What follows belongs to an exercise in optimizing a design on an open flow for small area and a short achievable clock period; a production flow would make more cautious choices. In this exercise RTL edits were held to simulation tests only and were not proved equivalent to the original. Not every run is shown, and edits may drop behaviour that the tests do not exercise. No activity file was given, so power comes from the tool's default toggle rates.

## config.mk

```make
export PLATFORM = sky130hd
export DESIGN_NAME = fadd
export DESIGN_NICKNAME = fadd
export VERILOG_FILES = /design/flow/design.v
export SDC_FILE = /design/flow/constraint.sdc
export NUM_CORES = 4
export LEC_CHECK = 0
export CAP_MARGIN = 20
export CORE_MARGIN = 2
export CORE_UTILIZATION = 40
export SLEW_MARGIN = 20
```

## design.v

```verilog
`timescale 1ns/1ps
module fadd (
	 	input logic clk,  
    input logic[31:0] a,  
    input logic[31:0] b,  
    output logic[31:0] c  
);
  logic[8:0] DIFF;
  logic SIGN1;
  logic[26:0] SHIFT_MB;
  logic[7:0] EXPSELECT3;
  logic[23:0] MASELECT3;
  logic[26:0] MASELECT;
  logic[27:0] MASELECT2;
  logic[31:0] input1,input2;   
  logic[26:0] shift_mb;        
  logic[31:0] in1,in2;   
  logic[3:0] flag1,flag2;		 
  logic[7:0] flag12;
  logic[2:0] flag;					 
  logic sign1,sign2;
  logic[7:0] exp1,exp2;
  logic[22:0] mant1,mant2;
  logic[4:0] returncase;		 
  logic[8:0] expdiff;   
  logic[26:0] ma,mb;  
  logic[27:0] maplus1,maminus1;   
  logic[7:0] expsub,expselect,expselect3;
  logic[8:0] expsub2,expselect2;
  logic[26:0] maplus2,maminus2,maselect,maselect3;
  logic[27:0] maselect2;
  logic pattern1,pattern2,pattern3,pattern4,pattern5;
  logic[8:0] expplus;   
  logic[31:0] returnbits;
	integer i;  
function ISNAN ( input logic[31:0] IN );
begin
	if(IN[30:23] == 8'b11111111 && IN[22:0] != 23'b00000000000000000000000)
	  ISNAN = 1'b1;
	else
	  ISNAN = 1'b0;
end
endfunction
function ISINF ( input logic[31:0] IN );
begin
	if(IN == 32'h7f800000)
	  ISINF = 1'b1;
	else
	  ISINF = 1'b0;
end
endfunction
function ISNINF ( input logic[31:0] IN );
begin
	if(IN == 32'hff800000)
	  ISNINF = 1'b1;
	else
	  ISNINF = 1'b0;
end
endfunction
function EXP0 ( input logic[31:0] IN );
begin
	if(IN[30:23] == 8'h00)
		EXP0 = 1'b1;
	else
		EXP0 = 1'b0;
end
endfunction
function SIGN ( input logic[31:0] IN );
begin
	SIGN = IN[31];
end
endfunction
function logic[7:0] EXP ( input logic[31:0] IN );
begin
	EXP[7:0] = IN[30:23];
end
endfunction
function logic[22:0] MANT ( input logic[31:0] IN );
begin
	MANT[22:0] = IN[22:0];
end
endfunction
always_ff @(posedge clk) 
begin
	input1 <= a;
	input2 <= b;
end
	assign flag1[3] = ISNAN(input1);
	assign flag1[2] = ISINF(input1);
	assign flag1[1] = ISNINF(input1);
	assign flag1[0] = EXP0(input1);
	assign flag2[3] = ISNAN(input2);
	assign flag2[2] = ISINF(input2);
	assign flag2[1] = ISNINF(input2);
	assign flag2[0] = EXP0(input2);
    assign flag12 = {flag1,flag2};
function logic[2:0] FLAG ( input logic[7:0] flags );
	begin
		if(flags[7] == 1'b1 || flags[3] == 1'b1)  
			FLAG = 3'b001;		 
		else if((flags[6]==1'b1&&flags[1]==1'b1)||(flags[5]==1'b1&&flags[2]==1'b1))  
			FLAG = 3'b001;		 
		else if(flags[6]==1'b1||flags[2]==1'b1)
			FLAG = 3'b010;		 
		else if(flags[5]==1'b1||flags[1]==1'b1)
			FLAG = 3'b011;		 
		else if(flags[4]==1'b1&&flags[0]==1'b1)
			FLAG = 3'b100;		 
		else if(flags[4]==1'b1)
			FLAG = 3'b110;		 
		else if(flags[0]==1'b1)
			FLAG = 3'b101;		 
		else
			FLAG = 3'b000;		 
	end
endfunction 
	assign flag = FLAG(flag12);
	always_comb
	begin
		if(input1[30:0] >= input2[30:0])
		begin
			in1 = input1;
			in2 = input2;
		end
		else
		begin
			in1 = input2;
			in2 = input1;
		end
	end
	assign sign1 = in1[31];
	assign exp1  = EXP(in1);
	assign mant1 = MANT(in1);	
	assign sign2 = in2[31];
	assign exp2  = EXP(in2);
	assign mant2 = MANT(in2);
	assign expdiff = (exp1 - exp2);     
	assign DIFF = expdiff[8:0];   
	assign SIGN1 = sign1;         
	always_comb
	begin
		if( expdiff[7:0] > 8'd26)
			returncase[0] = 1'b1;
		else
			returncase[0] = 1'b0;
	end
	assign ma = {1'b1,mant1,3'b000};
	assign mb = {1'b1,mant2,3'b000};
    function logic[26:0] SHIFTMB ( input logic[26:0] mantissab, logic[7:0] diff );
    begin
      priority case(diff)
        27'd0:    SHIFTMB = mantissab;
        27'd1:    SHIFTMB = {(mantissab[26:1] >> 1),|mantissab[1:0]};
        27'd2:    SHIFTMB = {(mantissab[26:1] >> 2),|mantissab[2:0]};
        27'd3:    SHIFTMB = {(mantissab[26:1] >> 3),|mantissab[3:0]};
        27'd4:    SHIFTMB = {(mantissab[26:1] >> 4),|mantissab[4:0]};
        27'd5:    SHIFTMB = {(mantissab[26:1] >> 5),|mantissab[5:0]};
        27'd6:    SHIFTMB = {(mantissab[26:1] >> 6),|mantissab[6:0]};
        27'd7:    SHIFTMB = {(mantissab[26:1] >> 7),|mantissab[7:0]};
        27'd8:    SHIFTMB = {(mantissab[26:1] >> 8),|mantissab[8:0]};
        27'd9:    SHIFTMB = {(mantissab[26:1] >> 9),|mantissab[9:0]};
        27'd10:    SHIFTMB ={(mantissab[26:1] >> 10),|mantissab[10:0]};
        27'd11:    SHIFTMB = {(mantissab[26:1] >> 11),|mantissab[11:0]};
        27'd12:    SHIFTMB = {(mantissab[26:1] >> 12),|mantissab[12:0]};
        27'd13:    SHIFTMB = {(mantissab[26:1] >> 13),|mantissab[13:0]};
        27'd14:    SHIFTMB = {(mantissab[26:1] >> 14),|mantissab[14:0]};
        27'd15:    SHIFTMB = {(mantissab[26:1] >> 15),|mantissab[15:0]};
        27'd16:    SHIFTMB = {(mantissab[26:1] >> 16),|mantissab[16:0]};
        27'd17:    SHIFTMB = {(mantissab[26:1] >> 17),|mantissab[17:0]};
        27'd18:    SHIFTMB = {(mantissab[26:1] >> 18),|mantissab[18:0]};
        27'd19:    SHIFTMB = {(mantissab[26:1] >> 19),|mantissab[19:0]};
        27'd20:    SHIFTMB = {(mantissab[26:1] >> 20),|mantissab[20:0]};
        27'd21:    SHIFTMB = {(mantissab[26:1] >> 21),|mantissab[21:0]};
        27'd22:    SHIFTMB = {(mantissab[26:1] >> 22),|mantissab[22:0]};
        27'd23:    SHIFTMB = {(mantissab[26:1] >> 23),|mantissab[23:0]};
        27'd24:    SHIFTMB = {(mantissab[26:1] >> 24),|mantissab[24:0]};
        27'd25:    SHIFTMB = {(mantissab[26:1] >> 25),|mantissab[25:0]};
        27'd26:    SHIFTMB = {(mantissab[26:1] >> 26),|mantissab[26:0]};
   default:    SHIFTMB = 1'b0; 
     endcase
   end
 endfunction   
    assign shift_mb = SHIFTMB(mb,expdiff[7:0]);
    assign SHIFT_MB = shift_mb;  
    always_comb   
    begin
      if(sign1 == sign2) 
        pattern1 = 1'b1;
      else
        pattern1 = 1'b0;
    end
	always_comb   
    begin
     if(pattern1 == 1'b1) 
      maplus1 = ma + shift_mb;   
     else
      maplus1 = ma - shift_mb;
     end
    always_comb
    begin
      if(pattern1 == 1'b1 && maplus1[27] == 1'b1)
        pattern2 = 1'b1;
      else
        pattern2 = 1'b0;
    end
    always_comb   
    begin
      if(pattern2 == 1'b1)
        expplus = exp1 + 1;  
      else
        expplus = 1'b0;
    end
    always_comb   
     begin
       if(pattern2 == 1'b1)
         maplus2[26:0] = {maplus1[27:2],|maplus1[1:0]};
       else
         maplus2[26:0] = maplus1[26:0];
     end    
	always_comb   
	begin
	  if(pattern1 == 1'b0)
		  maminus1 = ma - shift_mb;    
	  else 
		  maminus1 = ma + shift_mb;            
    end
    always_comb   
    begin
	  if(pattern1 == 1'b0 && maminus1 == 28'b0)
		returncase[1] = 1'b1;
	  else
	    returncase[1] = 1'b0;
	end
	function logic[7:0] EXPMINUS ( input logic[27:0] IN );
    begin
      if(IN[26]==1'b1)
        EXPMINUS = 8'h00;
      else if(IN[25]==1'b1)
        EXPMINUS = 8'h01;
      else if(IN[24]==1'b1)
        EXPMINUS = 8'h02;
      else if(IN[23]==1'b1)
        EXPMINUS = 8'h03;
      else if(IN[22]==1'b1)
        EXPMINUS = 8'h04;
      else if(IN[21]==1'b1)
        EXPMINUS = 8'h05;
      else if(IN[20]==1'b1)
        EXPMINUS = 8'h06;
      else if(IN[19]==1'b1)
        EXPMINUS = 8'h07;
      else if(IN[18]==1'b1)
        EXPMINUS = 8'h08;            
      else if(IN[17]==1'b1)
        EXPMINUS = 8'h09;
      else if(IN[16]==1'b1)
        EXPMINUS = 8'h0a;
      else if(IN[15]==1'b1)  
        EXPMINUS = 8'h0b;
      else if(IN[14]==1'b1)  
        EXPMINUS = 8'h0c;
      else if(IN[13]==1'b1)  
        EXPMINUS = 8'h0d;
      else if(IN[12]==1'b1)  
        EXPMINUS = 8'h0e;
      else if(IN[11]==1'b1)  
        EXPMINUS = 8'h0f;
      else if(IN[10]==1'b1)  
        EXPMINUS = 8'h10;
      else if(IN[9]==1'b1)  
        EXPMINUS = 8'h11;
      else if(IN[8]==1'b1)  
        EXPMINUS = 8'h12;
      else if(IN[7]==1'b1)  
        EXPMINUS = 8'h13;
      else if(IN[6]==1'b1)  
        EXPMINUS = 8'h14;
      else if(IN[5]==1'b1)  
        EXPMINUS = 8'h15;
      else if(IN[4]==1'b1)  
        EXPMINUS = 8'h16;
      else if(IN[3]==1'b1)  
        EXPMINUS = 8'h17;
      else if(IN[2]==1'b1)  
        EXPMINUS = 8'h18;
      else if(IN[1]==1'b1)  
        EXPMINUS = 8'h19;
      else if(IN[0]==1'b1)  
        EXPMINUS = 8'h1a;
      else  
        EXPMINUS = 8'hff;
    end
    endfunction
	function logic[26:0] MAMINUS ( input logic[27:0] IN );
    begin
      if(IN[26]==1'b1)
        MAMINUS = IN[26:0];
      else if(IN[25]==1'b1)
        MAMINUS = {IN[25:0],1'b0};    
      else if(IN[24]==1'b1)
        MAMINUS = {IN[24:0],2'b0};
      else if(IN[23]==1'b1)
        MAMINUS = {IN[23:0],3'b0};
      else if(IN[22]==1'b1)
        MAMINUS = {IN[22:0],4'b0};
      else if(IN[21]==1'b1)
        MAMINUS = {IN[21:0],5'b0};
      else if(IN[20]==1'b1)
        MAMINUS = {IN[20:0],6'b0};
      else if(IN[19]==1'b1)
        MAMINUS = {IN[19:0],7'b0};
      else if(IN[18]==1'b1)
        MAMINUS = {IN[18:0],8'b0};
      else if(IN[17]==1'b1)
        MAMINUS = {IN[17:0],9'b0};
      else if(IN[16]==1'b1)
        MAMINUS = {IN[16:0],10'b0};
      else if(IN[15]==1'b1)
        MAMINUS = {IN[15:0],11'b0};
      else if(IN[14]==1'b1)
        MAMINUS = {IN[14:0],12'b0};
      else if(IN[13]==1'b1)
        MAMINUS = {IN[13:0],13'b0};
      else if(IN[12]==1'b1)
        MAMINUS = {IN[12:0],14'b0};
      else if(IN[11]==1'b1)
        MAMINUS = {IN[11:0],15'b0};
      else if(IN[10]==1'b1)
        MAMINUS = {IN[10:0],16'b0};
      else if(IN[9]==1'b1)
        MAMINUS = {IN[9:0],17'b0};
      else if(IN[8]==1'b1)
        MAMINUS = {IN[8:0],18'b0};
      else if(IN[7]==1'b1)
        MAMINUS = {IN[7:0],19'b0};
      else if(IN[6]==1'b1)
        MAMINUS = {IN[6:0],20'b0};
      else if(IN[5]==1'b1)
        MAMINUS = {IN[5:0],21'b0};
      else if(IN[4]==1'b1)
        MAMINUS = {IN[4:0],22'b0};
      else if(IN[3]==1'b1)
        MAMINUS = {IN[3:0],23'b0};
      else if(IN[2]==1'b1)
        MAMINUS = {IN[2:0],24'b0};
      else if(IN[1]==1'b1)
        MAMINUS = {IN[1:0],25'b0};
      else if(IN[0]==1'b1)
        MAMINUS = {IN[0],26'b0};
      else 
        MAMINUS = 27'b0;
    end
    endfunction  
	always_comb   
	begin
	  if(pattern1 == 1'b0)
	    expsub = EXPMINUS(maminus1);
	  else
	    expsub = 1'b0;
	end
	always_comb   
	begin
	  if(pattern1 == 1'b0)
	    maminus2 = MAMINUS(maminus1);
	  else
	    maminus2 = 1'b0;
	end
	always_comb   
	begin
	  if(pattern1==1'b0 && exp1 <= expsub)
	    returncase[2] = 1'b1;
	  else
	    returncase[2] = 1'b0;
	end
    always_comb
    begin
      if(pattern2 == 1'b1)
        maselect = maplus2;
      else if(pattern1 == 1'b1)
        maselect = maplus1[26:0];   
      else 
        maselect = maminus2;
    end
    assign MASELECT = maselect;
    assign expsub2 = exp1 - expsub;
	always_comb 
	begin
      if(pattern2 == 1'b1)
		expselect = expplus[7:0];
	  else if(pattern1 == 1'b1)
		expselect = exp1;
	  else 
		expselect = expsub2[7:0];
	end
	always_comb
	begin
	  if((maselect[2] == 1'b1) && ((maselect[3:0] & 4'b1011) != 4'b0000))
	    pattern4 = 1'b1;
      else
        pattern4 = 1'b0;
    end
    always_comb
    begin
      if(pattern4 == 1'b1)
        maselect2[27:0] = maselect[26:0] + 4'b1000;
      else
        maselect2[27:0] = {1'b0,maselect[26:0]};   
    end
    assign MASELECT2[27:0] = maselect2[27:0];
    always_comb
    begin
        if(pattern4==1'b1 && maselect2[27]==1'b1)
          pattern5 = 1'b1;
        else
          pattern5 = 1'b0;
    end
	always_comb
	begin
	  if(pattern5==1'b1)
	    maselect3 = maselect2[27:1];
	  else
	    maselect3 = maselect2[26:0];
	end
	always_comb
	begin
	  if(pattern5==1'b1)
	    expselect2 = expselect + 1'b1;
	  else
	    expselect2 = {1'b0,expselect};
	end
	assign expselect3 = expselect2[7:0];
	assign EXPSELECT3 = expselect3;
	assign MASELECT3 = maselect3;
	always_comb
	begin 
		if(flag == 3'b001)
			returnbits = 32'h7fffffff;
		else if(flag == 3'b010)
			returnbits = 32'h7f800000;
		else if(flag == 3'b011)
			returnbits = 32'hff800000;
		else if(flag == 3'b100)
			returnbits = 32'h00000000;
		else if(flag == 3'b110)
			returnbits = input2;
		else if(flag == 3'b101)
			returnbits = input1;					 
		else if(returncase[0] == 1'b1)
			returnbits = in1;
		else if(returncase[1] == 1'b1)
			returnbits = 1'b0;
		else if(returncase[2] == 1'b1)
			returnbits = 1'b0;						
		else if(expselect3 == 8'hff)
			returnbits = {sign1,31'b1111111100000000000000000000000};
		else if(expselect3 == 8'h00)
			returnbits = {sign1,31'b0000000000000000000000000000000};
		else
			returnbits = {sign1,expselect3[7:0],maselect3[25:3]};
	end                             
	assign c = returnbits;
endmodule
```

## run.sh

```bash
#!/bin/bash
# synth_recipe.tcl (not shown) runs the flow's synth.tcl, then flattens the netlist and writes it again
# the make line also repeats each setting of config.mk as NAME=value (left out here)
make -C /OpenROAD-flow-scripts/flow DESIGN_CONFIG=/design/flow/config.mk WORK_HOME=/design/flow/orfs CLKGATE_MAP_FILE= SYNTH_SCRIPT=/design/flow/synth_recipe.tcl finish
```

## constraint.sdc

```tcl
create_clock -name core_clock -period 18.0 [get_ports {clk}]
set_input_delay 3.6000 -clock core_clock [delete_from_list [all_inputs] [get_ports {clk}]]
set_output_delay 3.6000 -clock core_clock [all_outputs]
set_load 0.01 [all_outputs]
```

Fig. 1: run 1, placed standard cells
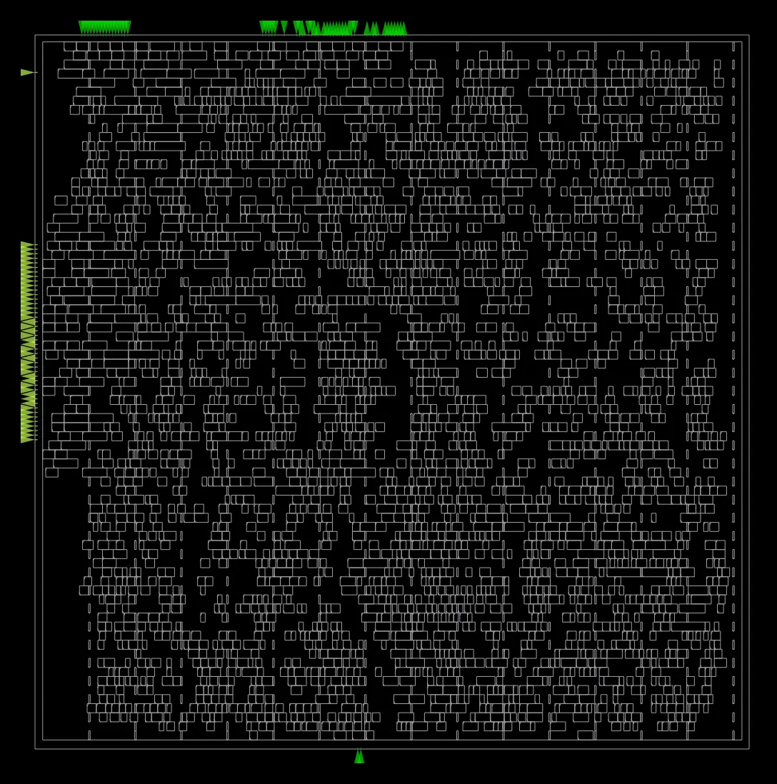
# fillers: 4657
fin cells: 3388
site row count: 77
FF+latch count: 64

Fig. 2: run 1, cell density map
Drawn at 1.5 px/um. 21 x 21 tiles, from dark purple (low) to yellow (high), 0 to 100% covered.
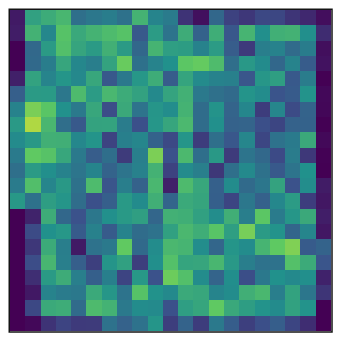
mean over tiles: 42%
tiles over 75% full: 2.5%
fullest tile: 88%
nearly empty tiles: 3.9%
Core Util, Final: 0.456
initial core utilization: 0.402
core area: 43900 um2

==> results.py, run 1 <==
metrics = {
    "final_layout": {
        "drive_above_1_share": 0.119,
        "num_antenna_cells": 0,
        "multiInputGateArea_um2": 14900,
        "area_growth_pct": 13.2,
        "layout.area.seq_um2": 1280,
        "nNetsFinal": 2949,
    },
    "synth": {
        "synth_cells": 2750,
        "synth_area_leaders": "dfxtp_1, a21oi_1, ha_1",
        "synth-seq-cells": 64,
        "synthArstFlopShare": 0,
        "synth_top_area_frac": 0.0725,
        "synth_flop_cell": "dfxtp_1",
        "yosys_warnings": 1,
        "syn_area_um2": 17700,
        "synth_edf_count": 0,
        "yosys.cell_types.count": 122,
        "synth_top_area_cell": "dfxtp_1",
        "synth_seq_area_share": 0.0725,
        "synth.avg_cell_area_um2": 6.43,
        "synth_nets": 2908,
    },
    "sta": {
        "slew_headroom": 0.209,
        "setup_ws_ps": 764,
        "slew_viol_final": 0,
        "setup_violations": 0,
        "final-hold-violation-count": 0,
        "fin_crit_sh": 0.958,
        "clock.fmax_mhz": 58.0,
        "min_period_ps": 17240,
        "final.setup.tns_ps": 0,
        "tightest_slew_ps": 1170,
    },
    "worst_setup_path": {
        "cp_common_cell": "nor2_1",
        "crit_path_max_fanout": 25,
        "critPathBufInv": 8,
        "crit_type": "flop to output port",
        "cp-end-kind": "output port",
        "slowest_stage": "clkdlybuf4s50_1",
        "slowest_delay_ps": 630,
        "critPathArrivalTime_ps": 13640,
        "cpLargestDelayFamily": "compound AO/OA/AOI/OAI gates",
        "cp.required_ps": 14400,
        "cp-start-kind": "flop",
    },
    "power": {
        "power.share.clock": 0.082,
        "p_leak_nw": 7.33,
        "p_sw_frac": 0.622,
        "power.internal_mw": 0.849,
        "p_sw_mw": 1.40,
        "p_comb_frac": 0.844,
        "vdd_drop_max_mv": 0.103,
        "pwr-share-seq": 0.073,
        "p_total_mw": 2.25,
        "power_density_nw_per_um2": 112,
    },
    "detailed_routing": {
        "viasPerCell": 7.30,
        "drt_iter0_drc": 4000,
        "dr.pass1.iters": 8,
        "drtAntennaViolNets": 0,
        "drc": 0,
    },
    "clocking": {
        "cts_made_buffers": 9,
        "cts.path.max_buffers": 2,
        "ctsHoldBuffers": 0,
        "root_buffer": "clkbuf_16",
        "clock-sinks": 64,
        "cts_tree": "yes",
        "path_clk_slew_ps": 60,
        "htree_levels": 3,
    },
    "die": {
        "die_h_um": 214,
        "io-pin-count": 97,
        "dieArea_um2": 45900,
        "dieWidth_um": 214,
    },
    "flow_run": {
        "drv_cap": 0,
    },
    "global_route": {
        "grt_max_degree": 65,
        "first_global_vias": 23100,
        "antenna_found_initial": 0,
        "grt_pass1_wl_mm": 152,
        "gr-total-overflow": 0,
    },
    "run_status": {
        "outcome": "finished clean",
    },
    "placement": {
        "portBuffers": 96,
        "routabilityCongestion": 1.05,
        "pre_cts_ws_ps": 595,
        "dp.final_hpwl_mm": 77.3,
    },
    "min_path": {
        "hp-class": "primary input to flop",
    },
}
Fig. 3: run 1, M1 wires
Drawn at 4 px/um. Supply wires on this layer in grey.
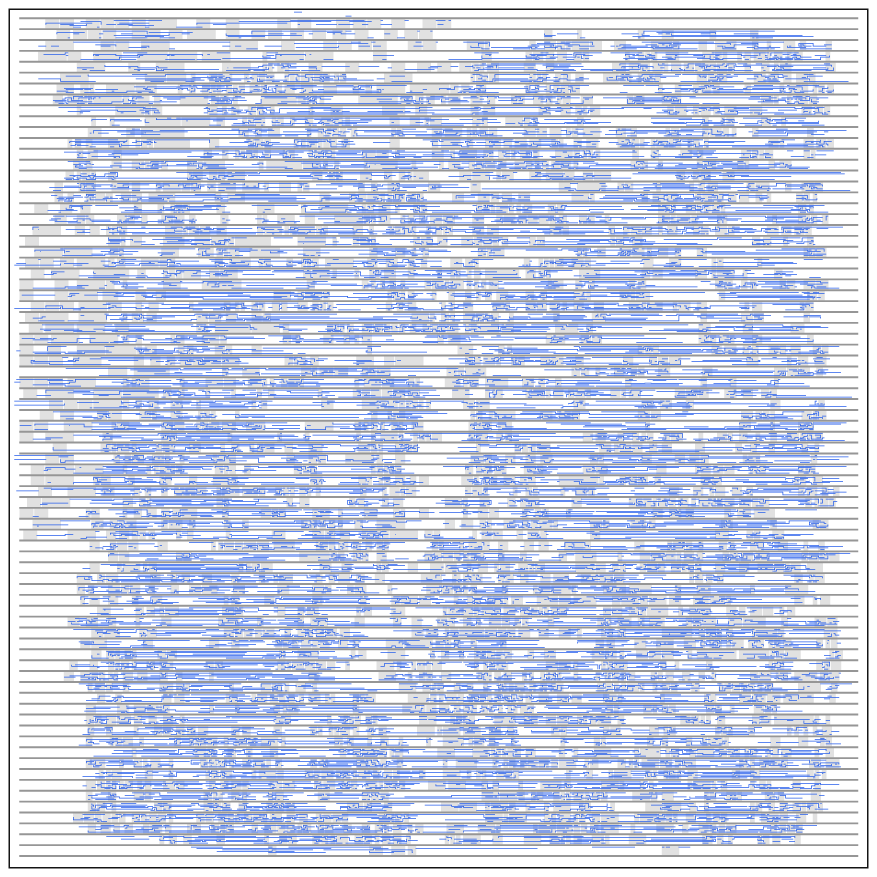
wire length on this layer: 39.1 mm
share of all routed wire: 38%
via count: 24700
GR met1 Demand/Resource: 0.550

Fig. 4: run 1, signal wires by layer
Drawn at 1.5 px/um. Two of the layers only.
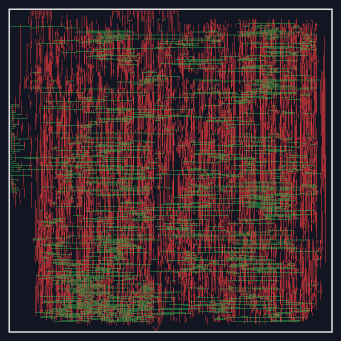
[M3] green | wire length: 12900 um
[M2] red | wire length: 42.9 mm
Avg WL per Cell: 30.3 um
GRT Overall Usage: 0.427
Routed WL: 103 mm

==> run 1: through the flow <==
step	hold WS, ps	utilization	area [um2]	std cells
final	3700	0.456	20000	3388
after global routing	3690	0.456	20000	3388
after CTS	3690	0.452	19900	3384
after detailed placement	4050	0.445	19600	3368
after global placement	4050	0.445	19500	3367
after floorplan	3630	-	17700	2750
==> run 1: power by group through the flow <==
stage / Clock, mW / Combinational (mW) / Sequential [mW]
after global placement: 0 / 1.79 / 0.167
after CTS: 0.188 / 1.79 / 0.164
after global routing: 0.194 / 1.97 / 0.165
final: 0.185 / 1.90 / 0.165
after detailed placement: 0 / 1.79 / 0.167
after floorplan: 0 / 1.14 / 0.160
==> run 1: final timing paths <==
kind | from | slack [ps] | to | depth (start not counted)
setup / recovery | input2[26] | 760 | c[20] | 60
hold / removal | a[9] | 3700 | input1[9] | 1
==> run 1: cells by family (layout without fill, tap and decap cells) <==
group	Yosys count	count (layout)	share of synthesized area
flops	64	64	0.0725
fa+ha+maj	93	93	0.0667
mux	37	37	0.0224
buf+inv	355	401	0.0941
compound gates	1106	1106	0.429
xor+xnor	62	62	0.0307
simple gates	1033	1033	0.285
==> run 1: layer usage <==
metal  global-route usage  wire length [um]
met5                    0                 0
met4                0.253              7710
met3                0.102             12900
met2                0.647             42900
met1                0.550             39100
==> run 1: flip-flops by register name, indices dropped and copies added (netlist names) <==
name / count
input1: 32
input2: 32
==> run 1: cells in the mapped netlist, drive strengths merged, types with 14 or more instances <==
cell type / instances
a211o: 15
mux2i: 25
o221ai: 32
o311ai: 15
a31oi: 53
and3: 25
inv: 104
nor4: 53
buf: 114
nor3: 90
xor2: 21
and2: 34
or3: 21
xnor2: 41
nand4: 49
o21ai: 227
ha: 91
o22ai: 116
nor2: 277
nor2b: 16
a311oi: 19
nand3: 121
o211ai: 58
o31ai: 19
a22oi: 25
clkbuf: 131
nand2: 278
o21bai: 17
nand2b: 18
a221oi: 37
a2111oi: 14
a41oi: 17
dfxtp: 64
or4: 14
a21o: 24
a211oi: 29
o2111ai: 23
a21oi: 256
==> run 1: final cells by class <==
| cell class | count | area share |
|---|---|---|
| timing repair buffer | 279 | 0.117 |
| sequential | 64 | 0.0641 |
| inverter | 106 | 0.0200 |
| clock inverter | 5 | 0.00319 |
| tap | 592 | 0.0370 |
| clock buffer | 11 | 0.0126 |
| multi-input combinational | 2331 | 0.746 |
==> run 1: timing repair <==
action,4_1_cts,5_1_grt
resized for setup,0,44
setup endpoints to repair,0,31
setup buffers,0,3
==> run 1: cell usage in the layout (no fill, tap or decap), types with 30 or more instances in the layout <==
cell type	n
nand3_1	117
o221ai_1	32
nand4_1	46
clkdlybuf4s50_1	96
nor3_1	88
dfxtp_1	62
a21oi_1	251
o22ai_1	116
buf_4	177
xnor2_1	36
nor2_1	271
inv_1	101
a221oi_1	30
o211ai_1	57
nand2_1	269
and2_1	31
nor4_1	45
a31oi_1	51
o21ai_0	201
ha_1	82
## Run 2: files that changed since run 1, shown whole
removed: run.sh
==> design.v <==
`timescale 1ns/1ps
module fadd (
    input  logic        clk,
    input  logic [31:0] a,
    input  logic [31:0] b,
    output logic [31:0] c
);
  function automatic logic [27:0] add28(input logic [27:0] x, input logic [27:0] y, input logic ci);
    logic [27:0] g, p, h;
    integer l, i;
    h = x ^ y;
    g = x & y;
    p = h;
    g[0] = g[0] | (p[0] & ci);
    for (l = 1; l < 28; l = l * 2)
      for (i = 0; i < 28; i = i + 1)
        if ((i / l) % 2 == 1) begin
          g[i] = g[i] | (p[i] & g[(i / l) * l - 1]);
          p[i] = p[i] & p[(i / l) * l - 1];
        end
    add28 = h ^ {g[26:0], ci};
  endfunction
  logic        a_ge_b;
  logic [31:0] x, y;           
  logic [7:0]  ex, ey, d;
  logic [26:0] mx, my, sh;
  logic        kill;
  logic [27:0] sum;
  logic        sub;
  logic        eA255, eB255, mAz, mBz, nanA, nanB, infA, infB;
  logic        eA0, eB0;
  logic [1:0]  spc;            
  logic        sgn;
  always_comb begin
    logic [30:0] g, p;
    integer l, i;
    g = a[30:0] & ~b[30:0];
    p = a[30:0] | ~b[30:0];
    for (l = 1; l < 31; l = l * 2)
      for (i = 0; i < 31; i = i + 1)
        if ((i / l) % 2 == 1) begin
          g[i] = g[i] | (p[i] & g[(i / l) * l - 1]);
          p[i] = p[i] & p[(i / l) * l - 1];
        end
    a_ge_b = g[30] | p[30];
  end
  assign x = a_ge_b ? a : b;
  assign y = a_ge_b ? b : a;
  assign ex = x[30:23];
  assign ey = y[30:23];
  assign d  = ex - ey;
  assign mx = {1'b1, x[22:0], 3'b000};
  assign my = {1'b1, y[22:0], 3'b000};
  always_comb begin
    logic [26:0] t;
    logic        s;
    t = my; s = 1'b0;
    if (d[0]) begin s = s | t[0];        t = {1'b0, t[26:1]};  end
    if (d[1]) begin s = s | (|t[1:0]);   t = {2'b0, t[26:2]};  end
    if (d[2]) begin s = s | (|t[3:0]);   t = {4'b0, t[26:4]};  end
    if (d[3]) begin s = s | (|t[7:0]);   t = {8'b0, t[26:8]};  end
    if (d[4]) begin s = s | (|t[15:0]);  t = {16'b0, t[26:16]}; end
    kill = (d > 8'd26) | (ey == 8'd0);
    sh = kill ? 27'd0 : {t[26:1], t[0] | s};
  end
  assign sub = x[31] ^ y[31];
  assign sum = add28({1'b0, mx}, {1'b0, sh} ^ {28{sub}}, sub);
  assign eA255 = (a[30:23] == 8'hff);
  assign eB255 = (b[30:23] == 8'hff);
  assign mAz = (a[22:0] == 23'd0);
  assign mBz = (b[22:0] == 23'd0);
  assign nanA = eA255 & ~mAz;
  assign nanB = eB255 & ~mBz;
  assign infA = eA255 & mAz;
  assign infB = eB255 & mBz;
  assign eA0 = (a[30:23] == 8'd0);
  assign eB0 = (b[30:23] == 8'd0);
  always_comb begin
    sgn = x[31];
    if (nanA | nanB | (infA & infB & (a[31] ^ b[31]))) spc = 2'd3;
    else if (infA | infB) begin
      spc = 2'd2;
      sgn = infA ? a[31] : b[31];
    end
    else if (eA0 & eB0) spc = 2'd1;
    else spc = 2'd0;
  end
  logic [27:0] r_sum;
  logic [7:0]  r_ex;
  logic        r_sgn;
  logic [1:0]  r_spc;
  always_ff @(posedge clk) begin
    r_sum <= sum;
    r_ex  <= ex;
    r_sgn <= sgn;
    r_spc <= spc;
  end
  logic [26:0] n;
  logic [4:0]  lz;
  logic [7:0]  e;
  logic        zero;
  logic        up;
  logic [23:0] rm;
  logic        ovf;
  logic [7:0]  ef;
  always_comb begin
    logic [26:0] t;
    t = r_sum[26:0];
    lz[4] = (t[26:11] == 16'd0); if (lz[4]) t = {t[10:0], 16'd0};
    lz[3] = (t[26:19] == 8'd0);  if (lz[3]) t = {t[18:0], 8'd0};
    lz[2] = (t[26:23] == 4'd0);  if (lz[2]) t = {t[22:0], 4'd0};
    lz[1] = (t[26:25] == 2'd0);  if (lz[1]) t = {t[24:0], 2'd0};
    lz[0] = ~t[26];              if (lz[0]) t = {t[25:0], 1'b0};
    if (r_sum[27]) begin
      n = {r_sum[27:2], |r_sum[1:0]};
      e = r_ex + 8'd1;
      zero = 1'b0;
    end else begin
      n = t;
      e = r_ex - {3'b0, lz};
      zero = (r_sum[26:0] == 27'd0) | ({1'b0, r_ex} <= {4'b0, lz});
    end
  end
  always_comb begin
    logic [23:0] q;
    integer l, i;
    up = n[2] & (n[3] | n[1] | n[0]);
    q = n[26:3];
    for (l = 1; l < 24; l = l * 2)
      for (i = 0; i < 24; i = i + 1)
        if ((i / l) % 2 == 1) q[i] = q[i] & q[(i / l) * l - 1];
    rm = n[26:3] ^ {q[22:0] & {23{up}}, up};
    ovf = q[23] & up;
    ef = e + {7'd0, ovf};
  end
  always_comb begin
    case (r_spc)
      2'd3: c = 32'h7fffffff;
      2'd2: c = {r_sgn, 31'h7f800000};
      2'd1: c = 32'h0;
      default:
        if (zero) c = 32'h0;
        else if (ef == 8'hff) c = {r_sgn, 8'hff, 23'd0};
        else if (ef == 8'h00) c = {r_sgn, 31'd0};
        else c = {r_sgn, ef, rm[22:0]};
    endcase
  end
endmodule
==> flow/run.sh <==
#!/bin/bash
set -euo pipefail
bash standard.sh SETUP_SLACK_MARGIN=7 finish > standard.log 2>&1
==> standard.sh <==
#!/bin/bash
# synth_recipe.tcl (not shown) runs the flow's synth.tcl, then flattens the netlist and writes it again
# the make line also repeats each setting of config.mk as NAME=value (left out here)
make -C /OpenROAD-flow-scripts/flow DESIGN_CONFIG=/design/flow/config.mk WORK_HOME=/design/flow/orfs CLKGATE_MAP_FILE= SYNTH_SCRIPT=/design/flow/synth_recipe.tcl "${@:-finish}"
Fig. 5: run 2, cell density map
Drawn at 2 px/um. 15 x 15 tiles, from dark purple (low) to yellow (high), 0 to 100% covered.
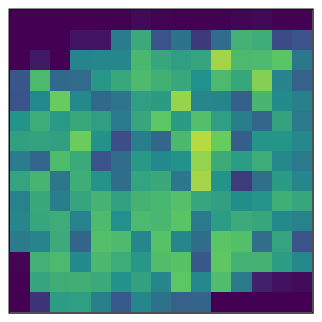
emptiest ninth of the die: upper left
nearly empty tiles: 12%
fullest tile: 89%
initial core utilization: 0.409
core area: 21200 um2
Core Util, Final: 0.502

Fig. 6: run 2, placed standard cells
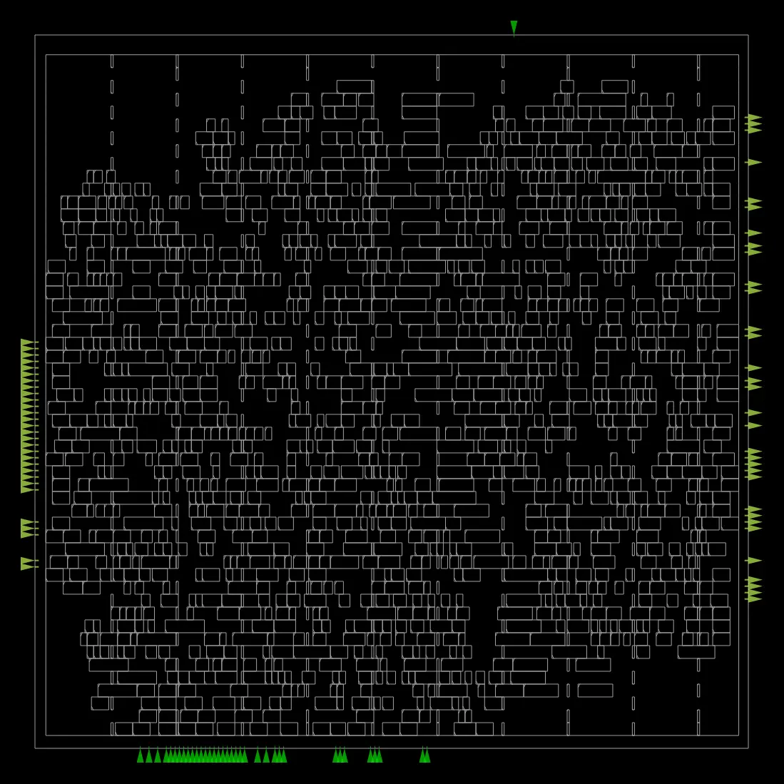
# fillers: 2166
FF+latch count: 39
Seq area share: 0.0745

==> run 2 against run 1 <==
  * Fmax grew 61%
  * Worst setup slack gained 6500 ps
  * Largest cell class unchanged
  * Wire length shrank 70%
  * First-iteration DRC count shrank 79%
  * Largest power group unchanged
  * Flip-flop and latch count shrank 25
  * Clock power shrank 55%
  * Highest routed layer unchanged
  * Combinational power shrank 33%
  * Die area shrank 50%
  * Power shrank 30%
  * Synthesized cell count shrank 55%
  * Sequential power grew 24%
==> results.py, run 2 <==
metrics = {
    "run_status": {
        "outcome": "finished clean",
    },
    "synth": {
        "synth_top_area_frac": 0.0902,
        "syn_area_um2": 8650,
        "synth_flop_cell": "dfxtp_1",
        "synth_seq_area_share": 0.0902,
        "post-synth-top-count-cell": "nand2_1",
        "synth_common_cells": "nand2_1, nor2_1, o21ai_0, mux2i_1, a21oi_1",
        "synthArstFlopShare": 0,
        "yosys.cell_types.count": 86,
        "synth-seq-cells": 39,
        "synth_cells": 1239,
        "synth_top_area_cell": "dfxtp_1",
        "synth_area_leaders": "dfxtp_1, mux2i_1, ha_1",
        "synth_edf_count": 0,
        "synth_nets": 1359,
        "synth.avg_cell_area_um2": 6.98,
        "yosys_warnings": 1,
    },
    "die": {
        "rows": 53,
        "dieArea_um2": 22800,
        "io-pin-count": 97,
        "dieWidth_um": 151,
        "die_h_um": 151,
    },
    "sta": {
        "final.setup.tns_ps": 0,
        "fin_crit_sh": 0.594,
        "clock.fmax_mhz": 93.5,
        "whs_ps": 3800,
        "slew_viol_final": 0,
        "slew_headroom": 0.267,
        "tightest_slew_ps": 1090,
        "min_period_ps": 10690,
        "rsz0062_at_grt": "no",
        "final-hold-violation-count": 0,
        "setup_violations": 0,
    },
    "detailed_routing": {
        "vias": 9674,
        "drtAntennaViolNets": 0,
        "viasPerCell": 6.05,
        "drc": 0,
        "dr.pass1.iters": 5,
        "drt_iter0_drc": 834,
    },
    "final_layout": {
        "regMostFlops": "r_sum",
        "multiInputGateArea_um2": 7760,
        "nNetsFinal": 1443,
        "design_area_um2": 10600,
        "drive_above_1_share": 0.138,
        "area_growth_pct": 22.8,
        "final_common_cell": "nand2_1",
        "num_antenna_cells": 0,
        "final_cell_mix": "nand2_1, nor2_1, o21ai_0, clkdlybuf4s50_1, mux2i_1",
        "largest_register_ffs": 28,
        "largestRegisters": "r_sum (28), r_ex (8), r_spc (2)",
    },
    "global_route": {
        "grt_max_degree": 70,
        "grt_pass1_wl_mm": 47.5,
        "antenna_found_initial": 0,
        "first_global_vias": 8839,
        "gr-total-overflow": 0,
    },
    "worst_setup_path": {
        "slowest_delay_ps": 570,
        "crit_type": "flop to output port",
        "cp.required_ps": 14400,
        "crit_path_max_fanout": 13,
        "critPathArrivalTime_ps": 7090,
        "cp-start-kind": "flop",
        "slowest_stage": "clkdlybuf4s50_1",
        "cp_common_cell": "buf_4",
        "cp-end-kind": "output port",
    },
    "flow_run": {
        "drv_cap": 0,
    },
    "placement": {
        "routabilityCongestion": 0.959,
        "place_area_um2": 9770,
        "portBuffers": 96,
        "dp.final_hpwl_mm": 23.6,
    },
    "clocking": {
        "cts_made_buffers": 5,
        "cts_tree": "yes",
        "clock-sinks": 39,
        "htree_levels": 2,
        "cts.path.max_buffers": 2,
        "path_clk_slew_ps": 50,
        "root_buffer": "clkbuf_16",
    },
    "power": {
        "vdd_drop_max_mv": 0.0595,
        "p_leak_nw": 4.39,
        "power_density_nw_per_um2": 147,
    },
    "min_path": {
        "hp-class": "primary input to flop",
    },
}
Fig. 7: run 2, signal wires by layer
Drawn at 2 px/um. Two of the layers only.
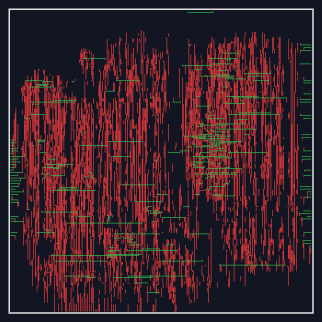
Routed WL: 30.7 mm
Avg WL per Cell: 19.2 um
GRT Overall Usage: 0.260

Fig. 8: run 2, sequential cells grouped by signal name
Drawn at 4 px/um. Other sequential cells in the stronger grey, the rest of the logic in the fainter grey.
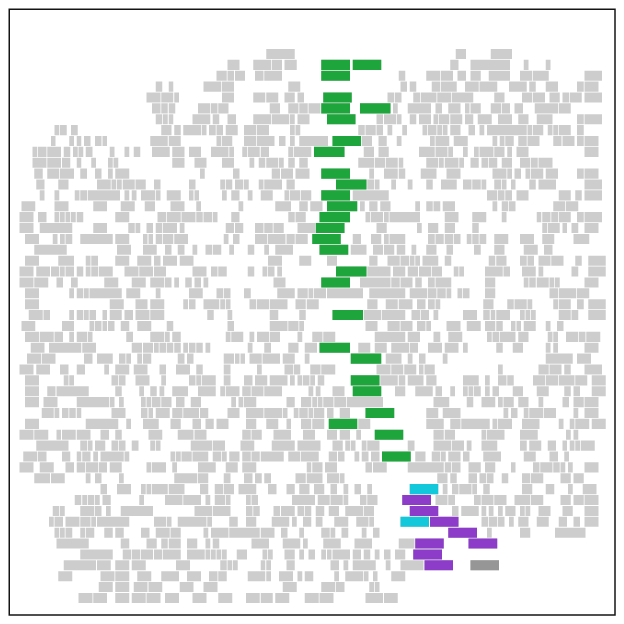
[r_sum] green | flops: 28
[r_spc] cyan | flops: 2
[r_ex] purple | flops: 8
not coloured: 1
seq pwr: 0.205 mW
register area: 792 um2

run 2: timing repair:
action                                  CTS  global route
hold buffers                              0             0
endpoints found under the setup margin   43            40
pin swaps                                 6            10
cloned                                    3             5
setup buffers                            12            15
resized for setup                        28           104
run 2: metal layers:
| metal | share of wire | vias to the layer above | global-route usage |
|---|---|---|---|
| li1 | - | 4732 | - |
| met1 | 0.43 | 4476 | 0.334 |
| met2 | 0.48 | 384 | 0.466 |
| met3 | 0.051 | 82 | 0.0169 |
| met4 | 0.037 | 0 | 0.0790 |
| met5 | 0 | - | 0 |
run 2: final timing paths:
path,startpoint,endpoint,slack (ps),cells past startpoint
hold / removal,a[25],r_ex[2],3800,3
setup / recovery,r_sum[26],c[18],7310,28
run 2: area by class of cell:
class	instances	area share
multi-input cells	1069	0.730
inverters	69	0.0257
clock buffers	5	0.0118
flip-flops and latches	39	0.0745
repair buffers	135	0.122
clock inverters	3	0.00188
well taps	275	0.0324
repair inverters	4	0.00212
run 2: worst max-delay path, delay by kind of cell (launching register included):
| kind | cells | cell delay [ps] |
|---|---|---|
| AOI/OAI and AO/OA | 10 | 2030 |
| muxes | 1 | 270 |
| DFF | 1 | 370 |
| buffers and inverters | 5 | 1400 |
| xor gates and xnor gates | 1 | 360 |
| adders and majority gates | 1 | 190 |
| and+or+nand+nor | 10 | 2170 |
run 2: metrics by stage:
stage,utilization,worst slack (ps),total power [mW],instances
floorplan,-,8010,0.963,1239
global placement,0.462,6020,1.34,1556
detailed placement,0.462,5960,1.35,1556
CTS,0.479,6990,1.47,1579
global route,0.502,6880,1.70,1599
finish,0.502,7310,1.56,1599
run 2: report_power, final:
group | internal [mW] | switching (mW)
combinational | 0.577 | 0.699
sequential | 0.125 | 0.0792
clock | 0.0509 | 0.0330
run 2: kinds of logic (layout without fill, tap and decap cells):
kind of cell             Yosys count  count (layout)  share of synthesized area
adder cells (fa/ha/maj)           62              62                     0.0902
XOR/XNOR                          84              84                     0.0850
AO/OA/AOI/OAI                    365             365                      0.278
flip-flops                        39              39                     0.0902
buffers and inverters            134             216                     0.0620
multiplexers                     101             101                      0.140
AND/OR/NAND/NOR                  454             457                      0.254
Fig. 9: run 2, M1 wires
Drawn at 4 px/um. Supply wires on this layer in grey.
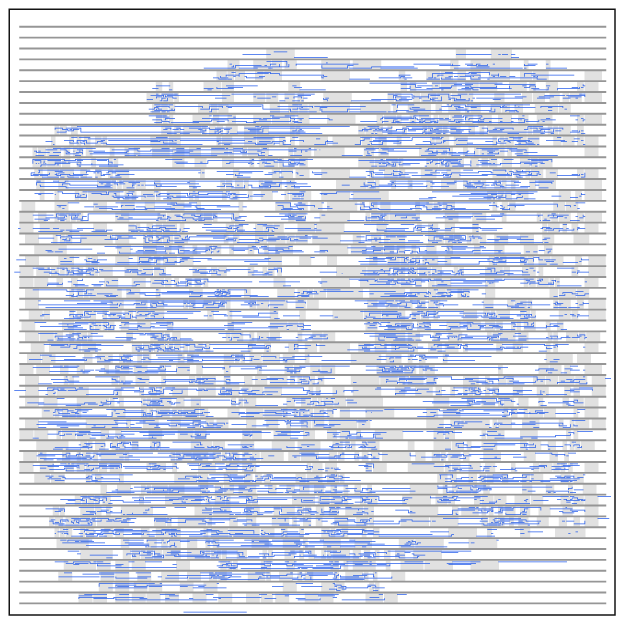

==> run 3, diff against run 2 <==
==> flow/run.sh (replaced) <==
#!/bin/bash
set -euo pipefail
bash standard.sh SETUP_SLACK_MARGIN=9 finish > standard.log 2>&1
Fig. 10: run 3, M1 wires
Drawn at 4 px/um. Supply wires on this layer in grey.
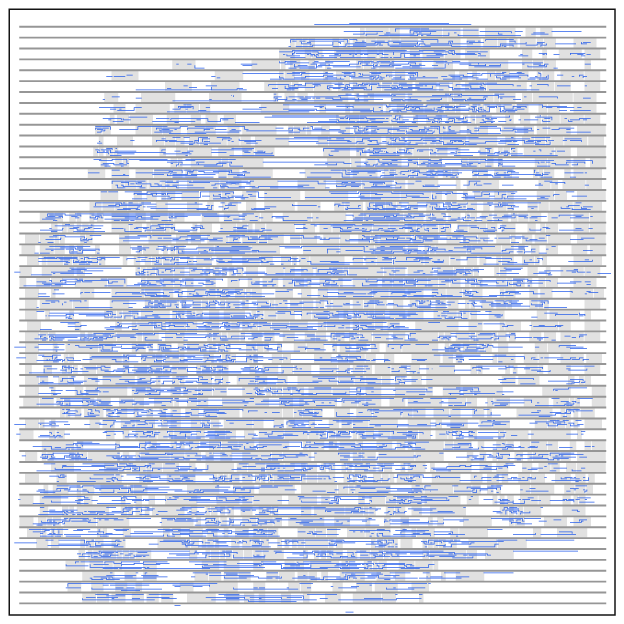
main direction: horizontal
wire length on this layer: 14800 um
nets with wire on the layer: 1504
longest straight run: 39.1 um
share of all routed wire: 39%
via count: 11100
GR met1 Demand/Resource: 0.389
Routed WL: 38.0 mm

Fig. 11: run 3, cell density map
Drawn at 2 px/um. 15 x 15 tiles, from dark purple (low) to yellow (high), 0 to 100% covered.
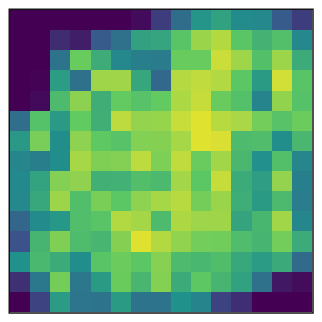
emptiest ninth of the die: upper left
densest ninth of the die: centre
mean over tiles: 59%
Core Util, Final: 0.656

==> run 3 against run 2 <==
  * Combinational power is 48% higher
  * Count of clock-buffer cells in the layout is 1 higher
  * Critical endpoint is now c[7]
  * Largest cell class unchanged
  * Flip-flop and latch count stayed put
  * Sequential share of layout area is 1.5 points lower
  * Still clean on timing, DRC and antenna
==> results.py, run 3 <==
metrics = {
    "run_status": {
        "outcome": "finished clean",
    },
    "synth": {
        "synth_area_leaders": "dfxtp_1, mux2i_1, ha_1",
        "yosys_warnings": 1,
        "synth-seq-cells": 39,
        "synth.avg_cell_area_um2": 6.98,
        "synth_top_area_frac": 0.0902,
        "yosys.area_share.simple": 0.254,
        "synth_compound_area_frac": 0.278,
        "post-synth-top-count-cell": "nand2_1",
        "synth_adder_area_share": 0.0902,
        "synth_flop_cell": "dfxtp_1",
        "syn_area_um2": 8650,
        "synth_edf_count": 0,
        "synth_top_area_cell": "dfxtp_1",
        "synth_top_family_by_area": "compound AO/OA/AOI/OAI gates",
        "synth_xor_area_frac": 0.0850,
        "synth_seq_area_share": 0.0902,
        "synth_nets": 1359,
    },
    "worst_setup_path": {
        "cp-end-kind": "output port",
        "slowest_delay_ps": 600,
        "cp.required_ps": 14400,
        "cp-start-kind": "flop",
        "critPathArrivalTime_ps": 6420,
        "crit_path_max_fanout": 6,
    },
    "final_layout": {
        "multiInputGateArea_um2": 9200,
        "design_area_um2": 13900,
        "largestRegisters": "r_sum (28), r_ex (8), r_spc (2)",
        "largest_register_ffs": 28,
        "nNetsFinal": 1631,
        "final_cell_mix": "buf_4, nand2_1, nor2_1",
    },
    "placement": {
        "portBuffers": 96,
        "place_area_um2": 10300,
        "dp.final_hpwl_mm": 24.6,
        "routabilityCongestion": 0.966,
    },
    "detailed_routing": {
        "drt_iter0_drc": 1177,
        "wl_met2_mm": 18.5,
        "drc": 0,
    },
    "clocking": {
        "cts.path.max_buffers": 2,
        "path_clk_slew_ps": 60,
        "cts_made_buffers": 5,
        "cts_tree": "yes",
        "root_buffer": "clkbuf_16",
    },
    "global_route": {
        "gr-total-overflow": 0,
        "first_global_vias": 10500,
    },
    "die": {
        "core_area_um2": 21200,
        "dieWidth_um": 151,
        "initial_utilization": 0.409,
        "die_h_um": 151,
    },
    "sta": {
        "final.setup.tns_ps": 0,
        "slew_headroom": 0.270,
        "min_period_ps": 10020,
        "slew_viol_final": 0,
        "setup_violations": 0,
        "rsz0062_at_grt": "yes",
        "fin_crit_sh": 0.557,
        "final-hold-violation-count": 0,
    },
    "power": {
        "vdd_drop_max_mv": 0.0708,
        "power_density_nw_per_um2": 161,
    },
}
Fig. 12: run 3, placed standard cells
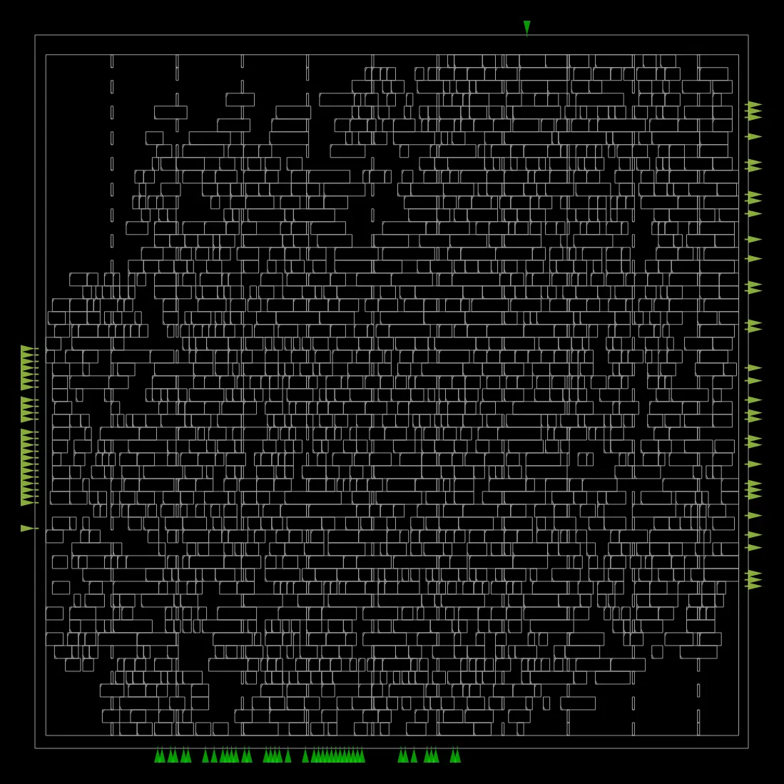
tap cells: 275
Seq area share: 0.0598
# fillers: 1731
fin cells: 1787

Fig. 13: run 3, sequential cells grouped by signal name
Drawn at 4 px/um. Other sequential cells in the stronger grey, the rest of the logic in the fainter grey.
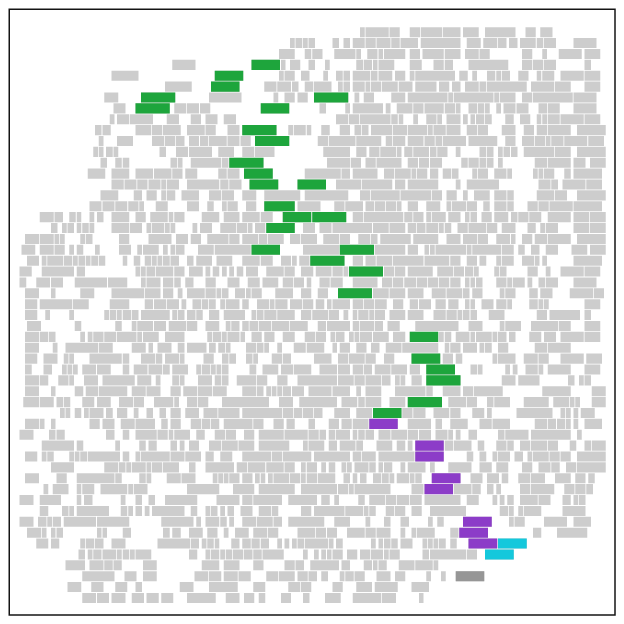
[r_sum] green | flops: 28
[r_ex] purple | flops: 8
[r_spc] cyan | flops: 2
not coloured: 1
register area: 831 um2
seq pwr: 0.221 mW

-- run 3: area by class of cell --
cell class / count / area share
multi-input combinational: 1074 / 0.662
timing repair buffer: 319 / 0.216
sequential: 39 / 0.0598
tap: 275 / 0.0248
inverter: 69 / 0.0217
clock buffer: 6 / 0.00928
clock inverter: 2 / 0.00433
timing repair inverter: 3 / 0.00126
-- run 3: cells by family (layout without fill, tap and decap cells) --
logic type,Yosys count,count (layout)
compound gates,365,365
flops,39,39
xor+xnor,84,84
mux,101,101
fa+ha+maj,62,62
simple gates,454,462
buf+inv,134,399
-- run 3: timing repair --
item                                    in CTS  in global routing
endpoints found under the setup margin      60                 56
resized for setup                          475                142
hold buffers                                 0                  0
pin swaps                                  127                 97
cloned                                      13                  0
setup buffers                              158                 54
-- run 3: metrics by stage --
stage | util | power, mW | setup WS (ps) | hold slack [ps]
after floorplan | - | 1.12 | 8430 | 3710
after global placement | 0.486 | 1.51 | 5910 | 4330
after detailed placement | 0.486 | 1.51 | 5950 | 4330
after CTS | 0.605 | 1.94 | 8210 | 3590
after global routing | 0.656 | 2.37 | 7790 | 3600
final | 0.656 | 2.24 | 7980 | 3590
-- run 3: final timing paths --
| path | start | endpoint | slack [ps] | depth (start not counted) |
|---|---|---|---|---|
| setup / recovery | r_sum[12] | c[7] | 7980 | 27 |
| hold / removal | b[29] | r_ex[6] | 3590 | 3 |
-- run 3: routing by layer --
layer / global-route usage / vias to the layer above
met4: 0.145 / 0
met2: 0.544 / 556
li1: - / 5125
met3: 0.0485 / 138
met5: 0 / -
met1: 0.389 / 5264
-- run 3: power by group --
part | total (mW) | leakage [nW] | internal, mW | switching (mW)
registers | 0.221 | 0.333 | 0.133 | 0.0880
logic | 1.90 | 5.30 | 0.934 | 0.966
clock network | 0.116 | 0.0911 | 0.0795 | 0.0363
total | 2.24 | 5.72 | 1.15 | 1.09
-- run 3: critical path: cells and delay by family (launching register included) --
kind	cells	cell delay [ps]
xor+xnor	1	170
mux	1	310
simple gates	12	2670
compound gates	6	1340
flops	1	420
buf+inv	6	930
fa+ha+maj	1	250
Fig. 14: run 3, signal wires by layer
Drawn at 2 px/um. Two of the layers only.
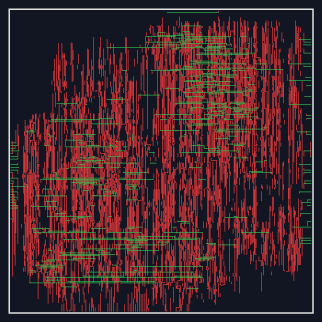

==> run 4, diff against run 3 <==
==> run.sh (new file) <==
#!/bin/bash
# synth_recipe.tcl (not shown) runs the flow's synth.tcl, then flattens the netlist and writes it again
# the make line also repeats each setting of config.mk as NAME=value (left out here)
make -C /OpenROAD-flow-scripts/flow DESIGN_CONFIG=/design/flow/config.mk WORK_HOME=/design/flow/orfs CLKGATE_MAP_FILE= SYNTH_SCRIPT=/design/flow/synth_recipe.tcl finish
removed: flow/run.sh
removed: standard.sh
Fig. 15: run 4, signal wires by layer
Drawn at 2 px/um. Two of the layers only.
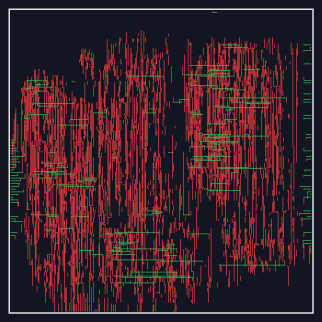
[M2] red | wire length: 14100 um
[M3] green | wire length: 1380 um
Avg WL per Cell: 18.7 um
via count: 9356
GRT Overall Usage: 0.255
Routed WL: 29.2 mm

Fig. 16: run 4, M1 wires
Drawn at 4 px/um. Supply wires on this layer in grey.
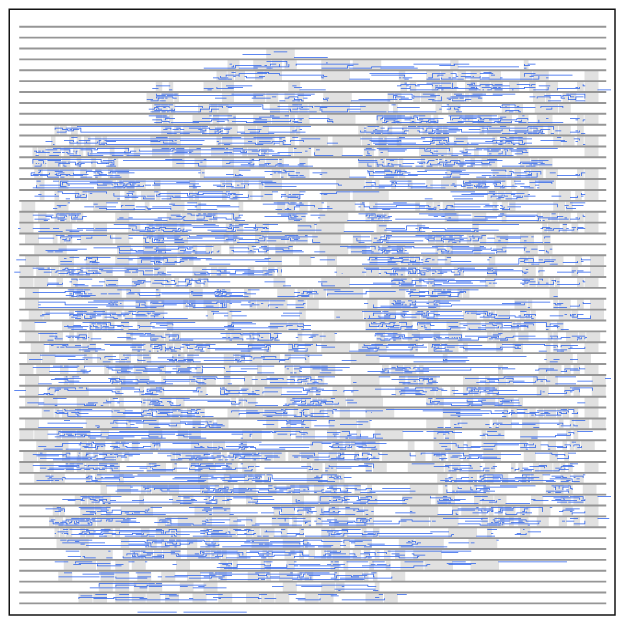
wire length on this layer: 13000 um
longest straight run: 52.4 um
share of all routed wire: 44%
nets with wire on the layer: 1285
GR met1 Demand/Resource: 0.331

Fig. 17: run 4, placed standard cells
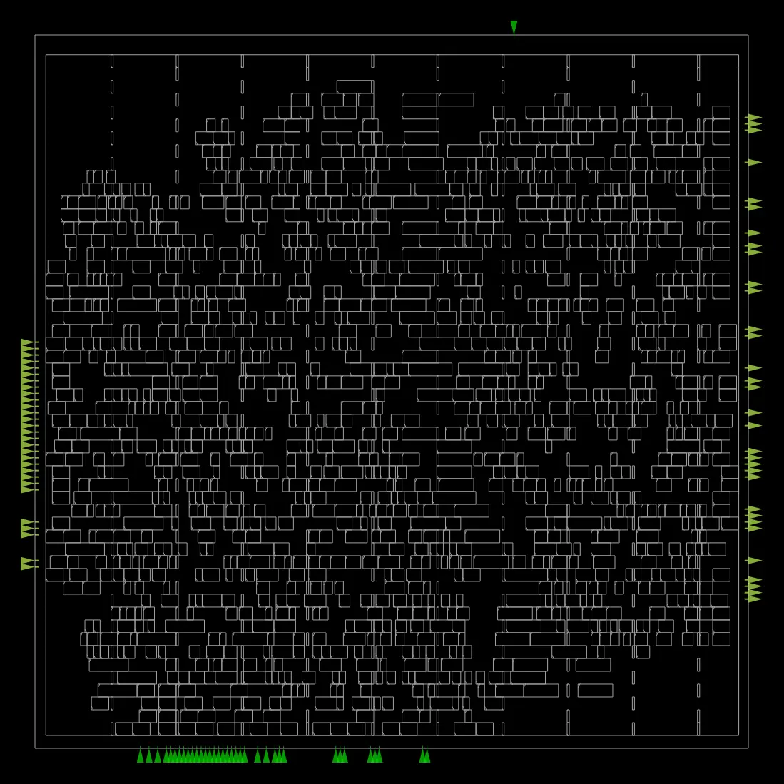
Seq area share: 0.0787
site row count: 53
fin cells: 1564

Fig. 18: run 4, cell density map
Drawn at 2 px/um. 15 x 15 tiles, from dark purple (low) to yellow (high), 0 to 100% covered.
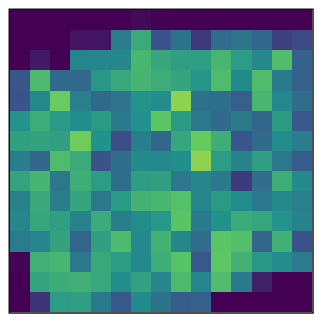
Core Util, Final: 0.469

==> run 4 against run 3 <==
  * Final cell count decreased by 12%
  * Sequential share of layout area increased by 1.9 points
  * Critical path type unchanged
  * Count of clock-buffer cells in the layout decreased by 1
  * Combinational power decreased by 39%
  * Die area unchanged
  * Worst hold slack improved by 450 ps
  * Highest routed layer unchanged
  * Worst setup slack got worse by 2100 ps
  * Fmax decreased by 17%
  * Largest power group unchanged
  * Clock power decreased by 28%
  * Sequential power decreased by 13%
  * Still clean on timing, DRC and antenna
  * Wire length decreased by 23%
  * Cell area decreased by 29%
==> results.py, run 4 <==
metrics = {
    "run_status": {
        "outcome": "finished clean",
    },
    "clocking": {
        "postCtsResizedCells": 0,
        "cts_made_buffers": 5,
        "path_clk_slew_ps": 60,
        "postCtsSetupRepairBufs": 0,
        "cts_tree": "yes",
        "htree_levels": 2,
        "ctsHoldBuffers": 0,
        "root_buffer": "clkbuf_16",
        "clock-sinks": 39,
        "cts.path.max_buffers": 2,
    },
    "synth": {
        "synth_area_leaders": "dfxtp_1, mux2i_1, ha_1",
        "synthArstFlopShare": 0,
        "synth_edf_count": 0,
        "post-synth-top-count-cell": "nand2_1",
        "synth_nets": 1359,
        "synth_cells": 1239,
        "yosys_warnings": 1,
        "synth_top_area_cell": "dfxtp_1",
        "yosys.cell_types.count": 86,
        "synth_flop_cell": "dfxtp_1",
        "syn_area_um2": 8650,
        "synth-seq-cells": 39,
        "synth_common_cells": "nand2_1, nor2_1, o21ai_0, mux2i_1, a21oi_1",
        "synth_top_area_frac": 0.0902,
        "synth.avg_cell_area_um2": 6.98,
        "synth_seq_area_share": 0.0902,
    },
    "detailed_routing": {
        "drt_iter0_drc": 831,
        "drc": 0,
        "drtAntennaViolNets": 0,
        "viasPerCell": 5.98,
        "dr.pass1.iters": 6,
    },
    "sta": {
        "min_period_ps": 12090,
        "fin_crit_sh": 0.672,
        "tightest_slew_ps": 1040,
        "setup_ws_ps": 5910,
        "slew_headroom": 0.303,
        "final-hold-violation-count": 0,
        "setup_violations": 0,
        "slew_viol_final": 0,
        "final.setup.tns_ps": 0,
        "clock.fmax_mhz": 82.7,
        "rsz0062_at_grt": "no",
    },
    "worst_setup_path": {
        "critPathArrivalTime_ps": 8490,
        "cp_common_cell": "o31ai_1",
        "crit_path_start": "r_sum[11]",
        "cp-start-kind": "flop",
        "slowest_delay_ps": 570,
        "cp.required_ps": 14400,
        "crit_type": "flop to output port",
        "crit_path_max_fanout": 22,
        "slowest_stage": "inv_1",
        "cp-end-kind": "output port",
    },
    "power": {
        "power_density_nw_per_um2": 145,
        "vdd_drop_max_mv": 0.0586,
        "p_leak_nw": 4.03,
    },
    "placement": {
        "routabilityCongestion": 0.959,
        "dp.final_hpwl_mm": 23.6,
        "portBuffers": 96,
        "pre_cts_ws_ps": 5960,
    },
    "die": {
        "die_h_um": 151,
        "core_area_um2": 21200,
        "dieWidth_um": 151,
        "initial_utilization": 0.409,
        "dieArea_um2": 22800,
        "io-pin-count": 97,
    },
    "global_route": {
        "first_global_vias": 8725,
        "grt_max_degree": 70,
        "antenna_found_initial": 0,
        "gr-total-overflow": 0,
        "grt_pass1_wl_mm": 46.6,
    },
    "final_layout": {
        "num_antenna_cells": 0,
        "regMostFlops": "r_sum",
        "final_cell_mix": "nand2_1, nor2_1, o21ai_0",
        "largestRegisters": "r_sum (28), r_ex (8), r_spc (2)",
        "final_common_cell": "nand2_1",
        "drive_above_1_share": 0.0659,
        "nNetsFinal": 1408,
        "largest_register_ffs": 28,
        "area_growth_pct": 14.6,
    },
    "min_path": {
        "hp-class": "primary input to flop",
        "worstHoldStart": "b[31]",
    },
    "flow_run": {
        "drv_cap": 0,
    },
}
-- run 4: cell counts after synthesis --
No cell type changed its count.
-- run 4: through the flow --
step	area, um2	std cells	hold WS (ps)	utilization	total power [mW]
4_1_cts	9920	1564	4040	0.469	1.43
3_5_place_dp	9770	1556	4330	0.462	1.35
2_1_floorplan	8650	1239	3710	-	0.963
5_1_grt	9920	1564	4040	0.469	1.58
3_3_place_gp	9770	1556	4320	0.462	1.34
6_report	9920	1564	4040	0.469	1.44
-- run 4: worst paths after layout --
kind | to | cells past startpoint
max | c[18] | 25
min | r_sgn | 2
-- run 4: per-layer routing --
layer  vias to the layer above  GRT usage  part of all wire
li1                       4658          -                 -
met4                         0     0.0780             0.027
met1                      4324      0.331              0.44
met3                        44     0.0154             0.047
met2                       330      0.452              0.48
met5                         -          0                 0
-- run 4: critical path, delay by kind of cell, from the launching register on --
family / cells / cell delay, ps
AO/OA/AOI/OAI: 8 / 2560
XOR/XNOR: 1 / 280
adder cells (fa/ha/maj): 1 / 190
buffers and inverters: 2 / 1140
flip-flops: 1 / 440
AND/OR/NAND/NOR: 13 / 3580
-- run 4: layout make-up --
cell class                 count  area, um2
inverter                      69        259
fill                        2222      11200
clock buffer                   5        125
multi-input combinational   1066       7350
timing repair buffer         107       1040
clock inverter                 3       20.0
sequential                    39        781
tap                          275        344
-- run 4: power breakdown --
group / internal [mW] / switching [mW] / total (mW)
registers: 0.123 / 0.0696 / 0.192
logic: 0.525 / 0.639 / 1.16
clock network: 0.0509 / 0.0324 / 0.0833
total: 0.699 / 0.741 / 1.44
-- run 4: cells by family (layout without fill, tap and decap cells) --
family,after synthesis,in the layout,share of synthesized area
simple gates,454,454,0.254
fa+ha+maj,62,62,0.0902
flops,39,39,0.0902
compound gates,365,365,0.278
buf+inv,134,184,0.0620
mux,101,101,0.140
xor+xnor,84,84,0.0850
Fig. 19: run 4, sequential cells grouped by signal name
Drawn at 4 px/um. Other sequential cells in the stronger grey, the rest of the logic in the fainter grey.
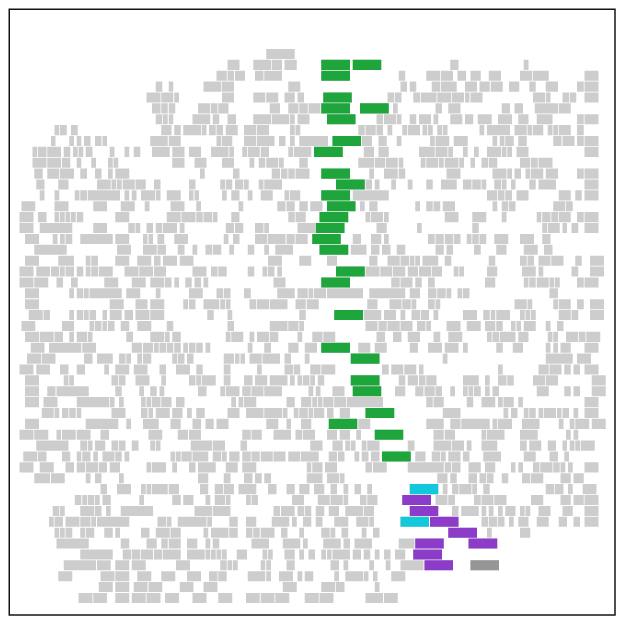

==> run 5, diff against run 4 <==
--- a/design.v
+++ b/design.v
@@ -22,7 +22,7 @@
   endfunction
   logic        a_ge_b;
   logic [31:0] x, y;           
-  logic [7:0]  ex, ey, d;
+  logic [7:0]  ex, d;
   logic [26:0] mx, my, sh;
   logic        kill;
   logic [27:0] sum;
@@ -47,8 +47,12 @@
   assign x = a_ge_b ? a : b;
   assign y = a_ge_b ? b : a;
   assign ex = x[30:23];
-  assign ey = y[30:23];
-  assign d  = ex - ey;
+  logic [7:0] dab, dba;
+  logic       ey0;
+  assign dab = a[30:23] - b[30:23];
+  assign dba = b[30:23] - a[30:23];
+  assign d   = a_ge_b ? dab : dba;
+  assign ey0 = a_ge_b ? (b[30:23] == 8'd0) : (a[30:23] == 8'd0);
   assign mx = {1'b1, x[22:0], 3'b000};
   assign my = {1'b1, y[22:0], 3'b000};
   always_comb begin
@@ -60,7 +64,7 @@
     if (d[2]) begin s = s | (|t[3:0]);   t = {4'b0, t[26:4]};  end
     if (d[3]) begin s = s | (|t[7:0]);   t = {8'b0, t[26:8]};  end
     if (d[4]) begin s = s | (|t[15:0]);  t = {16'b0, t[26:16]}; end
-    kill = (d > 8'd26) | (ey == 8'd0);
+    kill = (d > 8'd26) | ey0;
     sh = kill ? 27'd0 : {t[26:1], t[0] | s};
   end
   assign sub = x[31] ^ y[31];
@@ -133,6 +137,8 @@
     ovf = q[23] & up;
     ef = e + {7'd0, ovf};
   end
+  logic inf;
+  assign inf = (r_ex == 8'd254) & (r_sum[27] | (r_sum[26] & ovf));
   always_comb begin
     case (r_spc)
       2'd3: c = 32'h7fffffff;
@@ -140,8 +146,7 @@
       2'd1: c = 32'h0;
       default:
         if (zero) c = 32'h0;
-        else if (ef == 8'hff) c = {r_sgn, 8'hff, 23'd0};
-        else if (ef == 8'h00) c = {r_sgn, 31'd0};
+        else if (inf) c = {r_sgn, 8'hff, 23'd0};
         else c = {r_sgn, ef, rm[22:0]};
     endcase
   end
--- a/config.mk
+++ b/config.mk
@@ -5,6 +5,7 @@
 export SDC_FILE = /design/flow/constraint.sdc
 export NUM_CORES = 4
 export LEC_CHECK = 0
+export ABC_AREA = 1
 export CAP_MARGIN = 20
 export CORE_MARGIN = 2
 export CORE_UTILIZATION = 40
Fig. 20: run 5, sequential cells grouped by signal name
Drawn at 4 px/um. Other sequential cells in the stronger grey, the rest of the logic in the fainter grey.
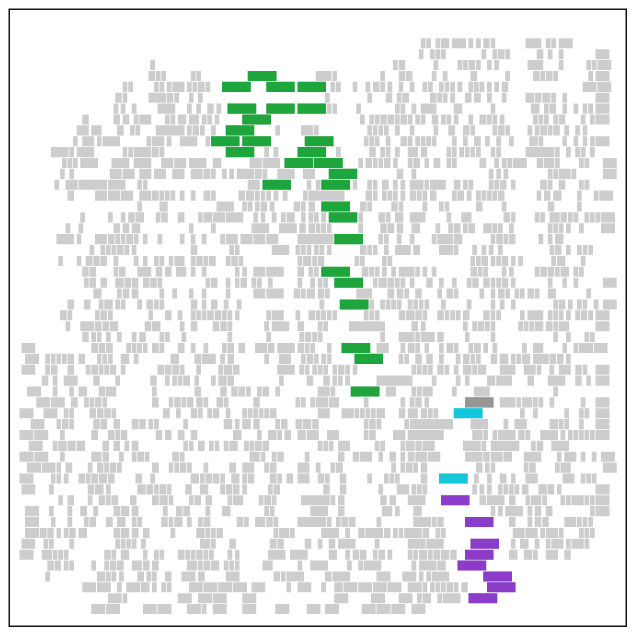
seq pwr: 0.148 mW
register area: 781 um2
Core Util, Final: 0.463

Fig. 21: run 5, cell density map
Drawn at 2 px/um. 15 x 15 tiles, from dark purple (low) to yellow (high), 0 to 100% covered.
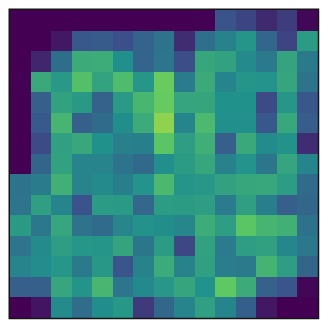
fullest tile: 83%
tiles over 75% full: 1.8%
densest ninth of the die: centre
core area: 22000 um2
initial core utilization: 0.409

==> run 5 against run 4 <==
  * Still clean on timing, DRC and antenna
  * First-iteration DRC count rose by 2.9%
  * Final cell count rose by 29%
  * Worst setup slack improved by 1000 ps
  * Count of clock-buffer cells in the layout did not move
  * Core utilization fell by 0.64 points
  * Cell area rose by 2.4%
  * Via count rose by 14%
  * Largest cell class unchanged
  * Largest power group unchanged
==> results.py, run 5 <==
metrics = {
    "worst_setup_path": {
        "cp-end-kind": "flop",
        "cp.required_ps": 18170,
    },
    "sta": {
        "final.setup.tns_ps": 0,
        "final-hold-violation-count": 0,
        "slew_viol_final": 0,
        "slew_headroom": 0.289,
        "whs_ps": 3990,
        "fin_crit_sh": 0.616,
        "setup_violations": 0,
    },
    "clocking": {
        "cts_made_buffers": 5,
        "cts.path.max_buffers": 2,
        "htree_levels": 2,
        "ctsHoldBuffers": 0,
    },
    "min_path": {
        "hp-class": "primary input to flop",
        "holdPathStages": 3,
        "worstHoldStart": "a[27]",
    },
    "detailed_routing": {
        "wl_met3_mm": 1.19,
        "wirelength_met1_mm": 12.8,
        "wl_met2_mm": 14.6,
        "drt_iter0_drc": 855,
        "dr.pass1.iters": 5,
        "viasPerCell": 5.27,
        "highest_layer": "met4",
    },
    "final_layout": {
        "nNetsFinal": 1868,
        "largest_register_ffs": 28,
        "final_cell_mix": "nand2_1, inv_1, nand3_1",
        "area_growth_pct": 13.1,
        "largestRegisters": "r_sum (28), r_ex (8), r_spc (2)",
    },
    "synth": {
        "synth_top_area_cell": "nand2_1",
        "synth_area_leaders": "nand2_1, nand3_1, dfxtp_1",
        "yosys_warnings": 1,
        "synth_edf_count": 0,
        "yosys.cell_types.count": 50,
        "synth.avg_cell_area_um2": 5.26,
        "synth-seq-cells": 39,
        "post-synth-top-count-cell": "nand2_1",
        "synth_seq_area_share": 0.0869,
        "synth_top_area_frac": 0.256,
        "synthArstFlopShare": 0,
        "synth_cells": 1707,
    },
    "global_route": {
        "antenna_found_initial": 0,
        "grt_max_degree": 92,
        "grt_pass1_wl_mm": 48.9,
        "gr-total-overflow": 0,
    },
    "power": {
        "p_leak_nw": 5.47,
        "vdd_drop_max_mv": 0.0876,
    },
    "die": {
        "rows": 54,
        "die_h_um": 154,
        "dieArea_um2": 23700,
        "io-pin-count": 97,
    },
    "run_status": {
        "outcome": "finished clean",
    },
    "placement": {
        "dp.final_hpwl_mm": 25.0,
        "routabilityCongestion": 0.942,
        "portBuffers": 96,
    },
}
Fig. 22: run 5, M1 wires
Drawn at 4 px/um. Supply wires on this layer in grey.
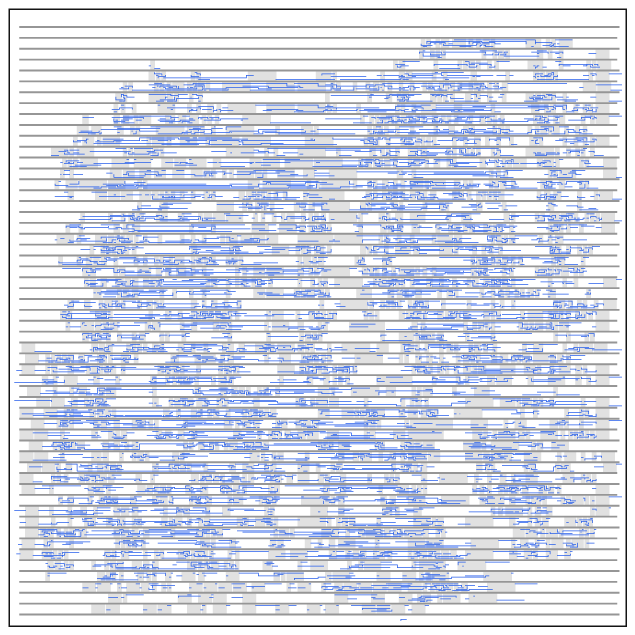
GR met1 Demand/Resource: 0.302
Routed WL: 29.9 mm
via count: 10700

Fig. 23: run 5, signal wires by layer
Drawn at 2 px/um. Two of the layers only.
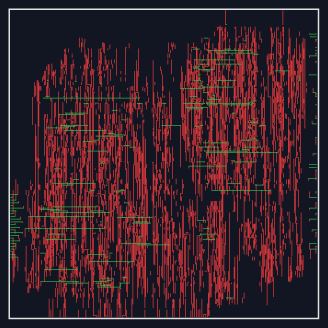
[M3] green | wire length: 1190 um
[M2] red | wire length: 14600 um
GRT Overall Usage: 0.252
Avg WL per Cell: 14.8 um

run 5: cell families (layout without fill, tap and decap cells):
logic type	Yosys count	in the layout	synth area share
AO/OA/AOI/OAI	239	239	0.144
XOR/XNOR	59	59	0.0575
AND/OR/NAND/NOR	1046	1046	0.504
multiplexers	3	3	0.00334
buffers and inverters	262	300	0.118
adder cells (fa/ha/maj)	59	59	0.0864
flip-flops	39	39	0.0869
run 5: stage by stage:
| stage | worst slack (ps) | utilization |
|---|---|---|
| after floorplan | 9500 | - |
| after global placement | 6910 | 0.455 |
| final | 6910 | 0.463 |
| after global routing | 6070 | 0.463 |
| after CTS | 7030 | 0.463 |
| after detailed placement | 6770 | 0.455 |
run 5: worst paths after layout:
path | to | slack (ps)
min | r_ex[4] | 3990
max | r_sum[27] | 6910
run 5: layer usage:
layer | GRT usage | vias up
met5 | 0 | -
met4 | 0.117 | 0
met3 | 0.0113 | 65
met2 | 0.463 | 319
met1 | 0.302 | 4725
li1 | - | 5569
run 5: where the power goes:
group | switching, mW | internal [mW]
registers | 0.0265 | 0.122
logic | 0.872 | 0.531
clock network | 0.0341 | 0.0653
total | 0.933 | 0.718
run 5: final cells by class:
class	count	area (um2)
Multi-Input combinational cell	1406	7140
Clock inverter	3	43.8
Inverter	192	723
Timing Repair Buffer	100	991
Fill cell	2452	11800
Clock buffer	5	125
Tap cell	280	350
Sequential cell	39	781
run 5: worst max-delay path: cells and delay by family:
| family | cells | cell delay (ps) |
|---|---|---|
| compound gates | 10 | 2390 |
| simple gates | 16 | 2320 |
| buf+inv | 9 | 2180 |
| fa+ha+maj | 2 | 590 |
| xor+xnor | 1 | 160 |
Fig. 24: run 5, placed standard cells
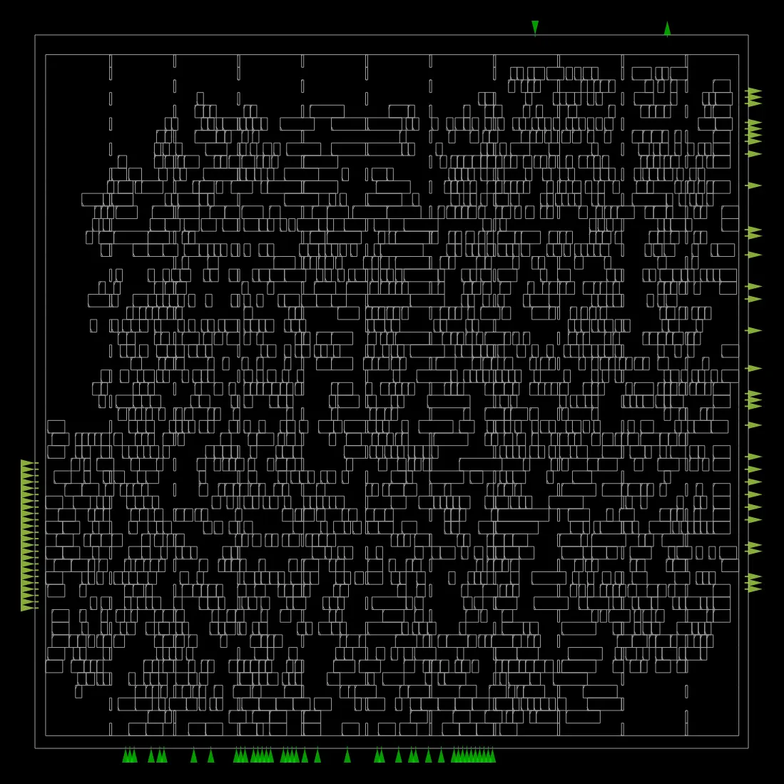

==> run 6, diff against run 5 <==
==> flow/run.sh (new file) <==
#!/bin/bash
set -euo pipefail
bash standard.sh "BUFFER_PORTS_ARGS=-buffer_cell sky130_fd_sc_hd__buf_2" finish > standard.log 2>&1
==> standard.sh (new file) <==
#!/bin/bash
# synth_recipe.tcl (not shown) runs the flow's synth.tcl, then flattens the netlist and writes it again
# the make line also repeats each setting of config.mk as NAME=value (left out here)
make -C /OpenROAD-flow-scripts/flow DESIGN_CONFIG=/design/flow/config.mk WORK_HOME=/design/flow/orfs CLKGATE_MAP_FILE= SYNTH_SCRIPT=/design/flow/synth_recipe.tcl "${@:-finish}"
removed: run.sh
Fig. 25: run 6, placed standard cells
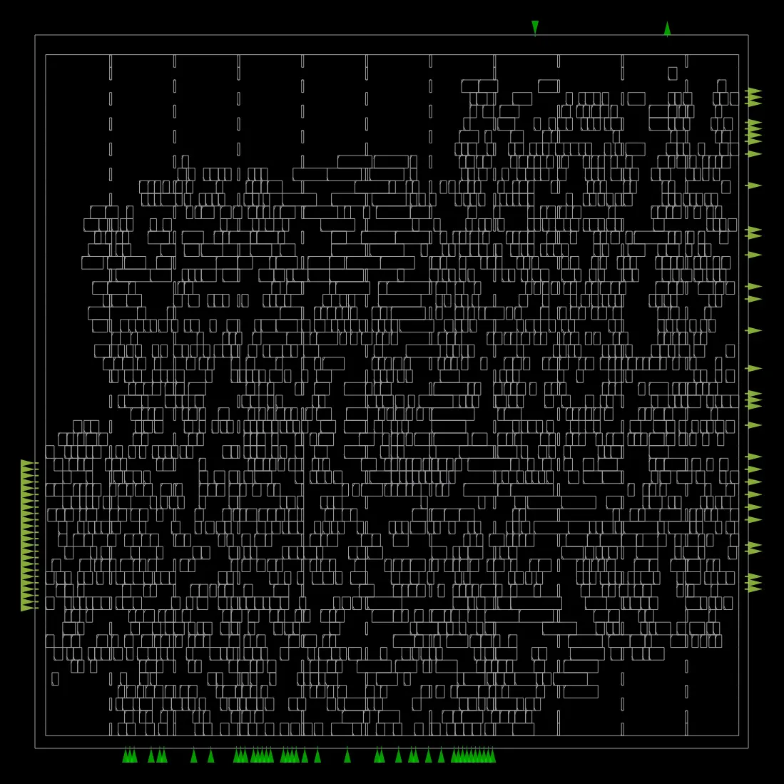
fin cells: 2026
site row count: 54
tap cells: 280
# fillers: 2551
Seq area share: 0.0806

Fig. 26: run 6, cell density map
Drawn at 2 px/um. 15 x 15 tiles, from dark purple (low) to yellow (high), 0 to 100% covered.
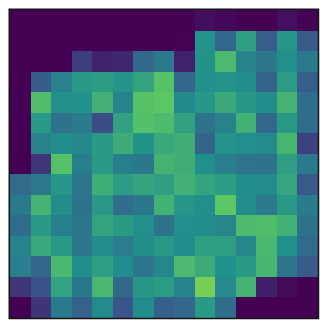
emptiest ninth of the die: upper left
tiles over 75% full: 0.40%
nearly empty tiles: 16%
Core Util, Final: 0.441

Fig. 27: run 6, M1 wires
Drawn at 4 px/um. Supply wires on this layer in grey.
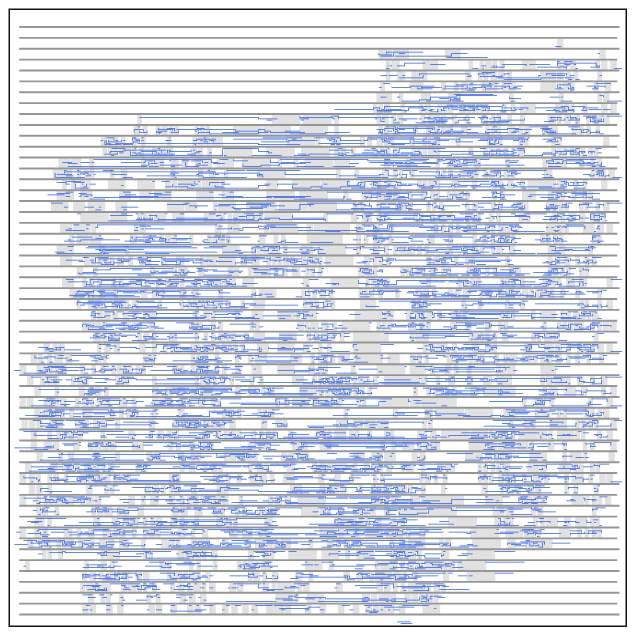
longest straight run: 48.3 um
share of all routed wire: 44%
nets with wire on the layer: 1738
wire length on this layer: 12700 um
Routed WL: 29.0 mm
GR met1 Demand/Resource: 0.294
via count: 10600

Fig. 28: run 6, sequential cells grouped by signal name
Drawn at 4 px/um. Other sequential cells in the stronger grey, the rest of the logic in the fainter grey.
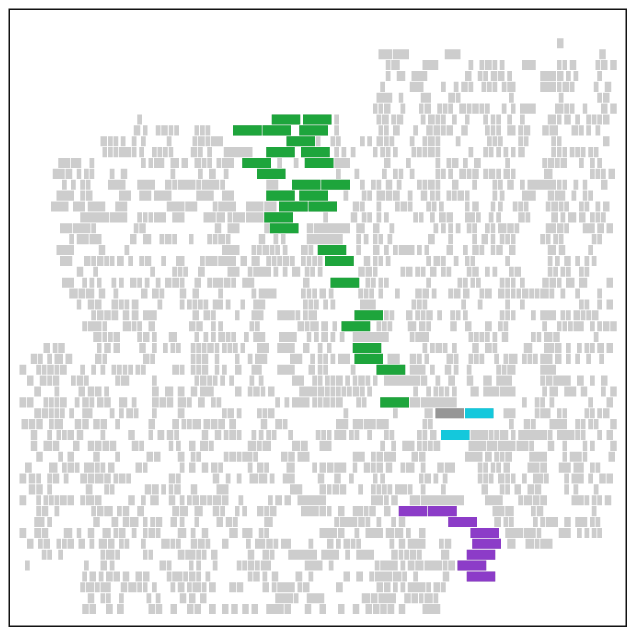
[r_ex] purple | flops: 8 | where: lower right
[r_spc] cyan | flops: 2
[r_sum] green | flops: 28
seq pwr: 0.149 mW

==> run 6 against run 5 <==
  * Flip-flop and latch count is the same
  * Global-route usage shrank 0.93 points
  * Still clean on timing, DRC and antenna
  * Critical path type unchanged
  * Combinational power shrank 7%
  * Wire length shrank 3.2%
  * Largest power group unchanged
==> results.py, run 6 <==
metrics = {
    "run_status": {
        "outcome": "finished clean",
    },
    "synth": {
        "synth_seq_area_share": 0.0869,
        "synth_edf_count": 0,
        "synth_cells": 1707,
        "synthArstFlopShare": 0,
        "yosys.cell_types.count": 50,
        "post-synth-top-count-cell": "nand2_1",
        "synth_top_area_cell": "nand2_1",
        "synth-seq-cells": 39,
        "synth_area_leaders": "nand2_1, nand3_1, dfxtp_1",
        "synth_top_area_frac": 0.256,
    },
    "sta": {
        "final.setup.tns_ps": 0,
        "slew_viol_final": 0,
        "setup_violations": 0,
    },
    "final_layout": {
        "multiInputGateArea_um2": 7140,
        "area_growth_pct": 7.81,
        "final_cell_mix": "nand2_1, inv_1, nand3_1",
        "largest_register_ffs": 28,
    },
    "clocking": {
        "ctsHoldBuffers": 0,
        "cts_made_buffers": 5,
        "cts.path.max_buffers": 2,
    },
    "worst_setup_path": {
        "cp-end-kind": "flop",
        "cp.required_ps": 18170,
    },
    "die": {
        "die_h_um": 154,
        "dieArea_um2": 23700,
        "core_area_um2": 22000,
        "initial_utilization": 0.409,
    },
    "detailed_routing": {
        "wl_per_cell_um": 14.3,
        "drt_iter0_drc": 845,
        "viasPerCell": 5.22,
    },
    "power": {
        "p_leak_nw": 5.48,
        "vdd_drop_max_mv": 0.0895,
    },
    "placement": {
        "routabilityCongestion": 0.960,
        "dp.final_hpwl_mm": 24.4,
    },
    "global_route": {
        "top_usage_layer": "met2",
        "grt_usage": 0.242,
        "grt_max_degree": 92,
        "grtUsageMet2": 0.442,
    },
    "min_path": {
        "worstHoldStart": "a[30]",
        "holdPathStages": 3,
    },
}
## run 6: layout make-up
type	count	area share
clock buffers	5	0.0129
clock inverters	3	0.00452
inverters	192	0.0747
multi-input cells	1406	0.738
flip-flops and latches	39	0.0806
well taps	280	0.0362
repair buffers	101	0.0535
## run 6: worst max path at each step
| stage | from | end |
|---|---|---|
| detailed placement | a[29] | r_sum[26] |
| global placement | a[29] | r_sum[26] |
| floorplan | a[29] | r_sum[27] |
| global route | a[29] | r_sum[27] |
| finish | a[29] | r_sum[26] |
| CTS | a[29] | r_sum[26] |
## run 6: layer usage
metal	share of wire	routed length (um)
met5	0	0
met4	0.043	1250
met3	0.041	1180
met2	0.48	13900
met1	0.44	12700
## run 6: where the power goes
part	total (mW)	internal (mW)	switching [mW]
Clock	0.0992	0.0653	0.0340
Combinational	1.30	0.432	0.864
Sequential	0.149	0.122	0.0272
Total	1.54	0.620	0.925
## run 6: cell families after synthesis
| group | after synthesis | share of synthesized area |
|---|---|---|
| AO/OA/AOI/OAI | 239 | 0.144 |
| XOR/XNOR | 59 | 0.0575 |
| adder cells (fa/ha/maj) | 59 | 0.0864 |
| buffers and inverters | 262 | 0.118 |
| flip-flops | 39 | 0.0869 |
| multiplexers | 3 | 0.00334 |
| AND/OR/NAND/NOR | 1046 | 0.504 |
## run 6: critical path: cells and delay by family
kind,cells,cell delay [ps]
adders and majority gates,2,600
and+or+nand+nor,16,2280
xor gates and xnor gates,1,160
buffers and inverters,9,1710
AOI/OAI and AO/OA,10,2360
## run 6: per-stage QoR
step	hold WS [ps]	worst slack (ps)	total power [mW]	instance area (um2)
3_5_place_dp	3870	7210	1.43	9520
4_1_cts	3580	7500	1.54	9680
3_3_place_gp	3870	7400	1.43	9520
5_1_grt	3620	6410	1.73	9680
6_report	3580	7420	1.54	9680
2_1_floorplan	3710	9500	1.12	8980
Fig. 29: run 6, signal wires by layer
Drawn at 2 px/um. Two of the layers only.
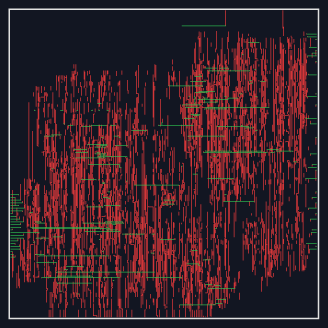

==> run 7, diff against run 6 <==
==> flow/run.sh (replaced) <==
#!/bin/bash
# The standard layout, with the extra ORFS make variables in flow/vars.sh.
set -euo pipefail
source flow/vars.sh
bash standard.sh "${MAKEVARS[@]}" finish > standard.log 2>&1
==> flow/vars.sh (new file) <==
MAKEVARS=("BUFFER_PORTS_ARGS=-buffer_cell sky130_fd_sc_hd__buf_2" "SETUP_SLACK_MARGIN=8")
--- a/config.mk
+++ b/config.mk
@@ -5,8 +5,8 @@
 export SDC_FILE = /design/flow/constraint.sdc
 export NUM_CORES = 4
 export LEC_CHECK = 0
-export ABC_AREA = 1
 export CAP_MARGIN = 20
 export CORE_MARGIN = 2
-export CORE_UTILIZATION = 40
+export CORE_UTILIZATION = 55
+export PLACE_DENSITY = 0.68
 export SLEW_MARGIN = 20
Fig. 30: run 7, signal wires by layer
Drawn at 3 px/um. Two of the layers only.
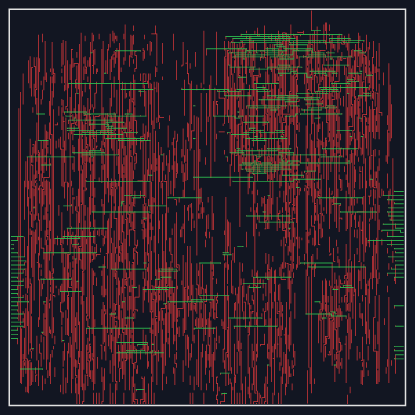
[M3] green | wire length: 1860 um
[M2] red | wire length: 13800 um
via count: 9580
Avg WL per Cell: 20.1 um

Fig. 31: run 7, M1 wires
Drawn at 6 px/um. Supply wires on this layer in grey.
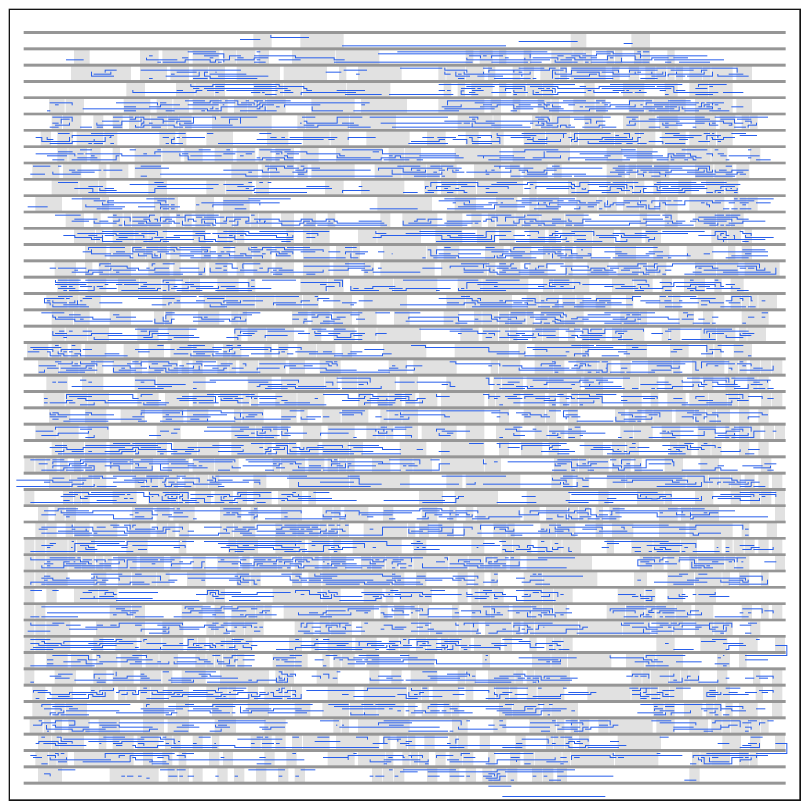
GR met1 Demand/Resource: 0.408
Routed WL: 29.7 mm

==> run 7 against run 6 <==
  * Still clean
  * First-iteration DRC count rose by 2.2%
  * Final cell count fell by 27%
  * Sequential share of layout area fell by 0.27 points
  * Critical path depth fell by 10
  * Core utilization rose by 19 points
  * Largest cell class unchanged
  * Largest power group unchanged
==> results.py, run 7 <==
metrics = {
    "clocking": {
        "htree_levels": 2,
        "root_buffer": "clkbuf_16",
        "cts_tree": "yes",
        "clock-sinks": 39,
        "cts_made_buffers": 5,
        "path_clk_slew_ps": 60,
        "cts.path.max_buffers": 2,
        "ctsHoldBuffers": 0,
    },
    "synth": {
        "synth_common_cells": "mux2i_1, nand2_1, nor2_1, a21oi_1, o21ai_0",
        "synth-seq-cells": 39,
        "syn_area_um2": 8950,
        "post-synth-top-count-cell": "mux2i_1",
        "synth.avg_cell_area_um2": 7.44,
        "synth_edf_count": 0,
        "yosys_warnings": 1,
        "synth_top_area_frac": 0.139,
        "synth_top_area_cell": "mux2i_1",
        "synth_flop_cell": "dfxtp_1",
        "synth_area_leaders": "mux2i_1, dfxtp_1, ha_1",
        "synth_seq_area_share": 0.0872,
        "synth_cells": 1203,
        "synthArstFlopShare": 0,
        "yosys.cell_types.count": 101,
        "synth_nets": 1327,
    },
    "die": {
        "initial_utilization": 0.564,
        "dieWidth_um": 132,
        "core_area_um2": 15900,
        "die_h_um": 132,
        "dieArea_um2": 17300,
        "io-pin-count": 97,
    },
    "detailed_routing": {
        "drc": 0,
        "drtAntennaViolNets": 0,
        "viasPerCell": 6.49,
        "dr.pass1.iters": 5,
        "drt_iter0_drc": 864,
    },
    "final_layout": {
        "regMostFlops": "r_sum",
        "largestRegisters": "r_sum (28), r_ex (8), r_spc (2)",
        "final_cell_mix": "mux2i_1, nand2_1, buf_2",
        "num_antenna_cells": 0,
        "area_growth_pct": 12.7,
        "largest_register_ffs": 28,
        "design_area_um2": 10100,
        "multiInputGateArea_um2": 7940,
        "nNetsFinal": 1382,
        "drive_above_1_share": 0.189,
        "final_common_cell": "mux2i_1",
    },
    "worst_setup_path": {
        "crit_type": "primary input to flop",
        "cp-end-kind": "flop",
        "critPathArrivalTime_ps": 9820,
        "cp.required_ps": 18140,
        "crit_path_max_fanout": 17,
        "cp-start-kind": "primary input",
    },
    "sta": {
        "clock.fmax_mhz": 103,
        "rsz0062_at_grt": "no",
        "setup_violations": 0,
        "whs_ps": 3600,
        "tightest_slew_ps": 934,
        "slew_viol_final": 0,
        "final-hold-violation-count": 0,
        "fin_crit_sh": 0.538,
        "setup_ws_ps": 8320,
        "min_period_ps": 9680,
        "final.setup.tns_ps": 0,
        "slew_headroom": 0.376,
    },
    "global_route": {
        "antenna_found_initial": 0,
        "grt_max_degree": 55,
        "grt_pass1_wl_mm": 46.4,
        "first_global_vias": 8856,
        "gr-total-overflow": 0,
        "grt_usage": 0.324,
    },
    "power": {
        "p_leak_nw": 4.39,
        "vdd_drop_max_mv": 0.112,
        "p_total_mw": 1.45,
        "power_density_nw_per_um2": 144,
    },
    "flow_run": {
        "drv_cap": 0,
    },
    "min_path": {
        "hp-class": "primary input to flop",
    },
    "placement": {
        "portBuffers": 96,
        "pre_cts_ws_ps": 7060,
        "place_area_um2": 9460,
        "routabilityCongestion": 0.998,
        "dp.final_hpwl_mm": 23.1,
        "dp_cells": 1451,
    },
    "run_status": {
        "outcome": "finished clean",
    },
}
Fig. 32: run 7, placed standard cells
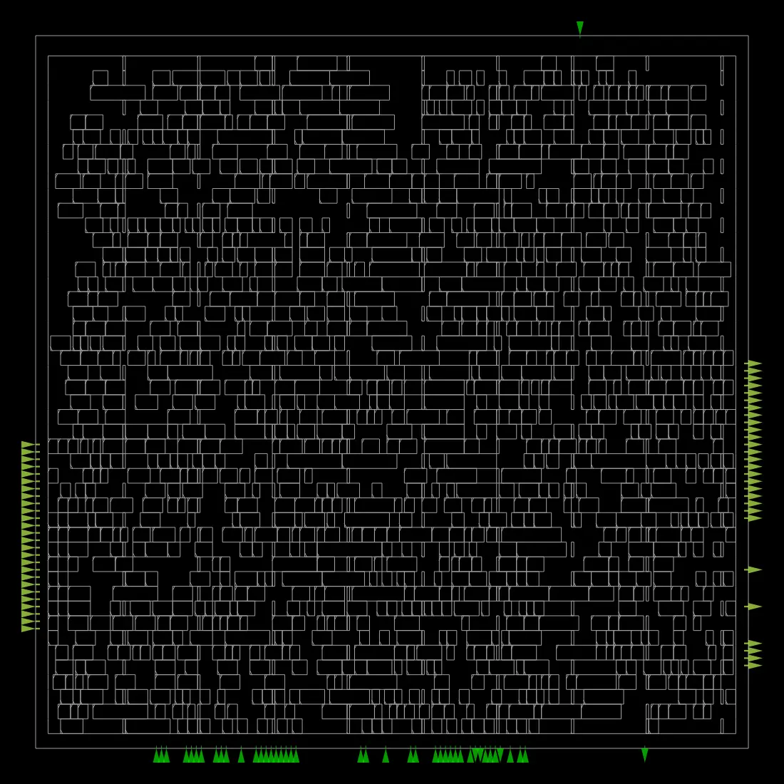
# fillers: 1518
site row count: 46
fin cells: 1475
Seq area share: 0.0779

Fig. 33: run 7, sequential cells grouped by signal name
Drawn at 4 px/um. Other sequential cells in the stronger grey, the rest of the logic in the fainter grey.
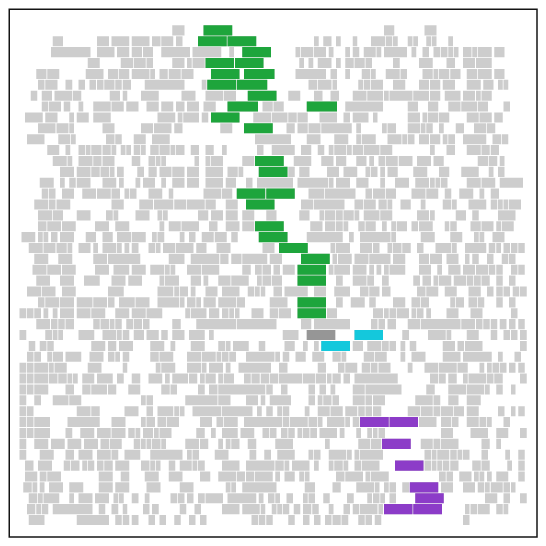
[r_sum] green | flops: 28
[r_spc] cyan | flops: 2
[r_ex] purple | flops: 8 | where: lower right
not coloured: 1
Core Util, Final: 0.635
register area: 786 um2
seq pwr: 0.211 mW

==> run 7: critical path, stage by stage <==
cell	delay [ps]
buf_2	120
inv_1	60
ha_1	230
or2_1	310
nor4b_4	320
and3_4	270
nand3_2	130
o211a_2	360
a211oi_4	510
xnor2_4	310
mux2_2	440
nand2_1	70
o21ai_0	140
o2111ai_1	140
nor4_1	80
o21ai_0	190
o211ai_1	130
ha_1	230
ha_1	220
and3_1	160
a31o_1	210
a211o_2	370
a32oi_4	330
o41ai_4	110
buf_4	190
a31o_4	250
a211oi_2	220
o22ai_1	110
==> run 7: area by class of cell <==
class / instances / area share
clock inverter: 3 / 0.00434
clock buffer: 5 / 0.0124
timing repair buffer: 116 / 0.0682
multi-input combinational: 1034 / 0.787
tap: 216 / 0.0268
sequential: 39 / 0.0779
inverter: 62 / 0.0236
==> run 7: timing repair <==
item,CTS,global route
cloned,1,2
pin swaps,1,10
resized for setup,16,48
buffers inserted,1,12
setup endpoints to repair,47,44
==> run 7: path summary, 6_finish.rpt <==
path                     to  startpoint  slack (ps)  cells past startpoint
setup / recovery  r_sum[27]       a[27]        8320                     28
hold / removal      r_ex[6]       b[29]        3600                      3
==> run 7: power by group <==
| group | leakage (nW) | internal [mW] | switching (mW) |
|---|---|---|---|
| logic | 3.98 | 0.461 | 0.680 |
| clock network | 0.0838 | 0.0653 | 0.0348 |
| registers | 0.328 | 0.123 | 0.0880 |
| total | 4.39 | 0.650 | 0.803 |
==> run 7: cells by family after synthesis <==
| group | after synthesis | share of synthesized area |
|---|---|---|
| compound gates | 346 | 0.270 |
| xor+xnor | 89 | 0.0908 |
| buf+inv | 132 | 0.0605 |
| simple gates | 376 | 0.213 |
| mux | 157 | 0.186 |
| flops | 39 | 0.0872 |
| fa+ha+maj | 64 | 0.0925 |
==> run 7: routing by layer <==
metal	wire length (um)	global-route usage	vias to the layer above
li1	-	-	4580
met1	12300	0.408	4407
met2	13800	0.549	475
met3	1860	0.0297	118
met4	1790	0.170	0
met5	0	0	-

==> afterwards: timing with drivers on the ports <==
How much do the figures lean on ideal ports? The routed layouts below were timed once more, with nothing changed but the port constraints.
Step 1, drivers: a clkbuf_16 drives clk and a buf_2 each remaining input, both assumed.
Step 2 also shifts input and output timing later by t, the mid clock arrival at the registers, as if the neighbouring blocks saw the same clock.
Three values: ideal, step 1, step 2; two values: the first two.
run | t, ns | slack for setup (ns) | clock arrival spread, ns | worst slew at a driven data input, ns
run 1 | 0.378 | 0.764 / 0.722 / 1.100 | 0.009 / 0.009 | 0.05
run 2 | 0.318 | 7.307 / 7.270 / 7.120 | 0.005 / 0.005 | 0.05
run 3 | 0.322 | 7.981 / 7.944 / 8.241 | 0.004 / 0.004 | 0.07
run 4 | 0.316 | 5.905 / 5.867 / 5.831 | 0.005 / 0.006 | 0.06
run 5 | 0.319 | 6.908 / 6.917 / 6.598 | 0.008 / 0.008 | 0.04
run 6 | 0.315 | 7.423 / 7.436 / 7.121 | 0.007 / 0.007 | 0.04
run 7 | 0.320 | 8.316 / 8.333 / 8.013 | 0.009 / 0.009 | 0.04
After both steps every run listed still meets setup and hold. For run 5, which loses most, drivers alone change the setup slack by +0.009 ns; drivers and shift together by -0.310 ns.
